Context: an optimization exercise on an open-source flow, tuned for small area. The choices shown serve that exercise and are no tape-out recipe. Where RTL was checked, it was by simulation tests only, not by an equivalence proof against the original. Some runs may be left out. An edit can pass the tests and still lose a function that they never use. Only the layout flow was run in runs 2 and 3; the RTL was not checked for function there.

<file path="design/flow/config.mk">
export PLATFORM = sky130hd
export DESIGN_NAME = fir_filter
export DESIGN_NICKNAME = fir_filter
export VERILOG_FILES = /design/flow/design.v
export SDC_FILE = /design/flow/constraint.sdc
export NUM_CORES = 8
export LEC_CHECK = 0
export CAP_MARGIN = 35
export CORE_MARGIN = 2
export CORE_UTILIZATION = 40
export SLEW_MARGIN = 35
</file>
<file path="design/flow/constraint.sdc">
create_clock -name core_clock -period 10.0 [get_ports {fir_clk}]
set_input_delay 2.0000 -clock core_clock [delete_from_list [all_inputs] [get_ports {fir_clk}]]
set_output_delay 2.0000 -clock core_clock [all_outputs]
set_load 0.01 [all_outputs]
</file>
<file path="design/flow/design.v">
`timescale 1ns / 1ps
module fir_filter #(
    parameter INPUT_WIDTH = 30,
    parameter INPUT_FRACTION_BITS = INPUT_WIDTH - 3,  
    parameter TAPS_WIDTH = 16,  
    parameter TAPS_FRACTIONAL_BITS = TAPS_WIDTH - 0,
    parameter TAPS_COUNT = 40,  
    parameter ADDITIONAL_MULTIPLIER_BITS = 5,
    parameter ADDITIONAL_ADDER_BITS = 5
) (
    input fir_clk,
    input rst_active_low,
    input signed [INPUT_WIDTH-1:0] data_in,
    output signed [INPUT_WIDTH+TAPS_WIDTH+$clog2(TAPS_COUNT)+ADDITIONAL_MULTIPLIER_BITS+ADDITIONAL_ADDER_BITS-1:0] data_out
);
reg signed [INPUT_WIDTH-1:0] initial_delay;
localparam MULTIPLIER_WIDTH = INPUT_WIDTH+TAPS_WIDTH+ADDITIONAL_MULTIPLIER_BITS;
reg signed [MULTIPLIER_WIDTH-1:0] multiplier_delay [0:TAPS_COUNT-1];
localparam ADDER_WIDTH = MULTIPLIER_WIDTH+$clog2(TAPS_COUNT)+ADDITIONAL_ADDER_BITS;
reg signed [ADDER_WIDTH-1:0] adder_delay [0:TAPS_COUNT-2];
reg signed [TAPS_WIDTH-1:0] coefficient_values [0:TAPS_COUNT-1];
integer idx;
initial begin
    $readmemh("fir_values.mem", coefficient_values);
end
always @(posedge fir_clk) begin
initial_delay <= data_in;
for (idx = 0; idx < TAPS_COUNT; idx = idx + 1) begin
    multiplier_delay[idx] <= $signed(initial_delay) * $signed(coefficient_values[idx]);  
end
adder_delay[0] <= {{(ADDER_WIDTH-MULTIPLIER_WIDTH){multiplier_delay[0][MULTIPLIER_WIDTH-1]}}, multiplier_delay[0]} + {{(ADDER_WIDTH-MULTIPLIER_WIDTH){multiplier_delay[1][MULTIPLIER_WIDTH-1]}}, multiplier_delay[1]};
	for (idx = 1; idx < TAPS_COUNT - 1; idx = idx + 1) begin
		adder_delay[idx] <= $signed(adder_delay[idx-1]) + $signed({{(ADDER_WIDTH-MULTIPLIER_WIDTH){multiplier_delay[idx+1][MULTIPLIER_WIDTH-1]}}, multiplier_delay[idx+1]});
	end
end
assign data_out = adder_delay[TAPS_COUNT-2];
endmodule
</file>
<file path="design/flow/fir_values.mem">
00F7
010A
0141
019B
0215
02AE
035F
0426
04FD
05DE
06C3
07A7
0883
0953
0A10
0AB5
0B3F
0BAA
0BF2
0C17
0C17
0BF2
0BAA
0B3F
0AB5
0A10
0953
0883
07A7
06C3
05DE
04FD
0426
035F
02AE
0215
019B
0141
010A
00F7
</file>
<file path="design/flow/run.sh">
#!/bin/bash
# synth_recipe.tcl (not shown) runs the flow's synth.tcl, then flattens the netlist and writes it again
# the make line also repeats each setting of config.mk as NAME=value (left out here)
make -C /OpenROAD-flow-scripts/flow DESIGN_CONFIG=/design/flow/config.mk WORK_HOME=/design/flow/orfs CLKGATE_MAP_FILE= SYNTH_SCRIPT=/design/flow/synth_recipe.tcl finish
</file>
==> run_1/worst_path.png <==
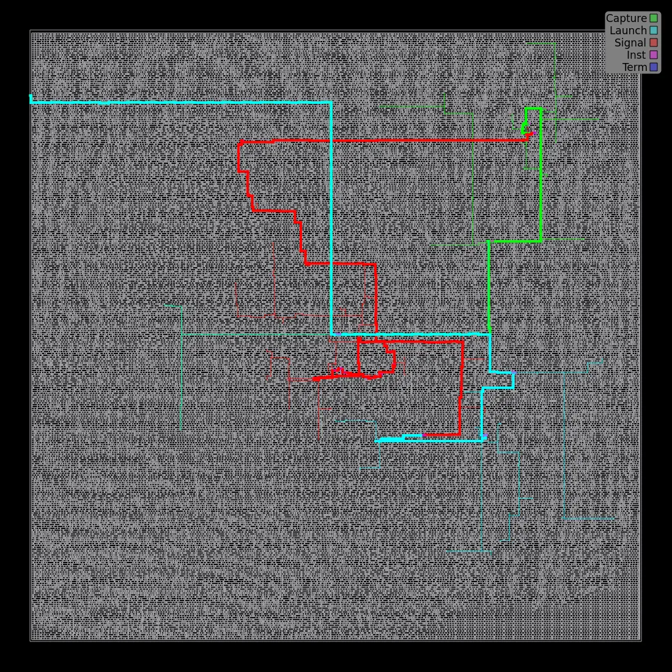
setup TNS: 0 ns
Final min period: 8.73 ns
final worst setup slack: 1.27 ns

==> run_1/layer_met3.png <==
Scale: 1 px per um.
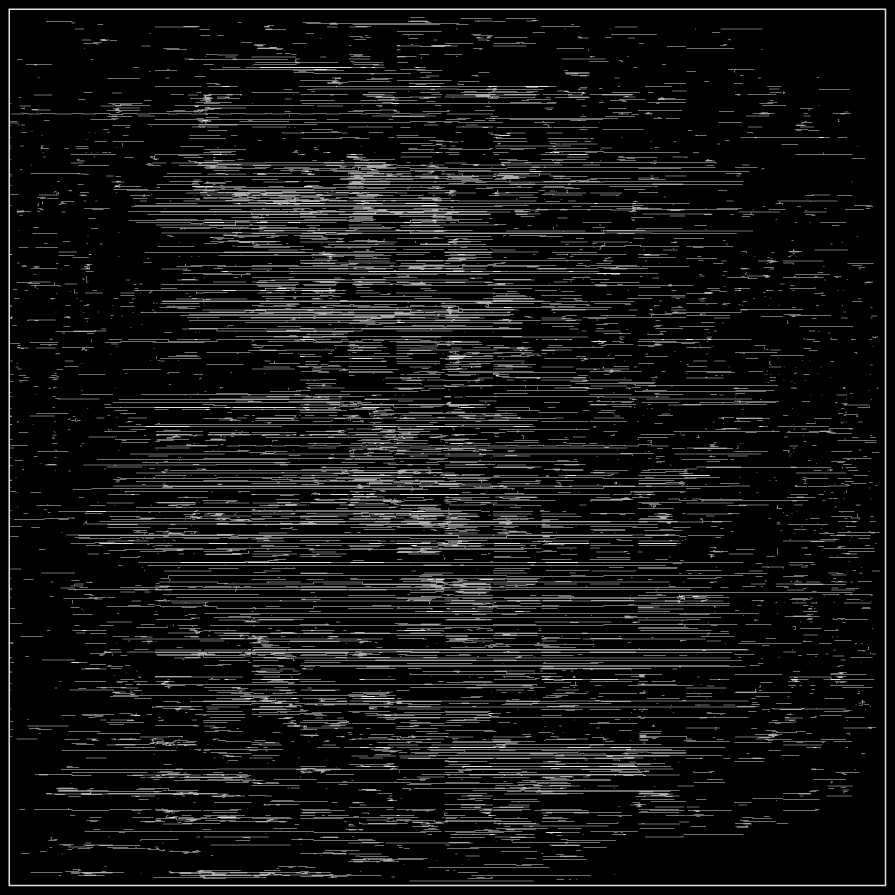
- longest straight run: 578 um
- wire length on this layer: 142 mm
- share of all routed wire: 9.4%
- nets with wire on the layer: 4,144
wirelength, routed: 1,520,000 um
M3 GR Usage: 0.101
routed vias: 267,000

==> out/metrics.yaml, run 1 <==
outcome:
  outcome: "no timing/DRC/antenna violations"
timing:
  timing.final.crit_share: 0.873
  fin_worst_skew_ns: 0.0692
  rsz0062_at_grt: "no"
  tightest_slew_ns: 1.17
  relSlewSlack: 0.215
  hold_violations: 0
  slew_viol_final: 0
setup_path:
  cpMaxStageDelayCell: "dfxtp_2"
  worstPathCellList: "buf_4 > ha_1 > fa_1 > inv_1 > fa_1 > fa_1 > inv_1 > fa_1 > inv_1 > fa_1 > inv_1 > ha_1 > a2111o_1 > a31oi_1 > nor3b_1 > buf_4 > o31ai_1 > a31o_2 > o21ai_0 > a221oi_1 > o21ai_1 > buf_4 > nand2_1 > mux2i_1"
  start_kind: "flip-flop"
  r2r_slack_ns: 1.27
  regToRegStartpoint: "initial_delay[12]"
  cpMostUsedCell: "fa_1"
  crit_type: "flip-flop to flip-flop"
  crit_arrival_ns: 9.71
  cpPeakStageDelay_ns: 0.78
  critPathCapture: "multiplier_delay[9][43]"
  cp-startpoint: "initial_delay[12]"
  cp_top_family: "adder cells"
  r2r_end: "multiplier_delay[9][43]"
  reg2regPathDepth: 24
  crit_buf_inv: 7
drt:
  ant_nets: 0
  drt_iter0_drc: 27000
  dr.pass1.iters: 6
  route.detailed.drc: 0
  wl_met2_um: 639000
  wire_per_inst_um: 33.5
synthesis:
  synth_top_family_by_area: "adder cells"
  synth_top_area_frac: 0.215
  synthMuxAreaShare: 0.000709
  synth_cell_types: 105
  syn_avg_cell_area_um2: 8.82
  synth_area_um2: 303000
  synth_seq_cells: 3260
  synthSimpleGateAreaFrac: 0.109
  synth_fa_ha_area_frac: 0.324
  synth_common_cells: "ha_1 (4,577), inv_1 (3,977), a21oi_1 (3,273)"
  synth-edff-count: 0
  synth_fp_nets: 41000
  synth_xor_area_frac: 0.0853
  ys_seq_area_frac: 0.215
  yosysMostFrequentCell: "ha_1"
  synth_ff_type: "dfxtp_1"
global_routing:
  grt_pass1_wl_um: 2060000
  use_met1: 0.505
  grt_max_degree: 58
  met2_usage: 0.577
  grt-ovfl-total: 0
  grt_pass1_vias: 260000
  grt_antenna_before_repair: 272
  grt_busiest_layer: "met2"
finish:
  clkCellAreaFrac: 0.0442
  fin_cells: 45300
  seq_area_frac: 0.196
  nFillCells: 75400
  nMultiInputCombCells: 26200
  nets: 41100
  syn_to_final_growth_pct: 10.2
  top_regs: "adder_delay: 2389 flops, multiplier_delay: 841 flops, initial_delay: 30 flops"
  nClkBuffers: 485
  utilization: 0.443
  multi_input_area_share: 0.661
  largest_reg_flops: 2389
  nNonClkBuffers: 571
  final_common_cell: "ha_1"
  mostFrequentLayoutCells: "ha_1 (4,566), inv_1 (3,973), a21oi_1 (3,270)"
  regMostFlops: "adder_delay"
place:
  preCtsSetupSlack_ns: 1.56
  dp_cells: 44100
  placed_area_um2: 318000
clock_tree:
  clk_path_buf_depth: 4
  ctsHtreeMaxLevel: 5
  clock_latency_ns: 1.13
  cts-buffers-inserted: 403
  cts_tree: "yes"
  cts_hold_buf: 0
  clk_pin_slew_ns: 0.08
floorplanning:
  die_h_um: 875
  die_x_um: 875
  initial_core_util: 0.402
hold_path:
  holdPathStages: 0
  holdCritStartpoint: "adder_delay[19][0]"
job:
  max_cap_viol_count: 0
==> run_1/io_fan.png <==
Scale: 1 px per um.
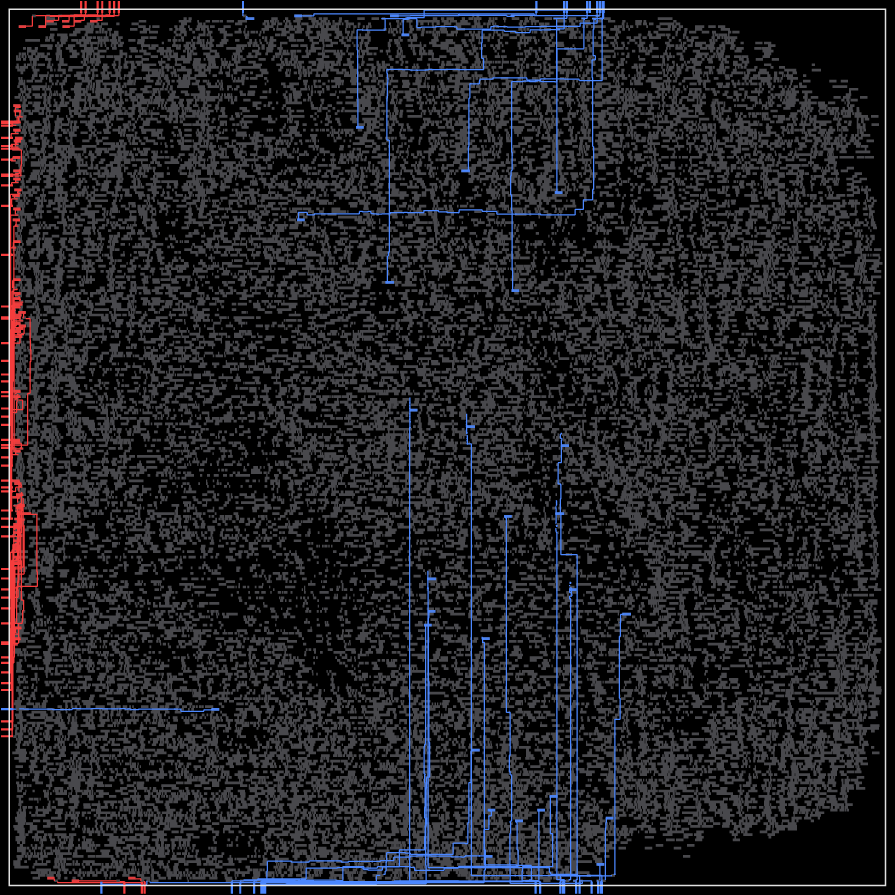
- data_in: blue (bits 30; direction input; edge 19 bottom, 10 top, 1 left; end cells 30; buffers 30; wire 10,400 um)
- data_out: red (bits 62; direction output; edge 52 left, 7 top, 3 bottom; end cells 62; buffers 62; wire 5,040 um)
PortBufs: 92
# IOs: 94

==> run_1/clk_routes.png <==
Scale: 1 px per um.
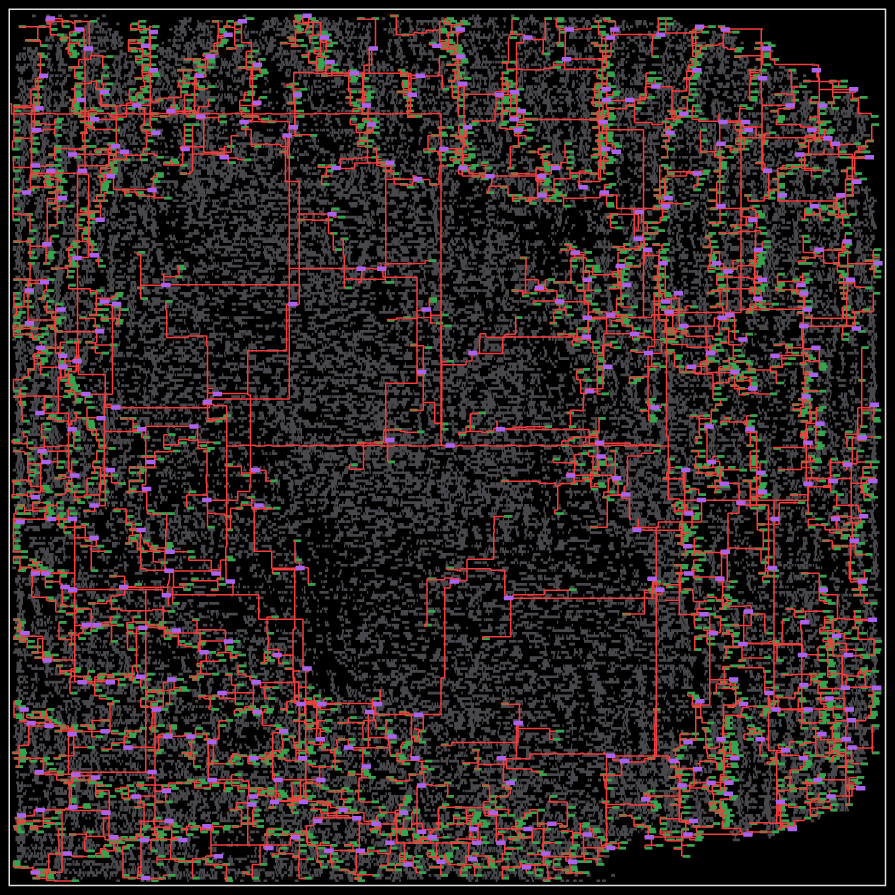

--- run 2: outline of the changes from run 1 ---
design/flow/design.v: 37 -> 3710 lines; modules unchanged: 0
  fir_filter: edited, 36 -> 3702 lines
  fir_fa: new, 4 lines
  fir_ha: new, 4 lines
==> module fir_fa as of run 2 <==
module fir_fa (input a, input b, input c, output s, output co);
assign s = a ^ b ^ c;
assign co = (a & b) | (a & c) | (b & c);
endmodule
==> module fir_ha as of run 2 <==
module fir_ha (input a, input b, output s, output co);
assign s = a ^ b;
assign co = a & b;
endmodule
--- a/design/flow/config.mk
+++ b/design/flow/config.mk
@@ -8,4 +8,8 @@
 export CAP_MARGIN = 35
 export CORE_MARGIN = 2
-export CORE_UTILIZATION = 40
+export CORE_UTILIZATION = 60
+export CTS_BUF_LIST = sky130_fd_sc_hd__clkbuf_16
+export CTS_CLUSTER_DIAMETER = 60
+export CTS_CLUSTER_SIZE = 30
 export SLEW_MARGIN = 35
+export SYNTH_HIERARCHICAL = 1
removed: design/flow/fir_values.mem
==> run_2/clk_routes.png <==
Scale: 1.5 px per um.
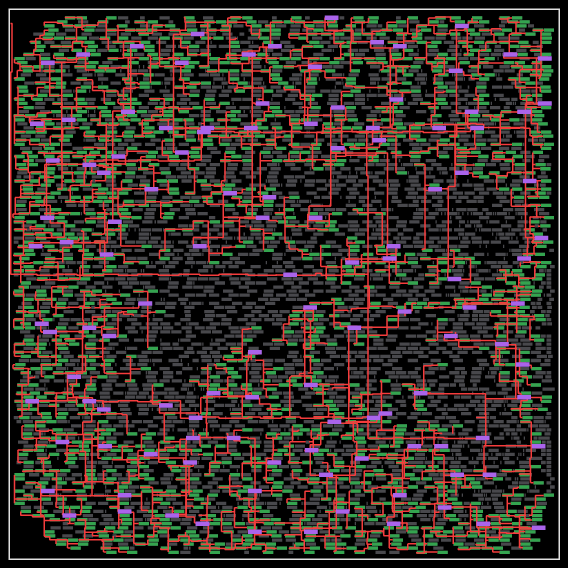
- flip-flops: green (count 1,701)
- clock drivers: purple (count 119)
- clock wires: red (length 17,900 um)
- flops lie: widely spread
Clock Latency Late Sink: 0.78 ns
Setup Skew: 0.0450 ns

==> run_2/io_fan.png <==
Scale: 1 px per um.
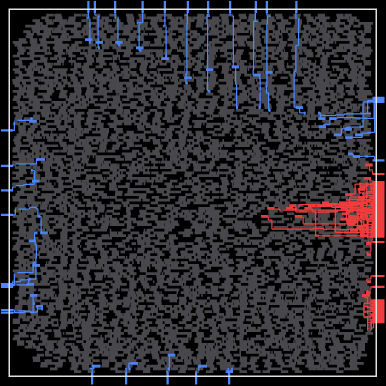

==> run_2/worst_path.png <==
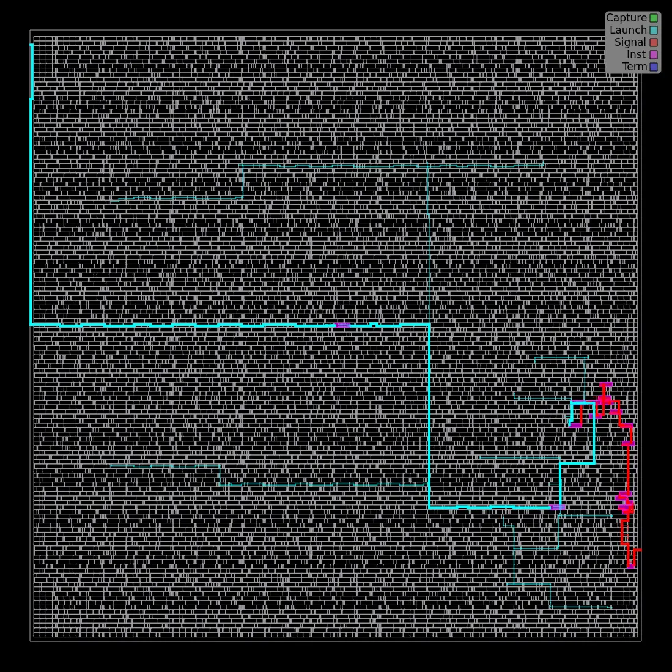
Final min period: 8.96 ns
post-route insts no fill: 6,458
final design utilization: 0.659
final worst setup slack: 1.04 ns

==> run_2/layer_met3.png <==
Scale: 1 px per um.
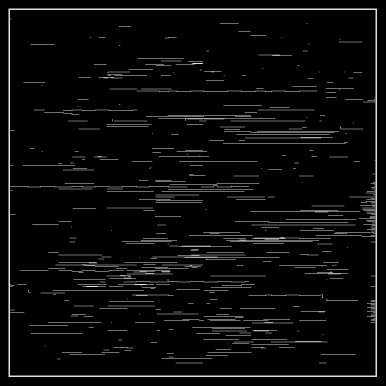
- share of all routed wire: 5.2%
- main direction: horizontal
- nets with wire on the layer: 352

==> out/metrics.yaml, run 2 <==
finish:
  seq_area_frac: 0.398  # +0.203
  nMultiInputCombCells: 2163  # -92%
  syn_to_final_growth_pct: 8.97
  multi_input_area_share: 0.491  # -0.170
  final_common_cell: "fa_1"
  nets: 6795  # -83%
  clkCellAreaFrac: 0.0510  # +0.00671
  nClkBuffers: 123  # -75%
  nNonClkBuffers: 92  # -84%
hold_path:
  holdPathStages: 0  # unchanged
place:
  dp_cells: 6233  # -86%
  portBuffers: 92  # unchanged
  placed_area_um2: 81100  # -75%
  preCtsSetupSlack_ns: 1.57  # +0.0151 ns
synthesis:
  synthMuxAreaShare: 0  # -0.000709
  synth_fa_ha_area_frac: 0.533  # +0.209
  syn_avg_cell_area_um2: 17.6  # +100%
  synth_ff_type: "dfxtp_1"
  ys_seq_area_frac: 0.434  # +0.219
  synth_cell_types: 9  # -91%
  synth-edff-count: 0  # unchanged
  synth_top_family_by_area: "adder cells"
  synth_common_cells: "fa_1 (1,986), dfxtp_1 (1,701), inv_1 (535)"
  synth_seq_cells: 1701  # -48%
  synth_xor_area_frac: 0.00188  # -0.0834
  synthSimpleGateAreaFrac: 0  # -0.109
outcome:
  outcome: "no timing/DRC/antenna violations"
setup_path:
  cp_top_family: "adder cells"
  r2r_end: "n5861_d1"
  critPathCapture: "data_out[54]"
  regToRegStartpoint: "n1884_d1"
  r2r_slack_ns: 1.57  # +0.30 ns
  reg2regPathDepth: 17  # -29%
  cpPeakStageDelay_ns: 0.63  # -0.15 ns
  cpMostUsedCell: "fa_1"
  crit_buf_inv: 1  # -6
  worstPathCellList: "fa_1 > fa_1 > fa_1 > fa_1 > fa_1 > fa_1 > fa_1 > fa_1 > fa_1 > fa_1 > ha_1 > xnor2_1 > xnor3_1 > clkdlybuf4s50_1"
  start_kind: "flip-flop"
drt:
  dr.pass1.iters: 7  # +1
  route.detailed.drc: 0  # unchanged
  wirelength_um: 183000  # -88%
  vias: 32400  # -88%
  ant_nets: 0  # unchanged
  drt_iter0_drc: 2266  # -92%
  wire_per_inst_um: 28.4  # -15%
  wl_met2_um: 84800  # -87%
timing:
  hold_violations: 0  # unchanged
  slew_viol_final: 0  # unchanged
  fin_setup_tns_ns: 0  # unchanged
  relSlewSlack: 0.649  # +0.434
  tightest_slew_ns: 0.524  # -0.644 ns
  timing.final.crit_share: 0.896  # +0.0227
job:
  max_cap_viol_count: 0  # unchanged
floorplanning:
  pin_count: 94  # unchanged
  die_h_um: 366  # -58%
  die_x_um: 366  # -58%
clock_tree:
  clk_pin_slew_ns: 0.09  # about the same
  ctsHtreeMaxLevel: 3  # -2
  clk_path_buf_depth: 3  # -1
  cts_tree: "yes"
  cts-buffers-inserted: 119  # -70%
global_routing:
  grt_antenna_before_repair: 4  # -99%
  grt_max_degree: 31  # -47%
  grt-ovfl-total: 0  # unchanged
==> run 2 -> run 3 <==
--- a/design/flow/config.mk
+++ b/design/flow/config.mk
@@ -9,7 +9,7 @@
 export CORE_MARGIN = 2
 export CORE_UTILIZATION = 60
 export CTS_BUF_LIST = sky130_fd_sc_hd__clkbuf_16
-export CTS_CLUSTER_DIAMETER = 60
-export CTS_CLUSTER_SIZE = 30
+export CTS_CLUSTER_DIAMETER = 50
+export CTS_CLUSTER_SIZE = 24
 export SLEW_MARGIN = 35
 export SYNTH_HIERARCHICAL = 1
==> run_3/io_fan.png <==
Scale: 1 px per um.
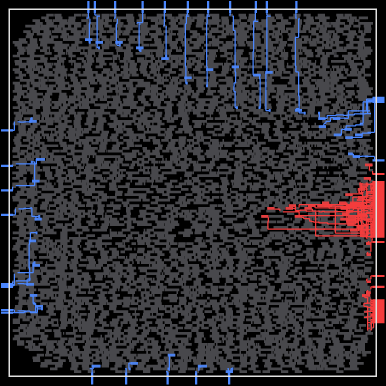
- data_in: blue (bits 30; direction input; edge 11 top, 9 left, 5 right, 5 bottom; end cells 60; buffers 30; wire 1,630 um)
- data_out: red (bits 62; direction output; edge right; end cells 46; buffers 62; wire 1,800 um)

==> run_3/worst_path.png <==
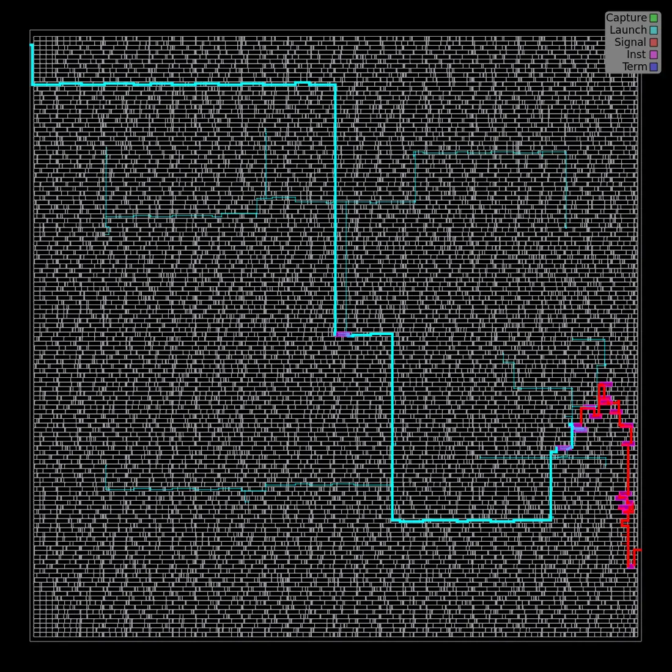
final design utilization: 0.668
post-route insts no fill: 6,507

==> run_3/layer_met3.png <==
Scale: 1 px per um.
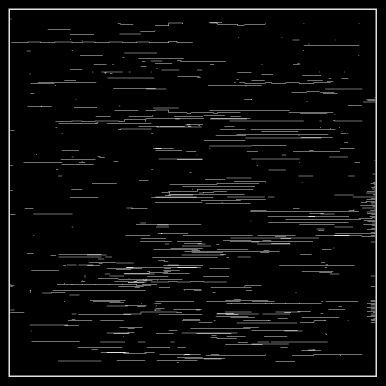
- wire length on this layer: 10,200 um
- share of all routed wire: 5.5%

==> run_3/clk_routes.png <==
Scale: 1.5 px per um.
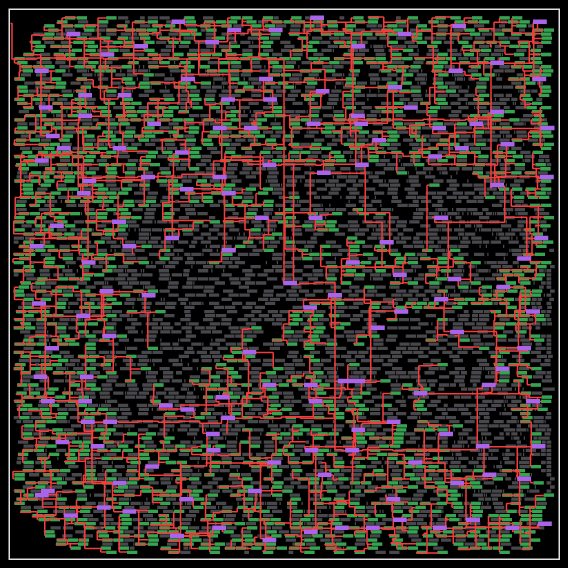
Clock Latency Late Sink: 0.80 ns

==> out/metrics.yaml, run 3 <==
outcome:
  outcome: "no timing/DRC/antenna violations"
hold_path:
  holdCritStartpoint: "n5403_d1"
  hold_path_class: "flip-flop to flip-flop"
  holdPathStages: 0  # unchanged
setup_path:
  regToRegStartpoint: "n1884_d1"
  crit_cells: 14
  crit_buf_inv: 1  # unchanged
  cpMostUsedCell: "fa_1"
  cp_max_fo: 17
  critPathCapture: "data_out[54]"
  start_kind: "flip-flop"
  cp_top_family: "adder cells"
  crit_arrival_ns: 6.97
  r2r_slack_ns: 1.56  # about the same
  cpPeakStageDelay_ns: 0.63  # about the same
  reg2regPathDepth: 17  # unchanged
  worstPathCellList: "fa_1 > fa_1 > fa_1 > fa_1 > fa_1 > fa_1 > fa_1 > fa_1 > fa_1 > fa_1 > ha_1 > xnor2_1 > xnor3_1 > clkdlybuf4s50_1"
  r2r_end: "n5861_d1"
finish:
  drive_gt1_frac: 0.0550
  nets: 6823  # +0.41%
  seq_cells: 1701
  seq_area_frac: 0.393  # -0.00489
  multi_input_area_share: 0.485  # -0.00603
  largest_cell_class: "multi-input combinational cells"
  clkCellAreaFrac: 0.0626  # +0.0116
  nMultiInputCombCells: 2163  # unchanged
  final_common_cell: "fa_1"
  nClkBuffers: 153  # +24%
  syn_to_final_growth_pct: 10.3
  mostFrequentLayoutCells: "fa_1 (1,986), dfxtp_1 (1,701), inv_1 (539)"
  nNonClkBuffers: 92  # unchanged
synthesis:
  synth_ff_type: "dfxtp_1"
  ys_seq_area_frac: 0.434  # unchanged
  syn_avg_cell_area_um2: 17.6  # unchanged
  synthSimpleGateAreaFrac: 0  # unchanged
  synth_cell_types: 9  # unchanged
  synth_xor_area_frac: 0.00188  # unchanged
  synth_fa_ha_area_frac: 0.533  # unchanged
  synth_top_family_by_area: "adder cells"
  synthMuxAreaShare: 0  # unchanged
  synth_top_area_frac: 0.507
  synth_seq_cells: 1701  # unchanged
  synth_common_cells: "fa_1 (1,986), dfxtp_1 (1,701), inv_1 (535)"
  netlist_instances: 4455
  synth-edff-count: 0  # unchanged
timing:
  slew_viol_final: 0  # unchanged
  fin_worst_skew_ns: 0.0454  # +0.000450 ns
  timing.final.crit_share: 0.897  # +0.00110
  fin_setup_tns_ns: 0  # unchanged
  hold_violations: 0  # unchanged
  fin_crit_ns: 8.97  # +0.0110 ns
  relSlewSlack: 0.676  # +0.0273
  tightest_slew_ns: 0.484  # -0.0408 ns
  fin_ws_ns: 1.03  # -0.0110 ns
job:
  max_cap_viol_count: 0  # unchanged
clock_tree:
  cts-buffers-inserted: 147  # +24%
  clk_path_buf_depth: 3  # unchanged
  clk_pin_slew_ns: 0.07  # -0.02 ns
  ctsHtreeMaxLevel: 4  # +1
  cts_tree: "yes"
  cts_hold_buf: 0
drt:
  vias: 32700  # +1.1%
  ant_nets: 0  # unchanged
  wirelength_um: 185000  # +0.71%
  viasPerCell: 5.03
  drt_iter0_drc: 2264  # -0.088%
  wl_met2_um: 85300  # +0.63%
  wire_per_inst_um: 28.4  # about the same
  route.detailed.drc: 0  # unchanged
  dr.pass1.iters: 7  # unchanged
global_routing:
  grt_antenna_before_repair: 2  # -2
  grt_max_degree: 25  # -19%
  grt-ovfl-total: 0  # unchanged
  met2_usage: 0.454
place:
  placed_area_um2: 81100  # unchanged
  portBuffers: 92  # unchanged
  preCtsSetupSlack_ns: 1.57  # unchanged
  dp_cells: 6233  # unchanged
floorplanning:
  die_h_um: 366  # unchanged
  pin_count: 94  # unchanged
  die_x_um: 366  # unchanged
  die_area_um2: 134000
--- run 4: outline of the changes from run 3 ---
design/flow/design.v: 3710 -> 3440 lines; modules unchanged: 2
  fir_filter: edited, 3702 -> 3432 lines
--- a/design/flow/config.mk
+++ b/design/flow/config.mk
@@ -8,8 +8,8 @@
 export CAP_MARGIN = 35
 export CORE_MARGIN = 2
-export CORE_UTILIZATION = 60
+export CORE_UTILIZATION = 75
 export CTS_BUF_LIST = sky130_fd_sc_hd__clkbuf_16
-export CTS_CLUSTER_DIAMETER = 50
-export CTS_CLUSTER_SIZE = 24
+export CTS_CLUSTER_DIAMETER = 60
+export CTS_CLUSTER_SIZE = 40
 export SLEW_MARGIN = 35
 export SYNTH_HIERARCHICAL = 1
==> run_4/worst_path.png <==
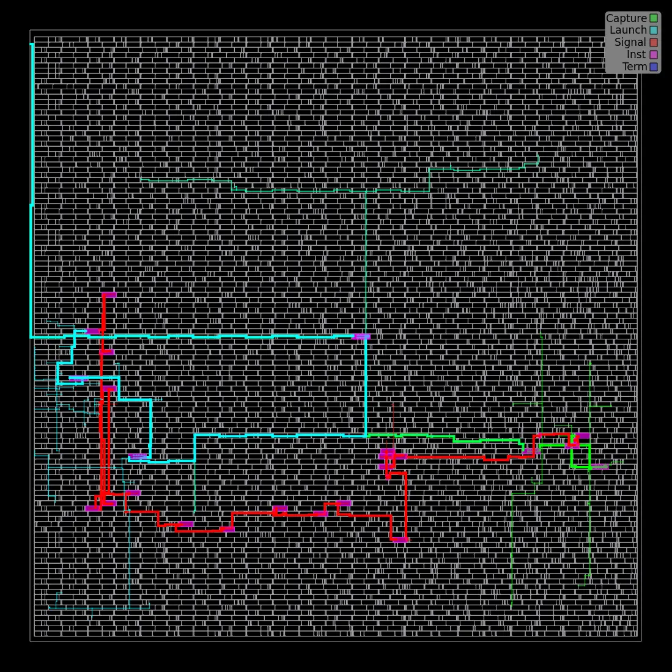
final worst setup slack: 0.496 ns
post-route insts no fill: 5,654
final design utilization: 0.821
Final min period: 9.50 ns

==> run_4/io_fan.png <==
Scale: 1.5 px per um.
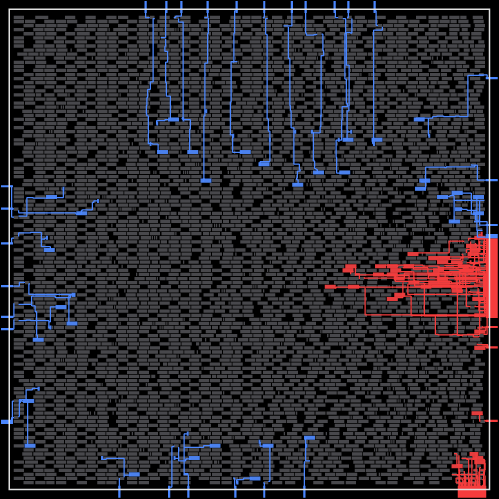
- data_in: blue (bits 30; direction input; edge 11 top, 8 left, 6 bottom, 5 right; end cells 60; buffers 30; wire 2,320 um)
- data_out: red (bits 62; direction output; edge 42 right, 20 bottom; end cells 46; buffers 62; wire 2,220 um)

==> out/metrics.yaml, run 4 <==
outcome:
  outcome: "no timing/DRC/antenna violations"
setup_path:
  r2r_slack_ns: 0.50  # -1.06 ns
  cp_top_family: "adder cells"
  regToRegStartpoint: "n1774_d1"
  reg2regPathDepth: 20  # +3
  r2r_end: "n5654_d1"
  crit_arrival_ns: 10.13  # +3.16 ns
  cpMostUsedCell: "fa_1"
  worstPathCellList: "fa_1 > fa_1 > fa_1 > fa_1 > fa_1 > fa_1 > fa_1 > fa_1 > fa_1 > fa_1 > fa_1 > fa_1 > inv_1 > fa_1 > fa_1 > fa_1 > fa_1 > inv_1 > fa_1 > inv_1"
  crit_buf_inv: 3  # +2
  cpPeakStageDelay_ns: 0.64  # about the same
  crit_cells: 20  # +6
  cp_max_fo: 2  # -15
  start_kind: "flip-flop"
finish:
  clkCellAreaFrac: 0.0529  # -0.00968
  syn_to_final_growth_pct: 8.55
  largest_cell_class: "multi-input combinational cells"
  seq_cells: 1575  # -7.4%
  nClkBuffers: 106  # -31%
  nNonClkBuffers: 92  # unchanged
  final_common_cell: "fa_1"
  drive_gt1_frac: 0.0453  # -0.00964
  multi_input_area_share: 0.507  # +0.0222
synthesis:
  ys_seq_area_frac: 0.423  # -0.0107
  synth_ff_type: "dfxtp_1"
  syn_avg_cell_area_um2: 18.0  # +2.2%
  synthSimpleGateAreaFrac: 0  # unchanged
  synth_top_family_by_area: "adder cells"
  synthMuxAreaShare: 0  # unchanged
  synth-edff-count: 0  # unchanged
  synth_xor_area_frac: 0.00232  # +0.000437
  synth_seq_cells: 1575  # -7.4%
  synth_cell_types: 8  # -1
  netlist_instances: 4137  # -7.1%
timing:
  fin_setup_tns_ns: 0  # unchanged
  fin_worst_skew_ns: 0.0603  # +0.0148 ns
  slew_viol_final: 0  # unchanged
  timing.final.crit_share: 0.950  # +0.0536
  hold_violations: 0  # unchanged
global_routing:
  grt_antenna_before_repair: 1  # -1
  grt-ovfl-total: 0  # unchanged
  met2_usage: 0.675  # +0.221
floorplanning:
  die_h_um: 319  # -13%
  pin_count: 94  # unchanged
  die_area_um2: 102000  # -24%
clock_tree:
  clk_pin_slew_ns: 0.12  # +0.05 ns
  cts_hold_buf: 0  # unchanged
  ctsHtreeMaxLevel: 3  # -1
  clock_latency_ns: 0.76  # -0.04 ns
hold_path:
  hold_path_class: "flip-flop to flip-flop"
  holdCritStartpoint: "X20[25]"
drt:
  route.detailed.drc: 0  # unchanged
  wl_met2_um: 98100  # +15%
  drt_iter0_drc: 3540  # +56%
  ant_nets: 0  # unchanged
place:
  placed_area_um2: 76600  # -5.6%
  dp_cells: 5456  # -12%
  portBuffers: 92  # unchanged
  preCtsSetupSlack_ns: 0.739  # -0.835 ns
job:
  max_cap_viol_count: 0  # unchanged
==> run_4/layer_met3.png <==
Scale: 1.5 px per um.
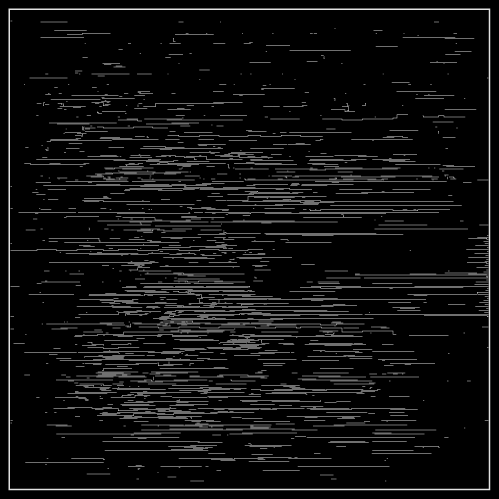
- share of all routed wire: 9.3%
- wire length on this layer: 18,900 um
- main direction: horizontal
- longest straight run: 109 um
routed vias: 34,200
wirelength, routed: 203,000 um
M3 GR Usage: 0.109

==> run_4/clk_routes.png <==
Scale: 2 px per um.
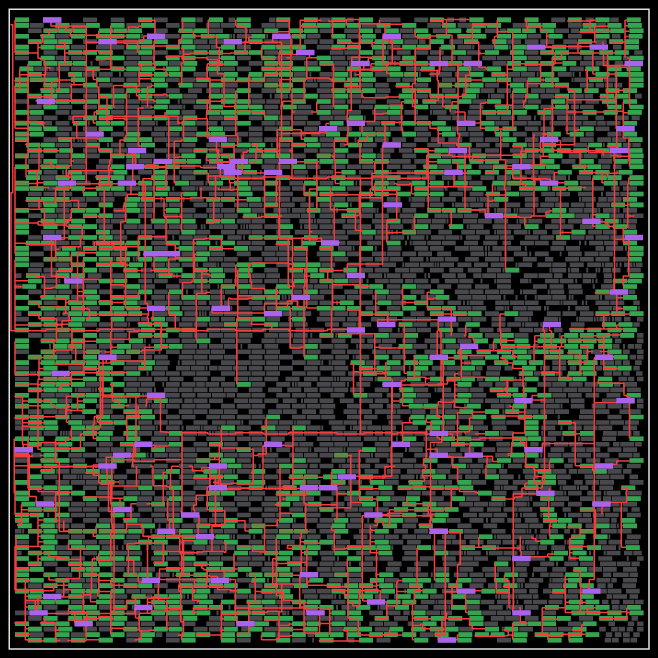
- clock wires: red (length 17,600 um)
- flip-flops: green (count 1,575)
- clock drivers: purple (count 105)
- flops lie: widely spread

==> run_4/sizes.png <==
Scale: 1.5 px per um.
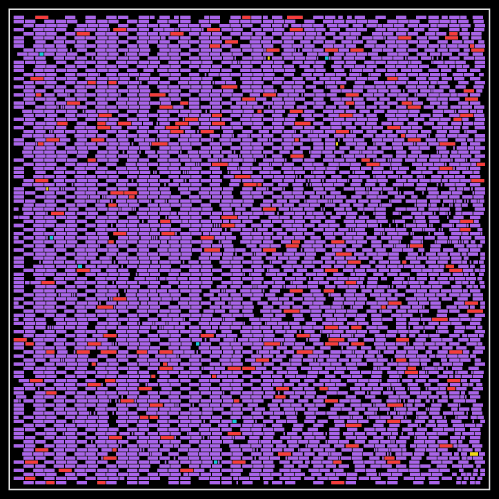

==> run 4 -> run 5 <==
--- a/design/flow/config.mk
+++ b/design/flow/config.mk
@@ -7,9 +7,9 @@
 export LEC_CHECK = 0
 export CAP_MARGIN = 35
 export CORE_MARGIN = 2
-export CORE_UTILIZATION = 75
+export CORE_UTILIZATION = 60
 export CTS_BUF_LIST = sky130_fd_sc_hd__clkbuf_16
 export CTS_CLUSTER_DIAMETER = 60
-export CTS_CLUSTER_SIZE = 40
+export CTS_CLUSTER_SIZE = 30
 export SLEW_MARGIN = 35
 export SYNTH_HIERARCHICAL = 1
==> run_5/sizes.png <==
Scale: 1.5 px per um.
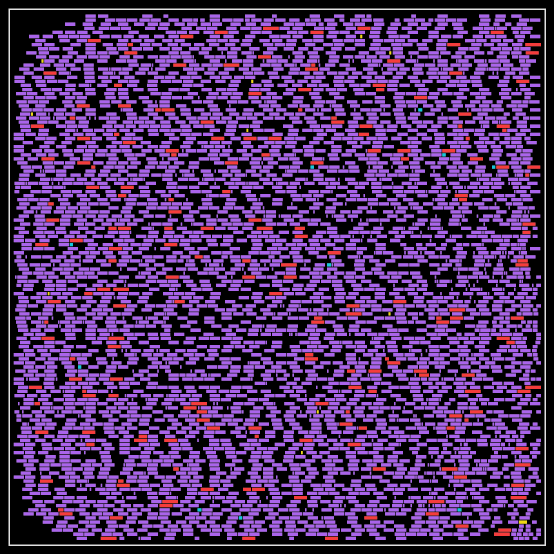
- _0 and _1 cells: purple (cells 4,175; most used fa_1)
- _6 and larger: red (cells 197; most used clkbuf_16)
- _2 cells: yellow (cells 11; most used clkinv_2)
- _3 and _4 cells: cyan (cells 10; most used clkinvlp_4)
Final Cell Area: 81,500 um^2
final worst setup slack: 0.747 ns

==> run_5/worst_path.png <==
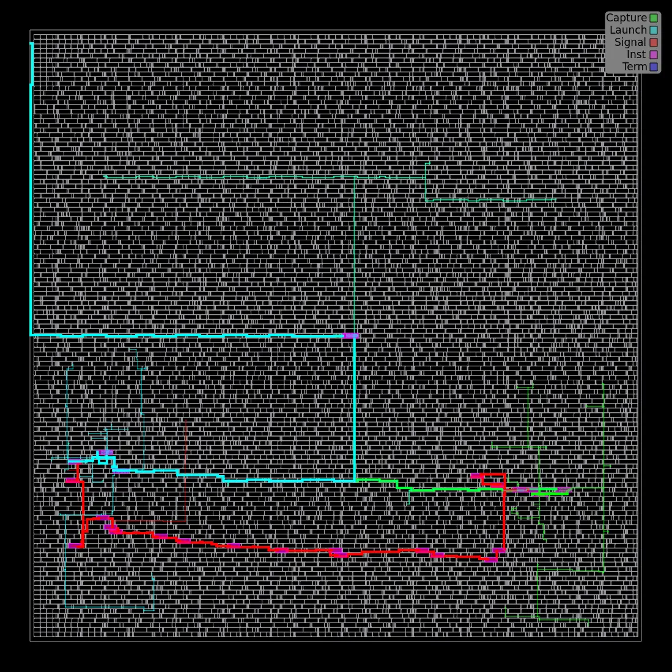
final design utilization: 0.660
post-route insts no fill: 6,031
Final min period: 9.25 ns

==> out/metrics.yaml, run 5 <==
synthesis:
  synth_top_family_by_area: "adder cells"
  synth_seq_cells: 1575  # unchanged
  synthMuxAreaShare: 0  # unchanged
  netlist_instances: 4137  # unchanged
  syn_avg_cell_area_um2: 18.0  # unchanged
  synth-edff-count: 0  # unchanged
  ys_seq_area_frac: 0.423  # unchanged
  synth_xor_area_frac: 0.00232  # unchanged
  synth_ff_type: "dfxtp_1"
  synth_fp_nets: 6255
  synth_cell_types: 8  # unchanged
  async_flop_share: 0
  synth_fa_ha_area_frac: 0.548
  synthSimpleGateAreaFrac: 0  # unchanged
drt:
  drt_iter0_drc: 2155  # -39%
  route.detailed.drc: 0  # unchanged
  ant_nets: 0  # unchanged
  wl_met2_um: 82700  # -16%
  wire_per_inst_um: 28.9
setup_path:
  crit_arrival_ns: 9.89  # -0.24 ns
  cpPeakStageDelay_ns: 0.73  # +0.09 ns
  reg2regPathDepth: 18  # -10%
  cpMostUsedCell: "fa_1"
  crit_buf_inv: 0  # -3
  end_kind: "flip-flop"
  cp_max_fo: 2  # unchanged
  r2r_end: "n3220_d1"
  cp_top_family: "adder cells"
  r2r_slack_ns: 0.75  # +0.25 ns
  crit_cells: 18  # -10%
  start_kind: "flip-flop"
  worstPathCellList: "fa_1 > fa_1 > fa_1 > fa_1 > fa_1 > fa_1 > fa_1 > fa_1 > fa_1 > fa_1 > fa_1 > fa_1 > fa_1 > fa_1 > fa_1 > fa_1 > fa_1 > fa_1"
  regToRegStartpoint: "X12[19]"
finish:
  nNonClkBuffers: 93  # +1.1%
  multi_input_area_share: 0.503  # -0.00431
  seq_cells: 1575  # unchanged
  final_common_cell: "fa_1"
  syn_to_final_growth_pct: 9.48
  inverters: 401
  clkCellAreaFrac: 0.0555  # +0.00256
  nets: 6409
  largest_cell_class: "multi-input combinational cells"
  drive_gt1_frac: 0.0496  # +0.00428
  nFillCells: 8720
  multi_input_area_um2: 41000
  nClkBuffers: 120  # +13%
timing:
  slew_viol_final: 0  # unchanged
  relSlewSlack: 0.605
  timing.final.crit_share: 0.925  # -0.0251
  fin_worst_skew_ns: 0.0364  # -0.0238 ns
  hold_violations: 0  # unchanged
  fin_setup_tns_ns: 0  # unchanged
  rsz0062_at_grt: "no"
  fmax_mhz: 108
hold_path:
  holdCritStartpoint: "n5381_d1"
  hold_path_class: "flip-flop to flip-flop"
  holdPathStages: 0
  min_to: "n5381_d2"
place:
  dp_cells: 5807  # +6.4%
  placed_area_um2: 77000  # +0.58%
  portBuffers: 92  # unchanged
  preCtsSetupSlack_ns: 0.744  # +0.00514 ns
floorplanning:
  die_h_um: 356  # +12%
  pin_count: 94  # unchanged
  die_area_um2: 127000  # +25%
clock_tree:
  clock_latency_ns: 0.77  # about the same
  cts_post_setup_buffers_inserted: 0
  cts_hold_buf: 0  # unchanged
  cts_num_sinks: 1575
  ctsHtreeMaxLevel: 3  # unchanged
  clk_pin_slew_ns: 0.10  # -0.02 ns
global_routing:
  grt-ovfl-total: 0  # unchanged
  grt_antenna_before_repair: 2  # +1
  track_usage: 0.296
  met2_usage: 0.463  # -0.212
job:
  max_cap_viol_count: 0  # unchanged
outcome:
  outcome: "no timing/DRC/antenna violations"
==> run_5/layer_met3.png <==
Scale: 1.5 px per um.
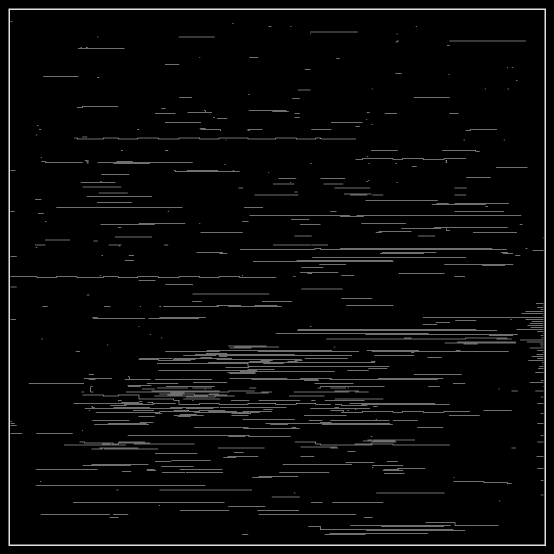
- wire length on this layer: 11,000 um
- main direction: horizontal
- longest straight run: 133 um
- share of all routed wire: 6.3%
routed vias: 30,400
M3 GR Usage: 0.0674
wirelength, routed: 174,000 um

==> run_5/io_fan.png <==
Scale: 1.5 px per um.
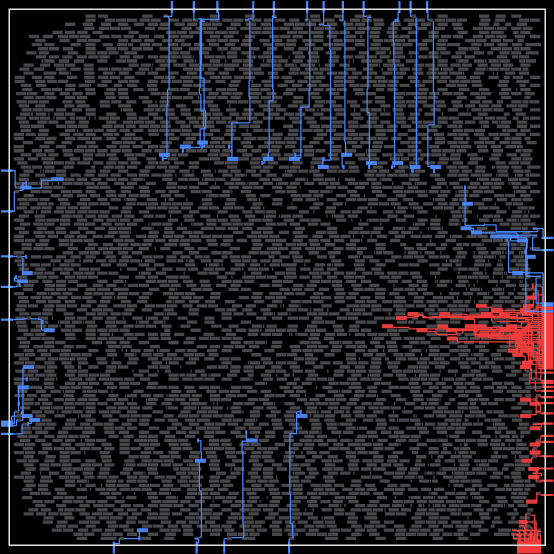

==> run_5/clk_routes.png <==
Scale: 1.5 px per um.
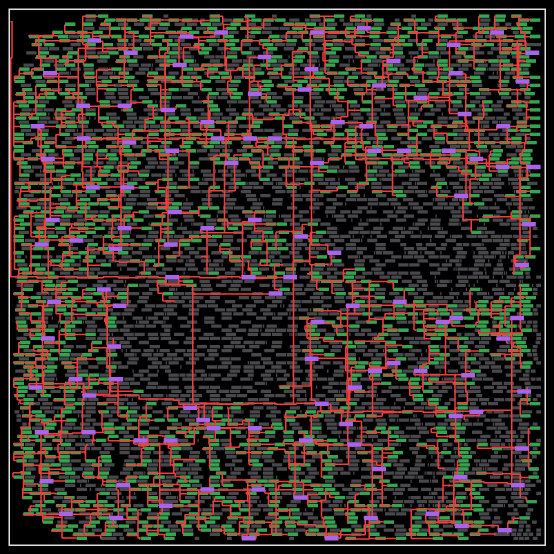

==> run 5 -> run 6 <==
==> design/flow/flow/run.sh (new file) <==
#!/bin/bash
set -e
export CTS_ARGS="-sink_clustering_enable -repair_clock_nets -dont_use_dummy_load -sink_clustering_size 30 -sink_clustering_max_diameter 60 -buf_list sky130_fd_sc_hd__clkbuf_16"
bash standard.sh > standard_flow.log 2>&1
==> design/flow/standard.sh (new file) <==
#!/bin/bash
# synth_recipe.tcl (not shown) runs the flow's synth.tcl, then flattens the netlist and writes it again
# the make line also repeats each setting of config.mk as NAME=value (left out here)
make -C /OpenROAD-flow-scripts/flow DESIGN_CONFIG=/design/flow/config.mk WORK_HOME=/design/flow/orfs CLKGATE_MAP_FILE= SYNTH_SCRIPT=/design/flow/synth_recipe.tcl "${@:-finish}"
removed: design/flow/run.sh
==> run_6/clk_routes.png <==
Scale: 1.5 px per um.
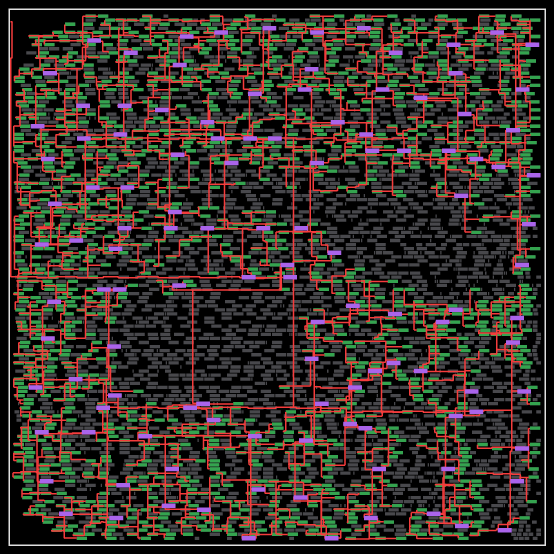
- clock wires: red (length 16,900 um)
- flip-flops: green (count 1,575)
- clock drivers: purple (count 119)
- routed clock nets: 120

==> run_6/worst_path.png <==
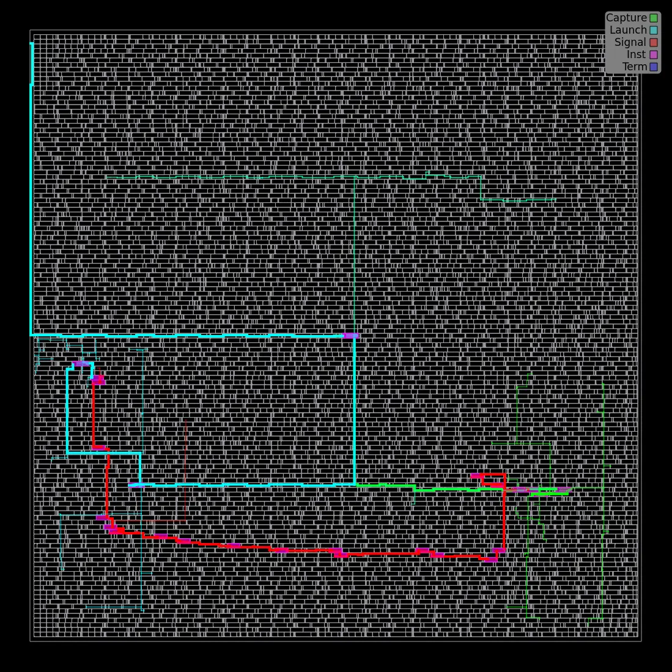
final worst setup slack: 0.713 ns
Final min period: 9.29 ns

==> run_6/sizes.png <==
Scale: 1.5 px per um.
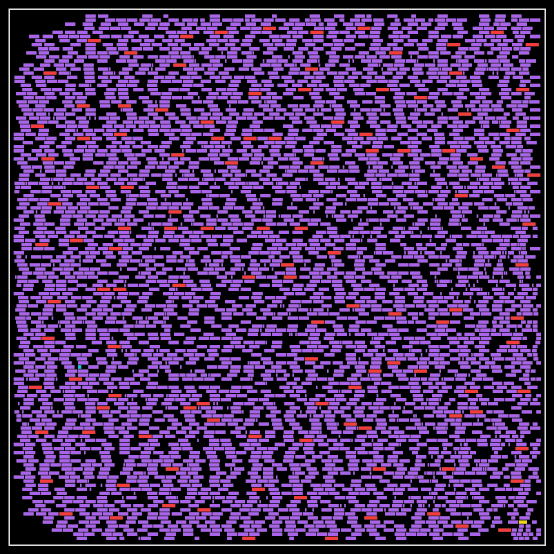
- _2 cells: yellow (cells 1; most used xor2_2)
- _6 and larger: red (cells 119; most used clkbuf_16)
- _3 and _4 cells: cyan (cells 1; most used buf_4)
- _0 and _1 cells: purple (cells 4,168; most used fa_1)

==> run_6/layer_met3.png <==
Scale: 1.5 px per um.
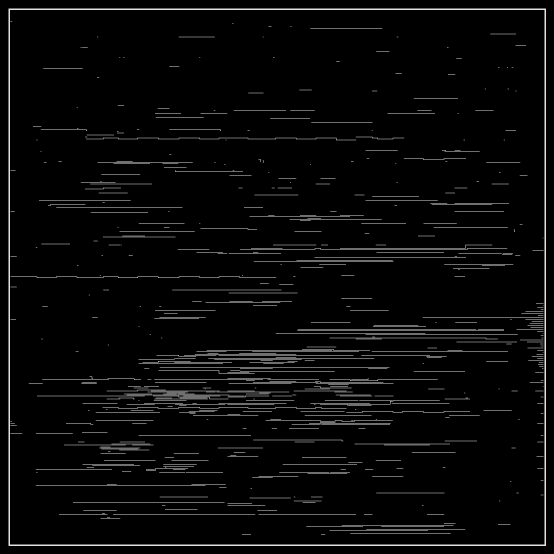
- longest straight run: 153 um
- wire length on this layer: 11,400 um
- nets with wire on the layer: 396

==> out/metrics.yaml, run 6 <==
hold_path:
  holdCritStartpoint: "n5219_d1"
  min_to: "n5219_d2"
  holdPathStages: 0  # unchanged
  hold_path_class: "flip-flop to flip-flop"
timing:
  hold_violations: 0  # unchanged
  slew_viol_final: 0  # unchanged
  fmax_mhz: 108  # -0.37%
  rsz0062_at_grt: "no"
  timing.final.crit_share: 0.929  # +0.00347
  fin_worst_skew_ns: 0.0933  # +0.0569 ns
  fin_setup_tns_ns: 0  # unchanged
drt:
  dr.pass1.iters: 5
  vias: 30200  # -0.90%
  ant_nets: 0  # unchanged
  wire_per_inst_um: 29.4  # +1.7%
  wl_met2_um: 81900  # -1.0%
  route.detailed.drc: 0  # unchanged
  wirelength_um: 174000  # -0.12%
  drt_iter0_drc: 2207  # +2.4%
synthesis:
  netlist_instances: 4137  # unchanged
  synth_ff_type: "dfxtp_1"
  synth_top_family_by_area: "adder cells"
  synthSimpleGateAreaFrac: 0  # unchanged
  synth_xor_area_frac: 0.00232  # unchanged
  async_flop_share: 0  # unchanged
  syn_avg_cell_area_um2: 18.0  # unchanged
  synthMuxAreaShare: 0  # unchanged
  yosysMostFrequentCell: "fa_1"
  ys_seq_area_frac: 0.423  # unchanged
  synth_fp_nets: 6255  # unchanged
  synth-edff-count: 0  # unchanged
  synth_seq_cells: 1575  # unchanged
  synth_cell_types: 8  # unchanged
  synth_fa_ha_area_frac: 0.548  # unchanged
setup_path:
  crit_cells: 18  # unchanged
  crit_arrival_ns: 9.88  # about the same
  cp_max_fo: 2  # unchanged
  start_kind: "flip-flop"
  crit_buf_inv: 0  # unchanged
  cpPeakStageDelay_ns: 0.76  # +0.03 ns
  regToRegStartpoint: "X5[19]"
  cp_top_family: "adder cells"
  cpMostUsedCell: "fa_1"
  worstPathCellList: "fa_1 > fa_1 > fa_1 > fa_1 > fa_1 > fa_1 > fa_1 > fa_1 > fa_1 > fa_1 > fa_1 > fa_1 > fa_1 > fa_1 > fa_1 > fa_1 > fa_1 > fa_1"
  end_kind: "flip-flop"
  reg2regPathDepth: 18  # unchanged
  r2r_end: "n3220_d1"
place:
  placed_area_um2: 77000  # unchanged
  dp_cells: 5807  # unchanged
  portBuffers: 92  # unchanged
  preCtsSetupSlack_ns: 0.744  # unchanged
finish:
  inverters: 401  # unchanged
  drive_gt1_frac: 0.0282  # -0.0214
  nClkBuffers: 119  # -0.83%
  multi_input_area_um2: 41000  # unchanged
  syn_to_final_growth_pct: 7.40
  largest_cell_class: "multi-input combinational cells"
  final_common_cell: "fa_1"
  nFillCells: 8880  # +1.8%
  fin_cells: 5926  # -1.7%
  multi_input_area_share: 0.513  # +0.00974
  clkCellAreaFrac: 0.0372  # -0.0183
  nNonClkBuffers: 93  # unchanged
  nets: 6409  # unchanged
clock_tree:
  cts_hold_buf: 0  # unchanged
  ctsHtreeMaxLevel: 3  # unchanged
  clock_latency_ns: 0.75  # -0.02 ns
  clk_pin_slew_ns: 0.10  # about the same
  cts_post_setup_buffers_inserted: 0  # unchanged
  cts_num_sinks: 1575  # unchanged
global_routing:
  met2_usage: 0.458  # -0.00474
  track_usage: 0.296  # -0.000433
  grt-ovfl-total: 0  # unchanged
  grt_util_met3: 0.0678  # +0.000409
  grt_antenna_before_repair: 4  # +2
outcome:
  outcome: "no timing/DRC/antenna violations"
floorplanning:
  die_h_um: 356  # unchanged
  pin_count: 94  # unchanged
  die_area_um2: 127000  # unchanged
job:
  max_cap_viol_count: 0  # unchanged
==> run_6/io_fan.png <==
Scale: 1.5 px per um.
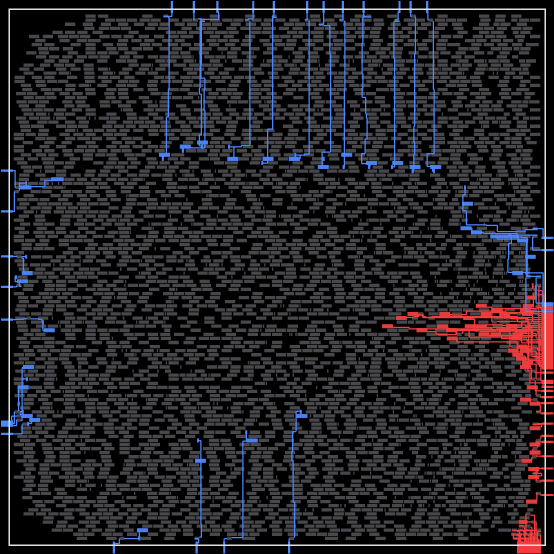

==> run 6 -> run 7 <==
==> design/flow/flow/run.sh (replaced) <==
#!/bin/bash
set -e
export CTS_ARGS="-sink_clustering_enable -repair_clock_nets -dont_use_dummy_load -sink_clustering_size 30 -sink_clustering_max_diameter 60 -buf_list sky130_fd_sc_hd__clkbuf_16"
export BUFFER_PORTS_ARGS="-buffer_cell sky130_fd_sc_hd__buf_1"
bash standard.sh > standard_flow.log 2>&1
==> run_7/io_fan.png <==
Scale: 1.5 px per um.
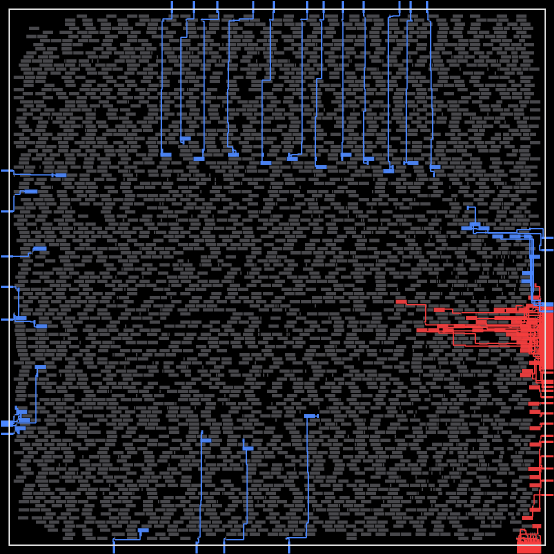
- data_in: blue (bits 30; direction input; edge 12 top, 9 left, 5 right, 4 bottom; end cells 60; buffers 30; wire 2,220 um)
- data_out: red (bits 62; direction output; edge 45 right, 17 bottom; end cells 46; buffers 62; wire 1,560 um)

==> run_7/sizes.png <==
Scale: 1.5 px per um.
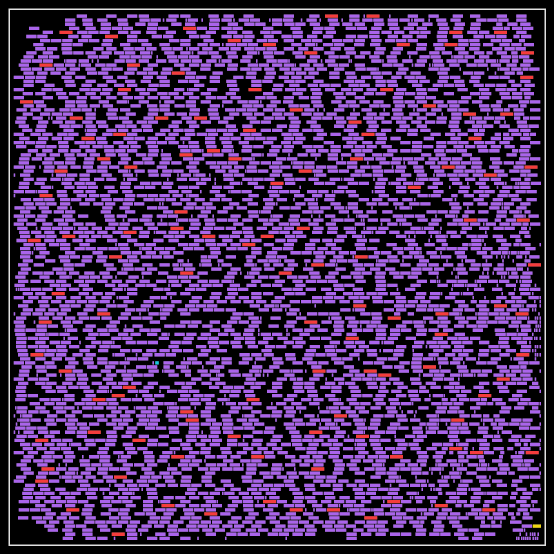
- _3 and _4 cells: cyan (cells 1; most used buf_4)
- _2 cells: yellow (cells 1; most used xor2_2)
- _0 and _1 cells: purple (cells 4,168; most used fa_1)
- _6 and larger: red (cells 120; most used clkbuf_16)
P&R area growth vs syn: 6.66%
Final Cell Area: 79,400 um^2
final worst setup slack: 0.684 ns
Buffers, non-clock: 93

==> out/metrics.yaml, run 7 <==
outcome:
  outcome: "no timing/DRC/antenna violations"
synthesis:
  synth_top_area_frac: 0.527
  synth-edff-count: 0  # unchanged
  synth_cell_types: 8  # unchanged
  synth_xor_area_frac: 0.00232  # unchanged
  synth_fp_nets: 6255  # unchanged
  synth_top_family_by_area: "adder cells"
  synth_fa_ha_area_frac: 0.548  # unchanged
  synth_ff_type: "dfxtp_1"
  synthMuxAreaShare: 0  # unchanged
  yosysMostFrequentCell: "fa_1"
  synth_seq_cells: 1575  # unchanged
  async_flop_share: 0  # unchanged
  syn_avg_cell_area_um2: 18.0  # unchanged
  ys_seq_area_frac: 0.423  # unchanged
clock_tree:
  cts_tree: "yes"
  clock_latency_ns: 0.77  # +0.02 ns
  clk_pin_slew_ns: 0.08  # -0.02 ns
  cts_num_sinks: 1575  # unchanged
  cts_hold_buf: 0  # unchanged
  ctsHtreeMaxLevel: 3  # unchanged
hold_path:
  holdPathStages: 0  # unchanged
  min_to: "X35[26]"
  holdCritStartpoint: "X34[26]"
  hold_path_class: "flip-flop to flip-flop"
place:
  preCtsSetupSlack_ns: 0.765  # +0.0211 ns
  portBuffers: 92  # unchanged
  dp_cells: 5807  # unchanged
  placed_area_um2: 76400  # -0.75%
floorplanning:
  pin_count: 94  # unchanged
  die_area_um2: 127000  # unchanged
  die_h_um: 356  # unchanged
  initial_core_util: 0.603
global_routing:
  grt-ovfl-total: 0  # unchanged
  met2_usage: 0.475  # +0.0164
  grt_util_met3: 0.0520  # -0.0158
  grt_pass1_wl_um: 258000
setup_path:
  cp_max_fo: 2  # unchanged
  regToRegStartpoint: "X12[19]"
  r2r_end: "n3220_d1"
  crit_buf_inv: 0  # unchanged
  crit_arrival_ns: 9.91  # +0.03 ns
  worstPathCellList: "fa_1 > fa_1 > fa_1 > fa_1 > fa_1 > fa_1 > fa_1 > fa_1 > fa_1 > fa_1 > fa_1 > fa_1 > fa_1 > fa_1 > fa_1 > fa_1 > fa_1 > fa_1"
  start_kind: "flip-flop"
  crit_cells: 18  # unchanged
  cp_top_family: "adder cells"
  cpPeakStageDelay_ns: 0.72  # -0.04 ns
  end_kind: "flip-flop"
  cpMostUsedCell: "fa_1"
drt:
  wl_met2_um: 85100  # +4.0%
  wl_met1_um: 77900
  route.detailed.drc: 0  # unchanged
  wire_per_inst_um: 29.5  # +0.56%
  wirelength_um: 175000  # +0.57%
  vias: 30100  # -0.13%
  ant_nets: 0  # unchanged
  drt_iter0_drc: 2162  # -2.0%
finish:
  drive_gt1_frac: 0.0284  # +0.000227
  final_common_cell: "fa_1"
  nFillCells: 8866  # -0.16%
  nClkBuffers: 120  # +0.84%
  multi_input_area_um2: 41000  # unchanged
  nets: 6410  # +0.016%
  multi_input_area_share: 0.516  # +0.00355
  largest_cell_class: "multi-input combinational cells"
timing:
  fin_setup_tns_ns: 0  # unchanged
  rsz0062_at_grt: "no"
  slew_viol_final: 0  # unchanged
  fin_worst_skew_ns: 0.114  # +0.0205 ns
  timing.final.crit_share: 0.932  # +0.00287
  fmax_mhz: 107  # -0.31%
job:
  max_cap_viol_count: 0  # unchanged
==> run_7/worst_path.png <==
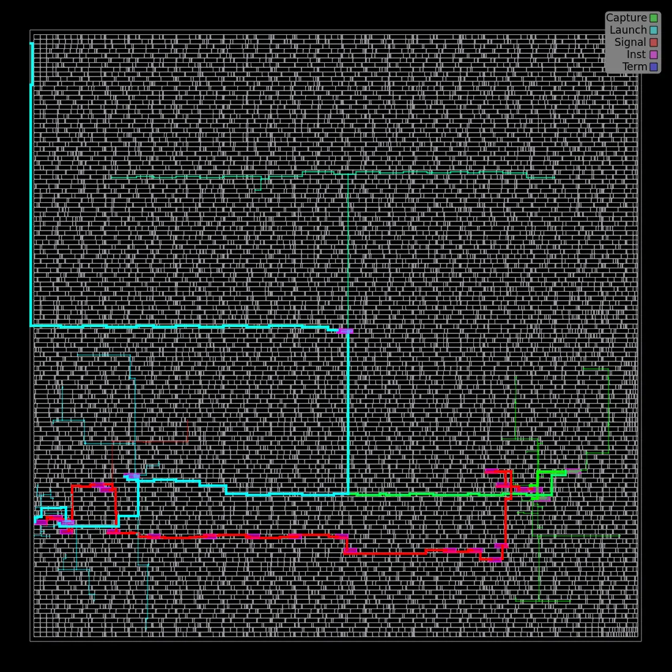
post-route insts no fill: 5,927
final design utilization: 0.643
Final min period: 9.32 ns

==> run_7/clk_routes.png <==
Scale: 1.5 px per um.
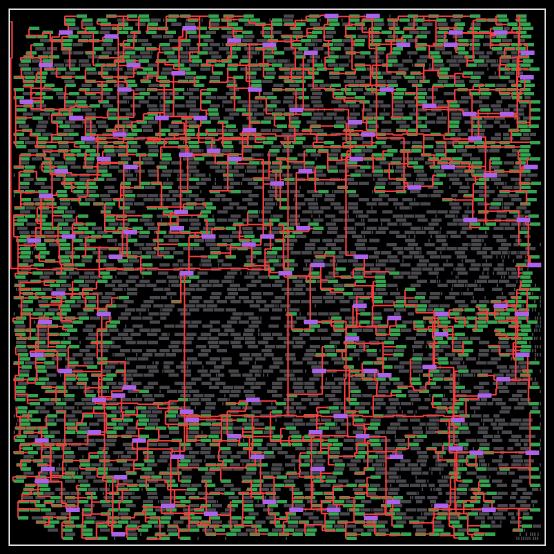
- flip-flops: green (count 1,575)
- clock wires: red (length 16,800 um)
- clock drivers: purple (count 120)
- flops lie: widely spread

==> run_7/layer_met3.png <==
Scale: 1.5 px per um.
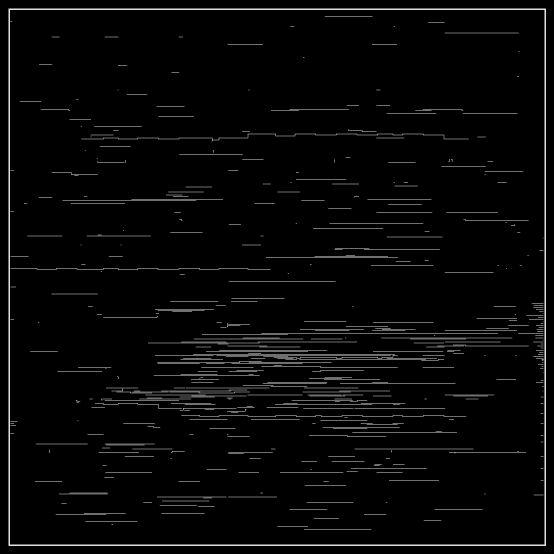

==> run 7 -> run 8 <==
==> design/flow/flow/run.sh (replaced) <==
#!/bin/bash
set -e
export CTS_ARGS="-sink_clustering_enable -repair_clock_nets -dont_use_dummy_load -sink_clustering_size 40 -sink_clustering_max_diameter 70 -buf_list sky130_fd_sc_hd__clkbuf_16"
export BUFFER_PORTS_ARGS="-buffer_cell sky130_fd_sc_hd__buf_1"
bash standard.sh > standard_flow.log 2>&1
==> run_8/layer_met3.png <==
Scale: 1.5 px per um.
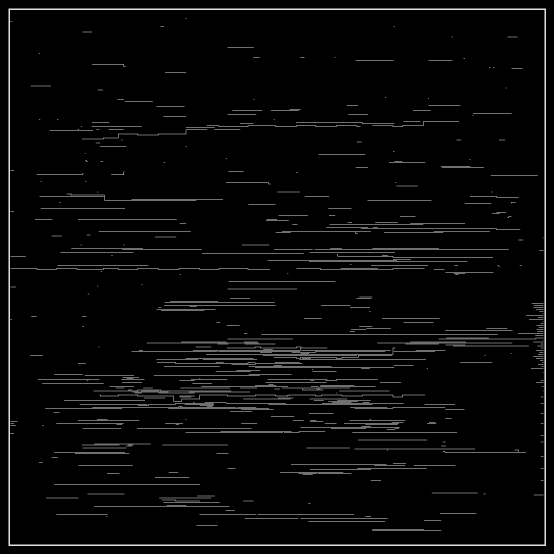
- main direction: horizontal
- nets with wire on the layer: 352

==> run_8/clk_routes.png <==
Scale: 1.5 px per um.
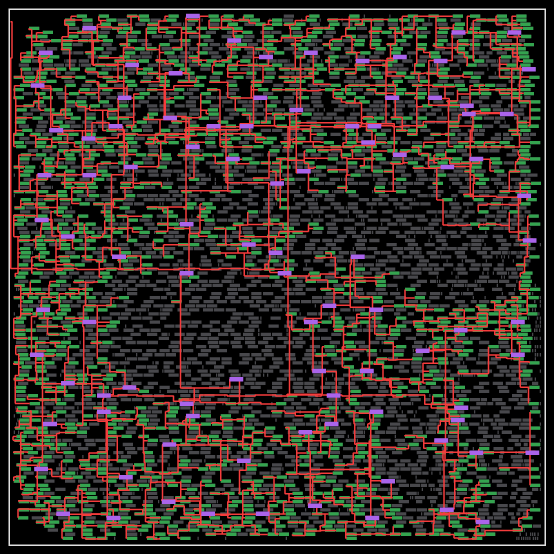
Setup Skew: 0.121 ns
Clock Latency Late Sink: 0.75 ns

==> run_8/io_fan.png <==
Scale: 1.5 px per um.
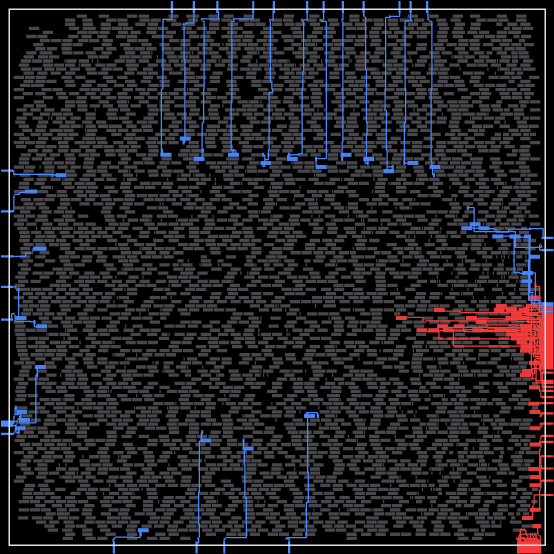
- data_out: red (bits 62; direction output; edge 45 right, 17 bottom; end cells 46; buffers 62; wire 1,560 um)
- data_in: blue (bits 30; direction input; edge 12 top, 9 left, 5 right, 4 bottom; end cells 60; buffers 30; wire 2,230 um)

==> run_8/worst_path.png <==
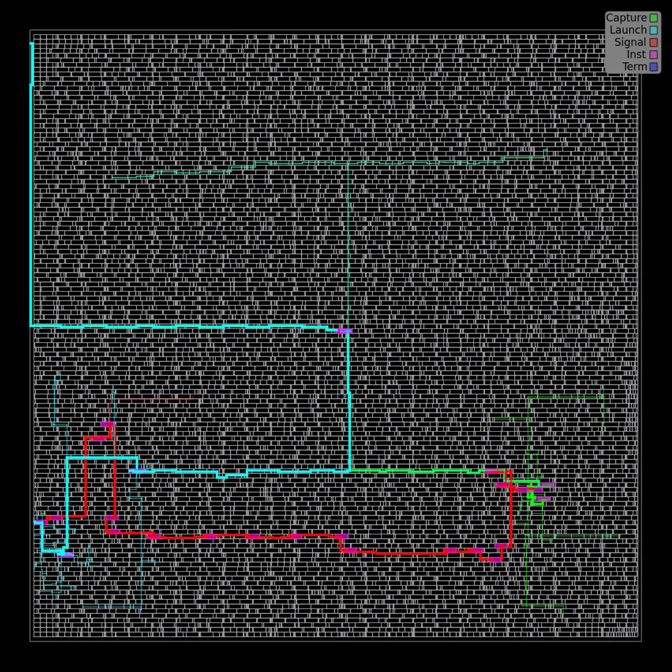
final worst setup slack: 0.681 ns
Final min period: 9.32 ns

==> out/metrics.yaml, run 8 <==
synthesis:
  synth-edff-count: 0  # unchanged
  synth_cell_types: 8  # unchanged
  synth_xor_area_frac: 0.00232  # unchanged
  synth_seq_cells: 1575  # unchanged
  async_flop_share: 0  # unchanged
  synth_fa_ha_area_frac: 0.548  # unchanged
  synth_ff_type: "dfxtp_1"
  synth_top_family_by_area: "adder cells"
  ys_seq_area_frac: 0.423  # unchanged
  synth_fp_nets: 6255  # unchanged
  syn_avg_cell_area_um2: 18.0  # unchanged
  yosysMostFrequentCell: "fa_1"
finish:
  nClkBuffers: 96  # -20%
  nNonClkBuffers: 93  # unchanged
  final_common_cell: "fa_1"
  drive_gt1_frac: 0.0230  # -0.00547
  syn_to_final_growth_pct: 5.88
  multi_input_area_share: 0.520  # +0.00383
  multi_input_area_um2: 41000  # unchanged
  fin_cells: 5909  # -0.30%
  nFillCells: 8926  # +0.68%
hold_path:
  holdPathStages: 0  # unchanged
  min_to: "X10[27]"
  hold_path_class: "flip-flop to flip-flop"
  holdCritStartpoint: "X9[27]"
place:
  dp_cells: 5807  # unchanged
  preCtsSetupSlack_ns: 0.765  # unchanged
  portBuffers: 92  # unchanged
setup_path:
  crit_cells: 18  # unchanged
  cp_top_family: "adder cells"
  start_kind: "flip-flop"
  cpMostUsedCell: "fa_1"
  cpPeakStageDelay_ns: 0.68  # -0.04 ns
  r2r_end: "n3220_d1"
  worstPathCellList: "fa_1 > fa_1 > fa_1 > fa_1 > fa_1 > fa_1 > fa_1 > fa_1 > fa_1 > fa_1 > fa_1 > fa_1 > fa_1 > fa_1 > fa_1 > fa_1 > fa_1 > fa_1"
outcome:
  check.faults: "antenna violations"
  outcome: "complete, but fails checks"
timing:
  rsz0062_at_grt: "no"
  fin_setup_tns_ns: 0  # unchanged
drt:
  vias: 29800  # -1.1%
  wire_per_inst_um: 29.6  # about the same
  ant_nets: 1  # +1
  drt_iter0_drc: 2236  # +3.4%
job:
  max_cap_viol_count: 0  # unchanged
floorplanning:
  die_h_um: 356  # unchanged
clock_tree:
  cts_num_sinks: 1575  # unchanged
global_routing:
  grt_util_met3: 0.0704  # +0.0184
  grt_pass1_wl_um: 256000  # -0.98%
==> run_8/sizes.png <==
Scale: 1.5 px per um.
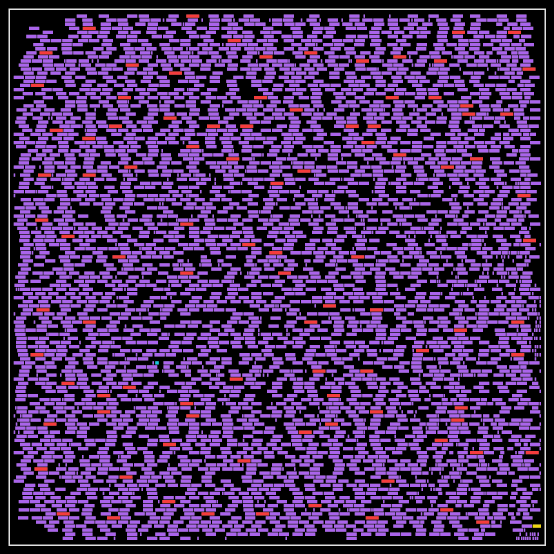

==> run 8 -> run 9 <==
==> design/flow/flow/run.sh (replaced) <==
#!/bin/bash
set -e
export CTS_ARGS="-sink_clustering_enable -repair_clock_nets -dont_use_dummy_load -sink_clustering_size 30 -sink_clustering_max_diameter 90 -buf_list sky130_fd_sc_hd__clkbuf_16"
export BUFFER_PORTS_ARGS="-buffer_cell sky130_fd_sc_hd__buf_1"
bash standard.sh > standard_flow.log 2>&1
==> run_9/sizes.png <==
Scale: 1.5 px per um.
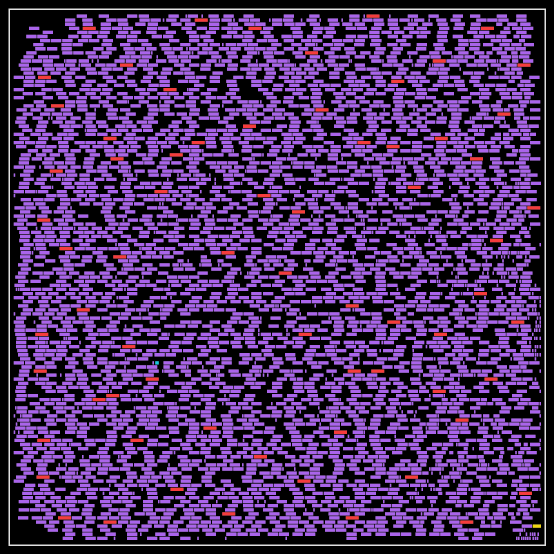
- _2 cells: yellow (cells 1; most used xor2_2)
- _0 and _1 cells: purple (cells 4,168; most used fa_1)
- _6 and larger: red (cells 69; most used clkbuf_16)
- _3 and _4 cells: cyan (cells 1; most used buf_4)
Final Cell Area: 78,200 um^2
final worst setup slack: 0.708 ns

==> run_9/worst_path.png <==
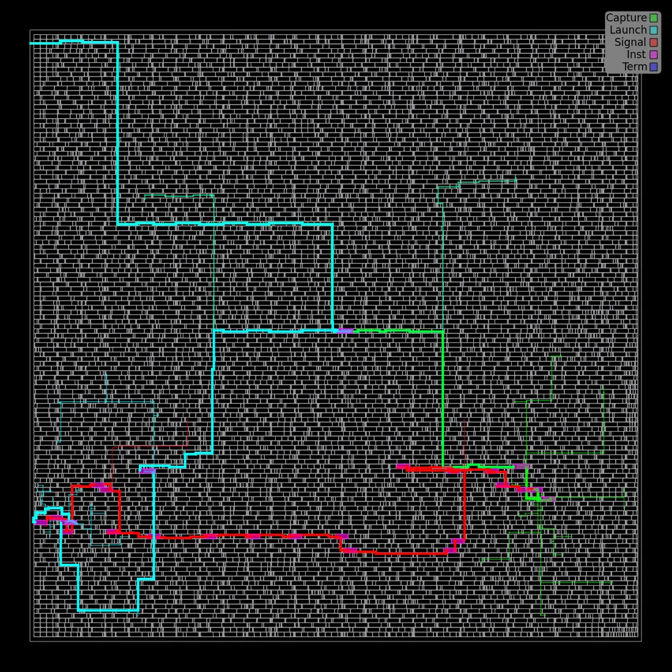
Final min period: 9.29 ns
post-route insts no fill: 5,877
final design utilization: 0.633

==> out/metrics.yaml, run 9 <==
drt:
  drt_iter0_drc: 2454  # +9.7%
  ant_nets: 0  # -1
  wire_per_inst_um: 29.6  # +0.21%
  vias: 29800  # unchanged
  wl_met1_um: 78300
timing:
  finalSetupViolations: 0
  fmax_mhz: 108
  rsz0062_at_grt: "no"
  fin_setup_tns_ns: 0  # unchanged
  fin_worst_skew_ns: 0.0812  # -0.0400 ns
  hold_violations: 0
  timing.final.crit_share: 0.929
clock_tree:
  ctsHtreeMaxLevel: 3
  cts_post_setup_buffers_inserted: 0
  cts-buffers-inserted: 69
  cts_num_sinks: 1575  # unchanged
finish:
  multi_input_area_share: 0.524  # +0.00458
  multi_input_area_um2: 41000  # unchanged
  syn_to_final_growth_pct: 4.95
  nNonClkBuffers: 93  # unchanged
  nFillCells: 9002  # +0.85%
  final_common_cell: "fa_1"
  drive_gt1_frac: 0.0167  # -0.00622
  mostFrequentLayoutCells: "fa_1 (1,960), dfxtp_1 (1,575), inv_1 (401)"
  antenna_cells: 1
  seq_cells: 1575
  nClkBuffers: 69  # -28%
global_routing:
  grt_pass1_wl_um: 256000  # +0.18%
  grt_util_met3: 0.0441  # -0.0263
  grt_pass1_vias: 35700
  grt_busiest_layer: "met2"
  grt-ovfl-total: 0
  grt_max_degree: 31
synthesis:
  syn_avg_cell_area_um2: 18.0  # unchanged
  synth_xor_area_frac: 0.00232  # unchanged
  synth_cell_types: 8  # unchanged
  synth_seq_cells: 1575  # unchanged
  synthSimpleGateAreaFrac: 0
  synth-edff-count: 0  # unchanged
  yosysMostFrequentCell: "fa_1"
  async_flop_share: 0  # unchanged
  synth_top_family_by_area: "adder cells"
  synth_fp_nets: 6255  # unchanged
  ys_seq_area_frac: 0.423  # unchanged
  netlist_instances: 4137
  synth_common_cells: "fa_1 (1,960), dfxtp_1 (1,575), inv_1 (401)"
  synth_ff_type: "dfxtp_1"
  synth_fa_ha_area_frac: 0.548  # unchanged
setup_path:
  crit_type: "flip-flop to flip-flop"
  crit_cells: 18  # unchanged
  crit_buf_inv: 0
  cpMostUsedCell: "fa_1"
  cpPeakStageDelay_ns: 0.72  # +0.04 ns
  r2r_end: "n3220_d1"
  reg2regPathDepth: 18
  critPathCapture: "n3220_d1"
  required_ns: 10.55
  regToRegStartpoint: "X12[19]"
  start_kind: "flip-flop"
  cp_top_family: "adder cells"
  worstPathCellList: "fa_1 > fa_1 > fa_1 > fa_1 > fa_1 > fa_1 > fa_1 > fa_1 > fa_1 > fa_1 > fa_1 > fa_1 > fa_1 > fa_1 > fa_1 > fa_1 > fa_1 > fa_1"
  crit_arrival_ns: 9.84
  cpMaxStageDelayCell: "fa_1"
place:
  preCtsSetupSlack_ns: 0.765  # unchanged
  placed_area_um2: 76400
  portBuffers: 92  # unchanged
  dp_cells: 5807  # unchanged
floorplanning:
  die_h_um: 356  # unchanged
job:
  max_cap_viol_count: 0  # unchanged
hold_path:
  holdPathStages: 0  # unchanged
  hold_path_class: "flip-flop to flip-flop"
  min_to: "n5102_d2"
  holdCritStartpoint: "n5102_d1"
outcome:
  outcome: "no timing/DRC/antenna violations"
==> run_9/io_fan.png <==
Scale: 1.5 px per um.
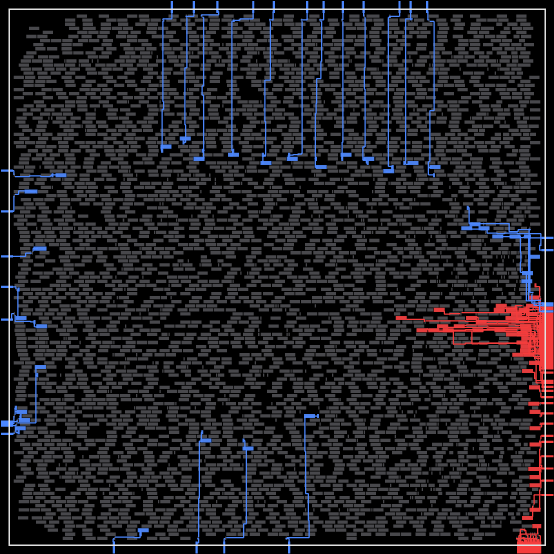
- data_out: red (bits 62; direction output; edge 45 right, 17 bottom; end cells 46; buffers 62; wire 1,540 um)
- data_in: blue (bits 30; direction input; edge 12 top, 9 left, 5 right, 4 bottom; end cells 60; buffers 30; wire 2,210 um)

==> run_9/clk_routes.png <==
Scale: 1.5 px per um.
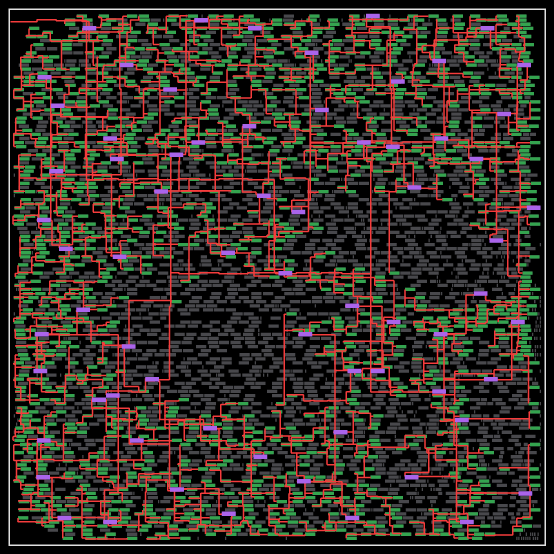
- clock drivers: purple (count 69)
- flip-flops: green (count 1,575)
- clock wires: red (length 16,300 um)
- routed clock nets: 70
- flops lie: widely spread
Clock Latency Late Sink: 0.69 ns

==> run_9/layer_met3.png <==
Scale: 1.5 px per um.
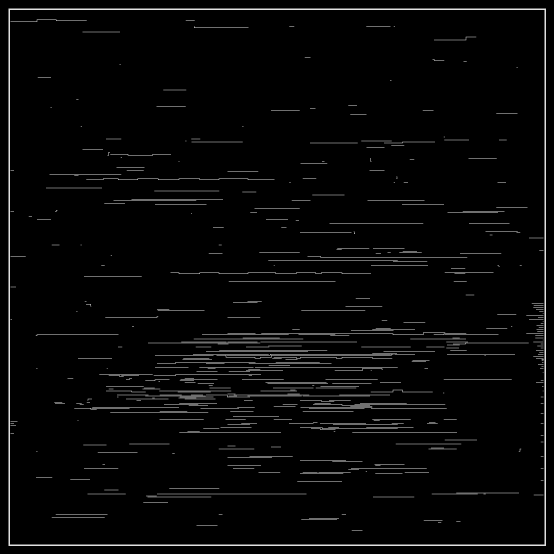

==> run 9 -> run 10 <==
==> design/flow/flow/run.sh (replaced) <==
#!/bin/bash
set -e
export CTS_ARGS="-sink_clustering_enable -repair_clock_nets -dont_use_dummy_load -sink_clustering_size 30 -sink_clustering_max_diameter 70 -buf_list sky130_fd_sc_hd__clkbuf_16"
export BUFFER_PORTS_ARGS="-buffer_cell sky130_fd_sc_hd__buf_1"
bash standard.sh > standard_flow.log 2>&1
--- a/design/flow/config.mk
+++ b/design/flow/config.mk
@@ -7,7 +7,7 @@
 export LEC_CHECK = 0
 export CAP_MARGIN = 35
 export CORE_MARGIN = 2
-export CORE_UTILIZATION = 60
+export CORE_UTILIZATION = 70
 export CTS_BUF_LIST = sky130_fd_sc_hd__clkbuf_16
 export CTS_CLUSTER_DIAMETER = 60
 export CTS_CLUSTER_SIZE = 30
==> run_10/layer_met3.png <==
Scale: 1.5 px per um.
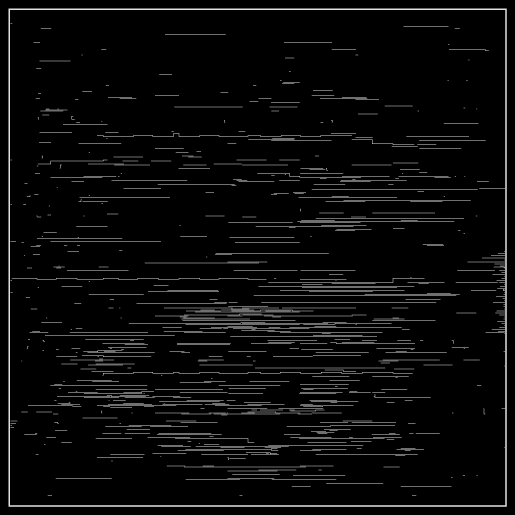
- nets with wire on the layer: 503
- wire length on this layer: 12,100 um
- share of all routed wire: 7.0%
- longest straight run: 135 um

==> run_10/sizes.png <==
Scale: 1.5 px per um.
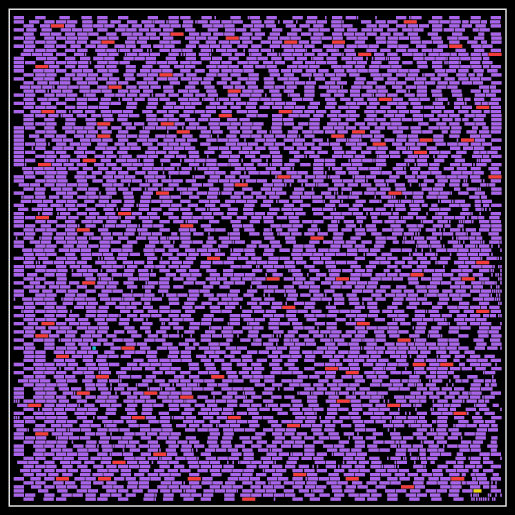
Final Cell Area: 78,200 um^2
P&R area growth vs syn: 5.01%
final worst setup slack: 0.672 ns

==> out/metrics.yaml, run 10 <==
synthesis:
  synth_xor_area_frac: 0.00232  # unchanged
  ys_seq_area_frac: 0.423  # unchanged
  synth_fp_nets: 6255  # unchanged
  synth_ff_type: "dfxtp_1"
  synth_seq_cells: 1575  # unchanged
  async_flop_share: 0  # unchanged
  synth_top_family_by_area: "adder cells"
  synthSimpleGateAreaFrac: 0  # unchanged
  synth_common_cells: "fa_1 (1,960), dfxtp_1 (1,575), inv_1 (401)"
  syn_avg_cell_area_um2: 18.0  # unchanged
  synth_cell_types: 8  # unchanged
  yosysMostFrequentCell: "fa_1"
outcome:
  outcome: "no timing/DRC/antenna violations"
finish:
  fin_cells: 5646  # -3.9%
  nNonClkBuffers: 93  # unchanged
  nFillCells: 6387  # -29%
  nClkBuffers: 83  # +20%
  antenna_cells: 2  # +1
  multi_input_area_share: 0.524  # about the same
  drive_gt1_frac: 0.0200  # +0.00324
  mostFrequentLayoutCells: "fa_1 (1,960), dfxtp_1 (1,575), inv_1 (401)"
  final_common_cell: "fa_1"
  utilization: 0.742  # +0.109
  seq_cells: 1575  # unchanged
job:
  max_cap_viol_count: 0  # unchanged
setup_path:
  crit_arrival_ns: 9.86  # +0.02 ns
  crit_type: "flip-flop to flip-flop"
  worstPathCellList: "fa_1 > fa_1 > fa_1 > fa_1 > fa_1 > fa_1 > fa_1 > fa_1 > fa_1 > fa_1 > fa_1 > fa_1 > fa_1 > inv_1 > fa_1 > fa_1 > fa_1 > fa_1 > fa_1"
  cpMostUsedCell: "fa_1"
  cpPeakStageDelay_ns: 0.65  # -0.07 ns
  regToRegStartpoint: "n1774_d1"
  crit_buf_inv: 1  # +1
  crit_cells: 19  # +1
  reg2regPathDepth: 19  # +1
  cp_top_family: "adder cells"
  r2r_end: "n4823_d1"
  required_ns: 10.53  # -0.02 ns
  r2r_slack_ns: 0.67
  start_kind: "flip-flop"
clock_tree:
  cts-buffers-inserted: 83  # +20%
  clock_latency_ns: 0.72  # +0.03 ns
  ctsHtreeMaxLevel: 3  # unchanged
hold_path:
  min_to: "X4[5]"
  hold_path_class: "flip-flop to flip-flop"
  holdPathStages: 0  # unchanged
place:
  placed_area_um2: 76100  # -0.40%
  portBuffers: 92  # unchanged
  dp_cells: 5561  # -4.2%
timing:
  fmax_mhz: 107  # -0.39%
  fin_worst_skew_ns: 0.0911  # +0.00989 ns
  hold_violations: 0  # unchanged
  finalSetupViolations: 0  # unchanged
  fin_crit_ns: 9.33  # +0.0365 ns
  rsz0062_at_grt: "no"
  timing.final.crit_share: 0.933  # +0.00365
global_routing:
  grt_util_met3: 0.0695  # +0.0254
  grt_pass1_wl_um: 254000  # -0.93%
  grt-ovfl-total: 0  # unchanged
  grt_busiest_layer: "met2"
  grt_pass1_vias: 36900  # +3.3%
  grt_max_degree: 31  # unchanged
drt:
  ant_nets: 0  # unchanged
  wire_per_inst_um: 30.4  # +2.6%
  wl_met1_um: 71800  # -8.3%
  vias: 30800  # +3.3%
  drt_iter0_drc: 2342  # -4.6%
floorplanning:
  die_h_um: 330  # -7.3%
==> run_10/clk_routes.png <==
Scale: 1.5 px per um.
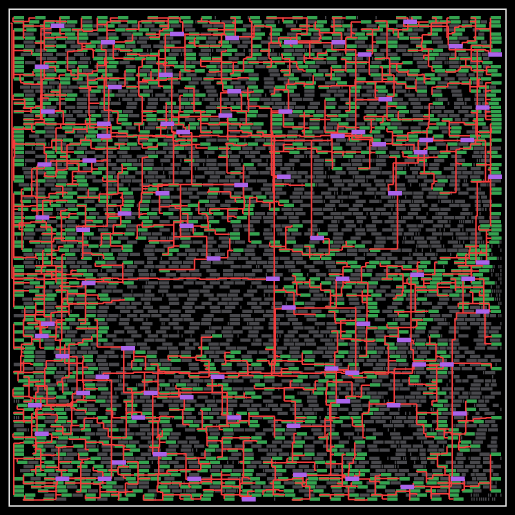

==> run_10/io_fan.png <==
Scale: 1.5 px per um.
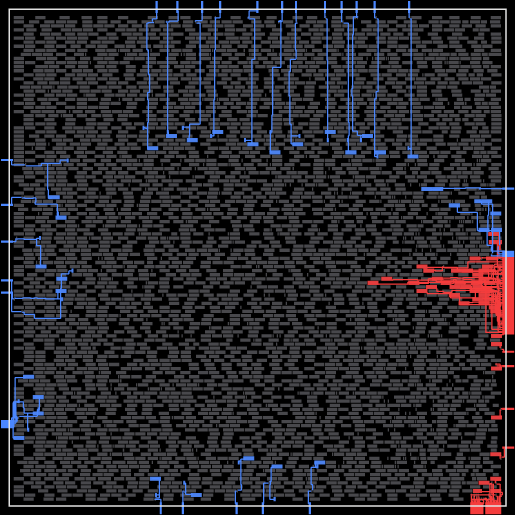
- data_out: red (bits 62; direction output; edge 42 right, 20 bottom; end cells 46; buffers 62; wire 1,560 um)
- data_in: blue (bits 30; direction input; edge 12 top, 9 left, 5 bottom, 4 right; end cells 60; buffers 30; wire 2,080 um)

==> run_10/worst_path.png <==
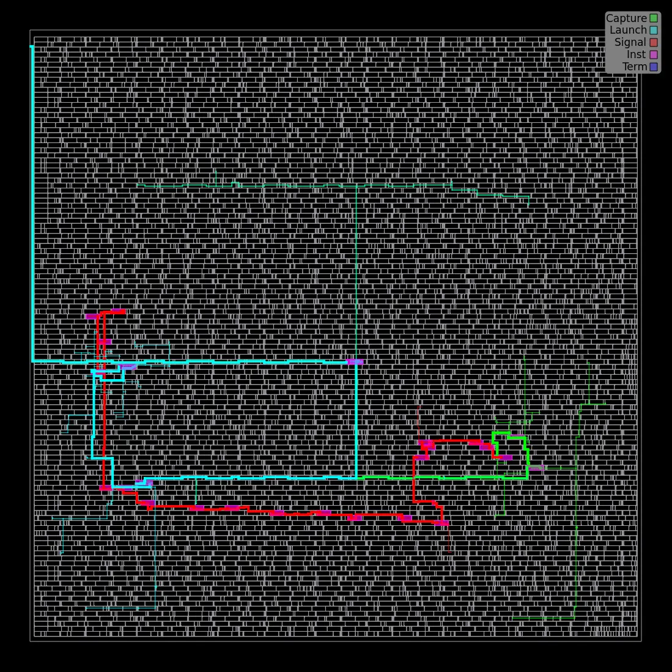

==> run 10 -> run 11 <==
==> design/flow/flow/run.sh (replaced) <==
#!/bin/bash
set -e
export CTS_ARGS="-sink_clustering_enable -repair_clock_nets -dont_use_dummy_load -sink_clustering_size 35 -sink_clustering_max_diameter 75 -buf_list sky130_fd_sc_hd__clkbuf_16"
export BUFFER_PORTS_ARGS="-buffer_cell sky130_fd_sc_hd__buf_1"
bash standard.sh > standard_flow.log 2>&1
--- a/design/flow/config.mk
+++ b/design/flow/config.mk
@@ -7,7 +7,7 @@
 export LEC_CHECK = 0
 export CAP_MARGIN = 35
 export CORE_MARGIN = 2
-export CORE_UTILIZATION = 70
+export CORE_UTILIZATION = 65
 export CTS_BUF_LIST = sky130_fd_sc_hd__clkbuf_16
 export CTS_CLUSTER_DIAMETER = 60
 export CTS_CLUSTER_SIZE = 30
==> run_11/worst_path.png <==
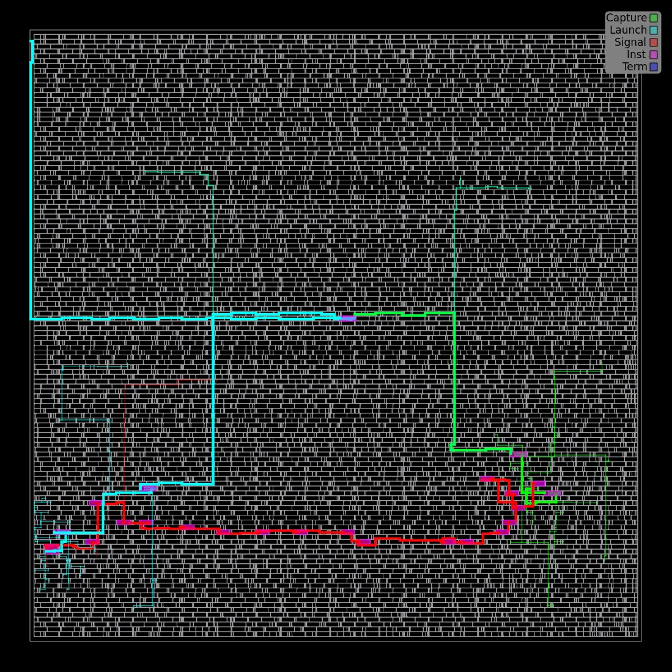
final worst setup slack: 0.635 ns
post-route insts no fill: 5,758

==> run_11/sizes.png <==
Scale: 1.5 px per um.
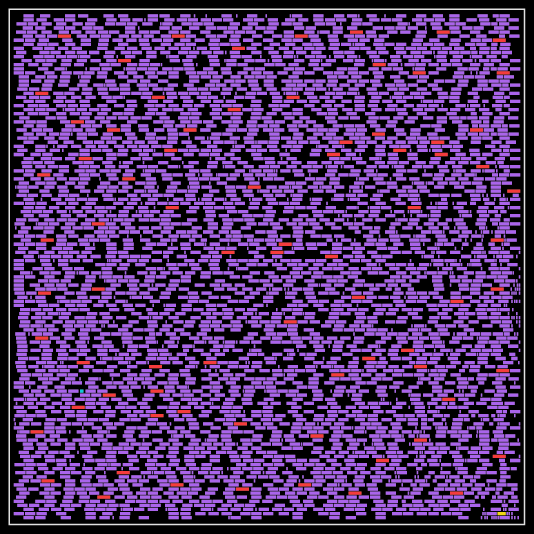
- _3 and _4 cells: cyan (cells 1; most used buf_4)
- _6 and larger: red (cells 76; most used clkbuf_16)
- _0 and _1 cells: purple (cells 4,168; most used fa_1)
- _2 cells: yellow (cells 1; most used xor2_2)
P&R area growth vs syn: 4.97%
Final Cell Area: 78,200 um^2

==> run_11/clk_routes.png <==
Scale: 1.5 px per um.
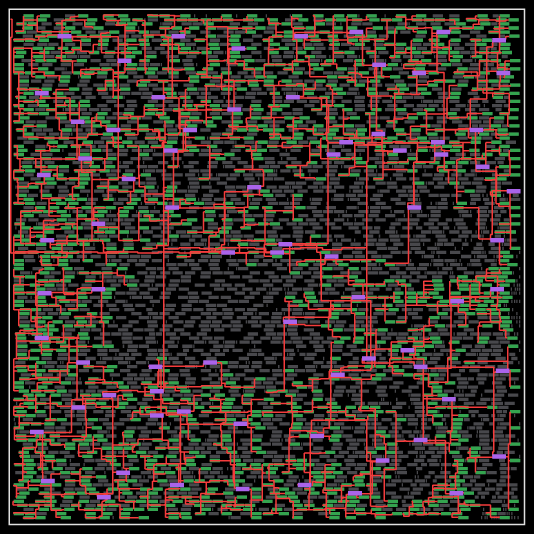
- flip-flops: green (count 1,575)
- clock wires: red (length 15,800 um)
- clock drivers: purple (count 76)
- routed clock nets: 77
- flops lie: widely spread

==> run_11/layer_met3.png <==
Scale: 1.5 px per um.
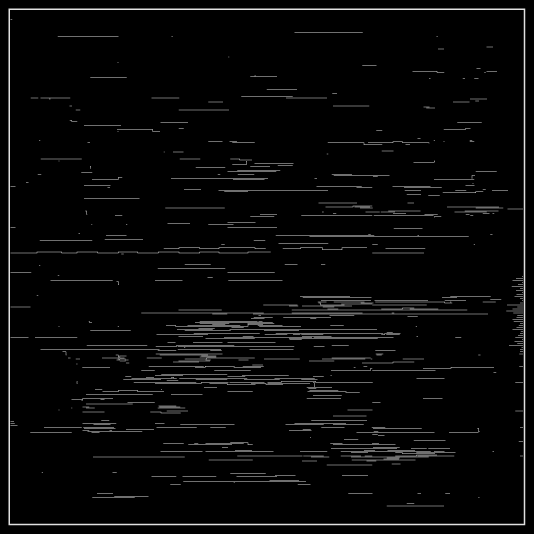
- longest straight run: 156 um
- nets with wire on the layer: 417
- main direction: horizontal

==> out/metrics.yaml, run 11 <==
clock_tree:
  ctsHtreeMaxLevel: 3  # unchanged
  clock_latency_ns: 0.70  # -0.02 ns
setup_path:
  cp_top_family: "adder cells"
  start_kind: "flip-flop"
  crit_buf_inv: 0  # -1
  worstPathCellList: "fa_1 > fa_1 > fa_1 > fa_1 > fa_1 > fa_1 > fa_1 > fa_1 > fa_1 > fa_1 > fa_1 > fa_1 > fa_1 > fa_1 > fa_1 > fa_1 > fa_1 > fa_1"
  crit_arrival_ns: 9.93  # +0.07 ns
  crit_type: "flip-flop to flip-flop"
  required_ns: 10.56  # +0.03 ns
synthesis:
  synth_cell_types: 8  # unchanged
  synth_fp_nets: 6255  # unchanged
  synth_common_cells: "fa_1 (1,960), dfxtp_1 (1,575), inv_1 (401)"
  syn_avg_cell_area_um2: 18.0  # unchanged
  yosysMostFrequentCell: "fa_1"
  synth_ff_type: "dfxtp_1"
  async_flop_share: 0  # unchanged
finish:
  drive_gt1_frac: 0.0184  # -0.00162
  nClkBuffers: 76  # -8.4%
  utilization: 0.686  # -0.0563
  multi_input_area_share: 0.524  # about the same
  final_common_cell: "fa_1"
  seq_cells: 1575  # unchanged
  nNonClkBuffers: 93  # unchanged
global_routing:
  grt_pass1_wl_um: 254000  # +0.20%
  grt_pass1_vias: 36100  # -2.0%
  grt_busiest_layer: "met2"
timing:
  hold_violations: 0  # unchanged
  fin_crit_ns: 9.36  # +0.0364 ns
  finalSetupViolations: 0  # unchanged
  fmax_mhz: 107  # -0.39%
  fin_worst_skew_ns: 0.107  # +0.0156 ns
  timing.final.crit_share: 0.936  # +0.00364
drt:
  wire_per_inst_um: 29.9  # -1.7%
outcome:
  outcome: "no timing/DRC/antenna violations"
job:
  max_cap_viol_count: 0  # unchanged
hold_path:
  min_to: "n4867_d3"
place:
  placed_area_um2: 76300  # +0.20%
==> run_11/io_fan.png <==
Scale: 1.5 px per um.
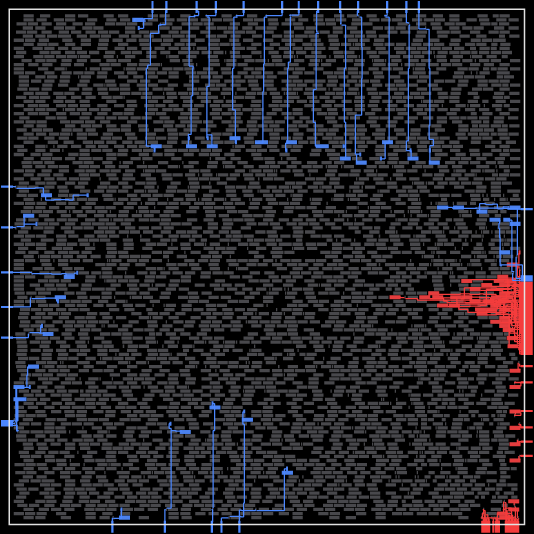

==> run 11 -> run 12 <==
==> design/flow/flow/run.sh (replaced) <==
#!/bin/bash
set -e
export CTS_ARGS="-sink_clustering_enable -repair_clock_nets -dont_use_dummy_load -sink_clustering_size 30 -sink_clustering_max_diameter 80 -buf_list sky130_fd_sc_hd__clkbuf_16"
export BUFFER_PORTS_ARGS="-buffer_cell sky130_fd_sc_hd__buf_1"
bash standard.sh > standard_flow.log 2>&1
--- a/design/flow/config.mk
+++ b/design/flow/config.mk
@@ -7,7 +7,7 @@
 export LEC_CHECK = 0
 export CAP_MARGIN = 35
 export CORE_MARGIN = 2
-export CORE_UTILIZATION = 65
+export CORE_UTILIZATION = 60
 export CTS_BUF_LIST = sky130_fd_sc_hd__clkbuf_16
 export CTS_CLUSTER_DIAMETER = 60
 export CTS_CLUSTER_SIZE = 30
==> run_12/io_fan.png <==
Scale: 1.5 px per um.
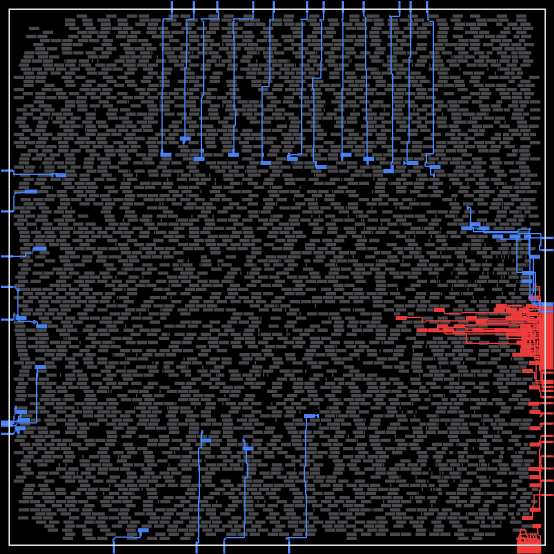

==> run_12/clk_routes.png <==
Scale: 1.5 px per um.
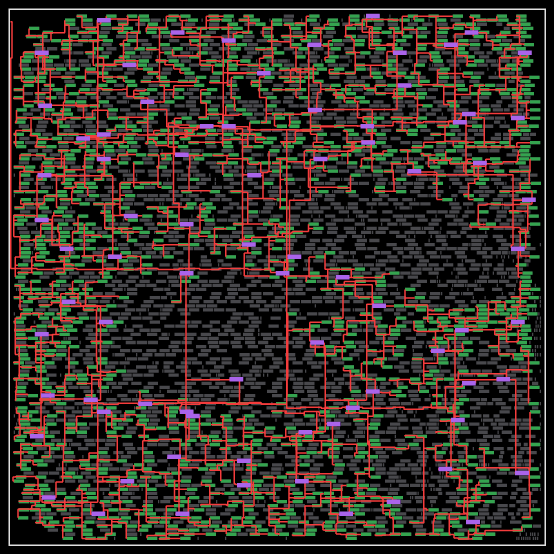
- flip-flops: green (count 1,575)
- clock drivers: purple (count 80)
- clock wires: red (length 16,400 um)
- routed clock nets: 81
- flops lie: widely spread

==> out/metrics.yaml, run 12 <==
setup_path:
  cp_max_fo: 2
  worstPathCellList: "fa_1 > fa_1 > fa_1 > fa_1 > fa_1 > fa_1 > fa_1 > fa_1 > fa_1 > fa_1 > fa_1 > fa_1 > fa_1 > fa_1 > fa_1 > fa_1 > fa_1 > fa_1"
  cp_top_family: "adder cells"
  crit_buf_inv: 0  # unchanged
  cpMostUsedCell: "fa_1"
  start_kind: "flip-flop"
  r2r_end: "n3220_d1"
  crit_arrival_ns: 9.85  # -0.08 ns
  r2r_slack_ns: 0.70
  crit_type: "flip-flop to flip-flop"
  cpMaxStageDelayCell: "fa_1"
  regToRegStartpoint: "X12[19]"
  required_ns: 10.55  # about the same
synthesis:
  synth_compound_area_frac: 0
  syn_avg_cell_area_um2: 18.0  # unchanged
  synthMuxAreaShare: 0
  synth_cell_types: 8  # unchanged
  netlist_instances: 4137
  async_flop_share: 0  # unchanged
  synth_common_cells: "fa_1 (1,960), dfxtp_1 (1,575), inv_1 (401)"
  yosysMostFrequentCell: "fa_1"
  ys_seq_area_frac: 0.423
  synth_area_leaders: "fa_1 (53%), dfxtp_1 (42%), ha_1 (2.1%)"
  synth_ff_type: "dfxtp_1"
  synth-edff-count: 0
  synth.largest_area_cell: "fa_1"
  synth_fp_nets: 6255  # unchanged
finish:
  largest_cell_class: "multi-input combinational cells"
  final_cell_area_um2: 78400  # +0.33%
  multi_input_area_um2: 41000
  drive_gt1_frac: 0.0193  # +0.000924
  seq_cells: 1575  # unchanged
  clkCellAreaFrac: 0.0255
  nClkBuffers: 80  # +5.3%
  nNonClkBuffers: 93  # unchanged
  seq_area_frac: 0.402
  syn_to_final_growth_pct: 5.32
  antenna_cells: 1
  final_common_cell: "fa_1"
  nMultiInputCombCells: 2101
  multi_input_area_share: 0.523  # -0.00173
  layout.nonclk_buf_frac: 0.00450
hold_path:
  hold_path_class: "flip-flop to flip-flop"
  min_to: "X38[18]"
drt:
  highest_layer: "met4"
  vias: 29900
  met3_length_um: 8540
  wire_per_inst_um: 29.6  # -0.99%
  wl_met2_um: 84400
  dr.pass1.iters: 5
clock_tree:
  clk_pin_slew_ns: 0.10
  clk_path_buf_depth: 3
  cts_post_setup_buffers_inserted: 0
  clock_latency_ns: 0.73  # +0.03 ns
  ctsHtreeMaxLevel: 3  # unchanged
floorplanning:
  taps: 1637
  pin_count: 94
  initial_core_util: 0.603
  die_x_um: 356
  num_rows: 129
  die_area_um2: 127000
timing:
  timing.final.crit_share: 0.930  # -0.00637
  hold_violations: 0  # unchanged
  timing.hold.ws_ns: 0.312
  fmax_mhz: 108  # +0.69%
  finalSetupViolations: 0  # unchanged
  fin_worst_skew_ns: 0.107  # +0.000493 ns
  rsz0062_at_grt: "no"
global_routing:
  grt_pass1_vias: 35900  # -0.62%
  use_met1: 0.445
  grt_busiest_layer: "met2"
  grt_pass1_wl_um: 257000  # +0.86%
  grt_max_degree: 31
  grt_util_met3: 0.0484
place:
  preCtsSetupSlack_ns: 0.765
  placed_area_um2: 76400  # +0.21%
job:
  max_cap_viol_count: 0  # unchanged
outcome:
  outcome: "no timing/DRC/antenna violations"
==> run_12/worst_path.png <==
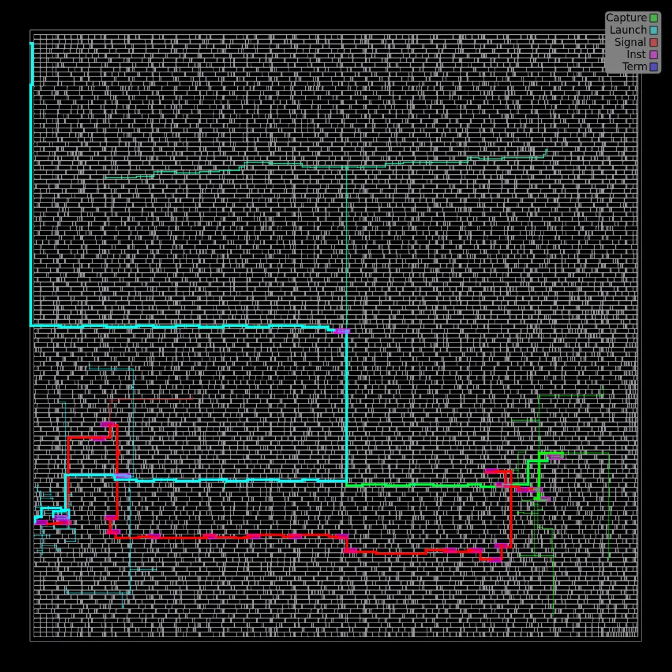
post-route insts no fill: 5,888
final worst setup slack: 0.699 ns
Final min period: 9.30 ns
final design utilization: 0.635

==> run_12/sizes.png <==
Scale: 1.5 px per um.
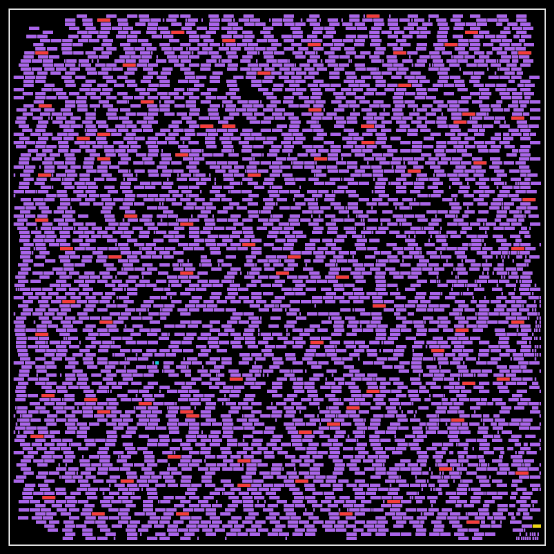
- _2 cells: yellow (cells 1; most used xor2_2)
- _6 and larger: red (cells 80; most used clkbuf_16)
- _3 and _4 cells: cyan (cells 1; most used buf_4)
- _0 and _1 cells: purple (cells 4,168; most used fa_1)

==> run_12/layer_met3.png <==
Scale: 1.5 px per um.
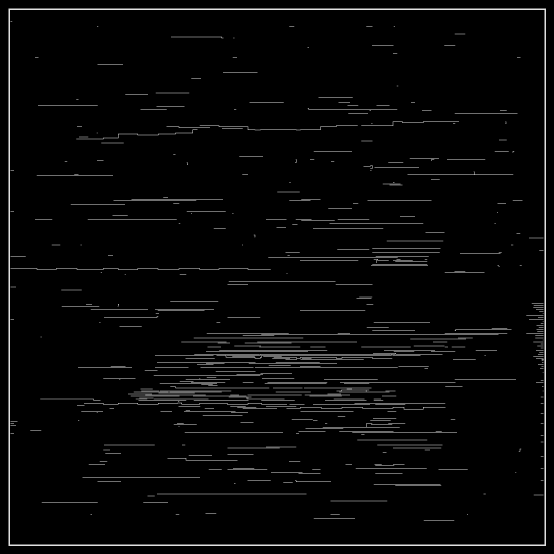

## Run 13: large edit since run 12, in outline
design/flow/design.v: 3440 -> 4247 lines; modules unchanged: 2
  fir_filter: edited, 3432 -> 4239 lines
==> design/flow/run.sh (new file) <==
#!/bin/bash
# synth_recipe.tcl (not shown) runs the flow's synth.tcl, then flattens the netlist and writes it again
# the make line also repeats each setting of config.mk as NAME=value (left out here)
make -C /OpenROAD-flow-scripts/flow DESIGN_CONFIG=/design/flow/config.mk WORK_HOME=/design/flow/orfs CLKGATE_MAP_FILE= SYNTH_SCRIPT=/design/flow/synth_recipe.tcl finish
--- a/design/flow/config.mk
+++ b/design/flow/config.mk
@@ -9,7 +9,6 @@
 export CORE_MARGIN = 2
 export CORE_UTILIZATION = 60
-export CTS_BUF_LIST = sky130_fd_sc_hd__clkbuf_16
-export CTS_CLUSTER_DIAMETER = 60
-export CTS_CLUSTER_SIZE = 30
+export CTS_BUF_LIST = sky130_fd_sc_hd__clkbuf_8
+export CTS_CLUSTER_SIZE = 20
 export SLEW_MARGIN = 35
 export SYNTH_HIERARCHICAL = 1
removed: design/flow/flow/run.sh
removed: design/flow/standard.sh
==> run_13/layer_met3.png <==
Scale: 1 px per um.
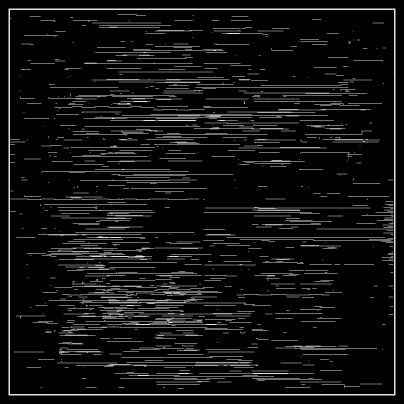
wirelength, routed: 253,000 um
M3 GR Usage: 0.0831
routed vias: 40,000

==> run_13/clk_routes.png <==
Scale: 1.5 px per um.
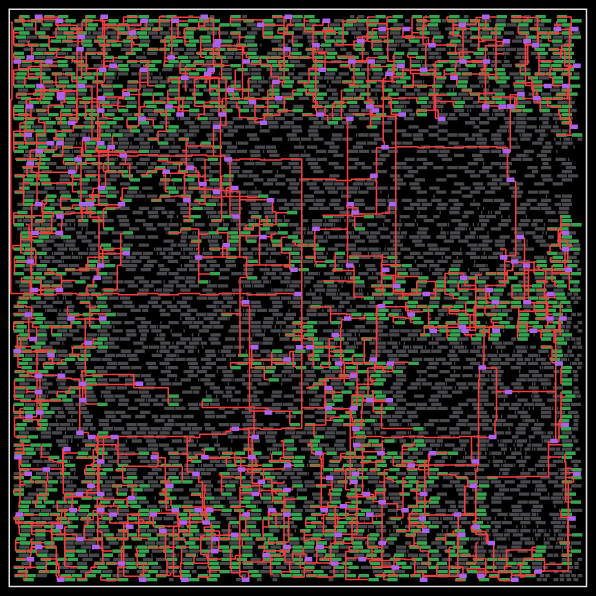
- flip-flops: green (count 1,629)
- clock drivers: purple (count 283)
- clock wires: red (length 20.6 mm)
- flops lie: widely spread
Clock Latency Late Sink: 1.02 ns
Setup Skew: 0.0959 ns

==> run_13/io_fan.png <==
Scale: 1 px per um.
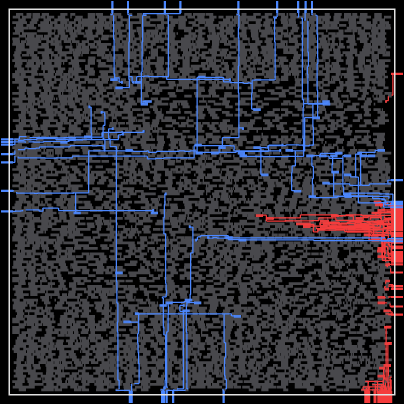
- data_in: blue (bits 30; direction input; edge 9 top, 7 right, 7 left, 7 bottom; end cells 70; buffers 30; wire 5,250 um)
- data_out: red (bits 62; direction output; edge 41 right, 21 bottom; end cells 46; buffers 62; wire 2,070 um)

==> run_13/worst_path.png <==
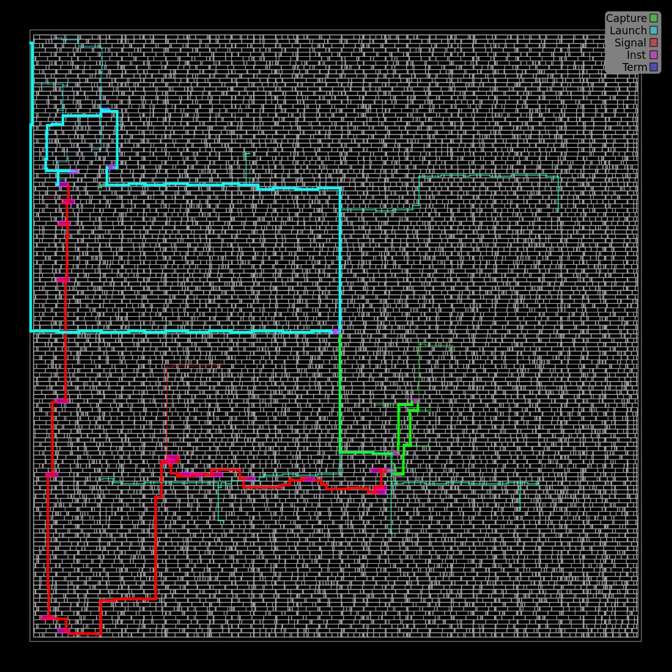
final worst setup slack: 1.19 ns
final design utilization: 0.662
Final min period: 8.81 ns
post-route insts no fill: 7,402

==> out/metrics.yaml, run 13 <==
finish:
  clkCellAreaFrac: 0.0567  # +0.0312
  nMultiInputCombCells: 2658  # +27%
  syn_to_final_growth_pct: 9.66
  largest_cell_class: "multi-input combinational cells"
  final_common_cell: "fa_1"
  multi_input_area_share: 0.539  # +0.0167
  nClkBuffers: 340  # +330%
  seq_cells: 1629  # +3.4%
  multi_input_area_um2: 51200  # +25%
  final_cell_area_um2: 95000  # +21%
clock_tree:
  ctsHtreeMaxLevel: 5  # +2
  cts_post_setup_buffers_inserted: 0  # unchanged
  clk_pin_slew_ns: 0.06  # -0.04 ns
  clk_path_buf_depth: 4  # +1
drt:
  wire_per_inst_um: 34.2  # +15%
  wl_met2_um: 114000  # +36%
  met3_length_um: 21000  # +150%
setup_path:
  required_ns: 10.82  # +0.27 ns
  crit_arrival_ns: 9.63  # -0.22 ns
  crit_type: "flip-flop to flip-flop"
  cpMostUsedCell: "fa_1"
  crit_buf_inv: 0  # unchanged
  r2r_slack_ns: 1.19  # +0.49 ns
  start_kind: "flip-flop"
global_routing:
  grt_pass1_vias: 47000  # +31%
  use_met1: 0.545  # +0.100
  grt_max_degree: 18  # -42%
synthesis:
  synthMuxAreaShare: 0  # unchanged
  syn_avg_cell_area_um2: 17.4  # -3.4%
  ys_seq_area_frac: 0.377  # -0.0468
  synth_fp_nets: 7657  # +22%
  synth_ff_type: "dfxtp_1"
  yosysMostFrequentCell: "fa_1"
timing:
  hold_violations: 0  # unchanged
  rsz0062_at_grt: "no"
  finalSetupViolations: 0  # unchanged
  timing.hold.ws_ns: 0.314  # +0.00160 ns
hold_path:
  hold_path_class: "flip-flop to flip-flop"
  min_to: "n4155_d2"
job:
  max_cap_viol_count: 0  # unchanged
place:
  placed_area_um2: 89600  # +17%
floorplanning:
  pin_count: 94  # unchanged
outcome:
  outcome: "no timing/DRC/antenna violations"

[separate check: timing with driven ports]
How much do the figures lean on ideal ports? The routed layouts below were timed once more, with nothing changed but the port constraints.
Step 1 assumes that a clkbuf_16 drives the clock port and a buf_2 every other input.
Step 2 also shifts input and output timing later by t, the mid clock arrival at the registers, as if the neighbouring blocks saw the same clock.
Slacks: ideal ports / drivers / drivers and shift; pairs: ideal ports / drivers.
run	shift t [ns]	slack for setup (ns)	worst setup path after step 2	clock arrival spread, ns	worst data-port slew with drivers (ns)
run 1	1.249	1.270 / 1.270 / 1.270	register to register	0.080 / 0.080	0.21
run 2	0.832	1.043 / 0.971 / 1.574	register to register	0.049 / 0.049	0.05
run 3	0.855	1.032 / 0.951 / 1.557	register to register	0.045 / 0.045	0.05
run 4	0.806	0.496 / 0.496 / 0.496	register to register	0.070 / 0.071	0.05
run 5	0.821	0.747 / 0.747 / 0.747	register to register	0.039 / 0.040	0.04
run 6	0.779	0.713 / 0.713 / 0.713	register to register	0.094 / 0.094	0.04
run 7	0.781	0.684 / 0.684 / 0.684	register to register	0.114 / 0.115	0.04
run 8	0.758	0.681 / 0.681 / 0.681	register to register	0.126 / 0.125	0.04
run 9	0.738	0.708 / 0.708 / 0.708	register to register	0.087 / 0.087	0.04
run 10	0.750	0.672 / 0.672 / 0.672	register to register	0.094 / 0.095	0.04
run 11	0.722	0.635 / 0.635 / 0.635	register to register	0.120 / 0.121	0.04
run 12	0.749	0.699 / 0.699 / 0.699	register to register	0.108 / 0.108	0.04
run 13	1.038	1.194 / 1.194 / 1.194	register to register	0.103 / 0.103	0.06
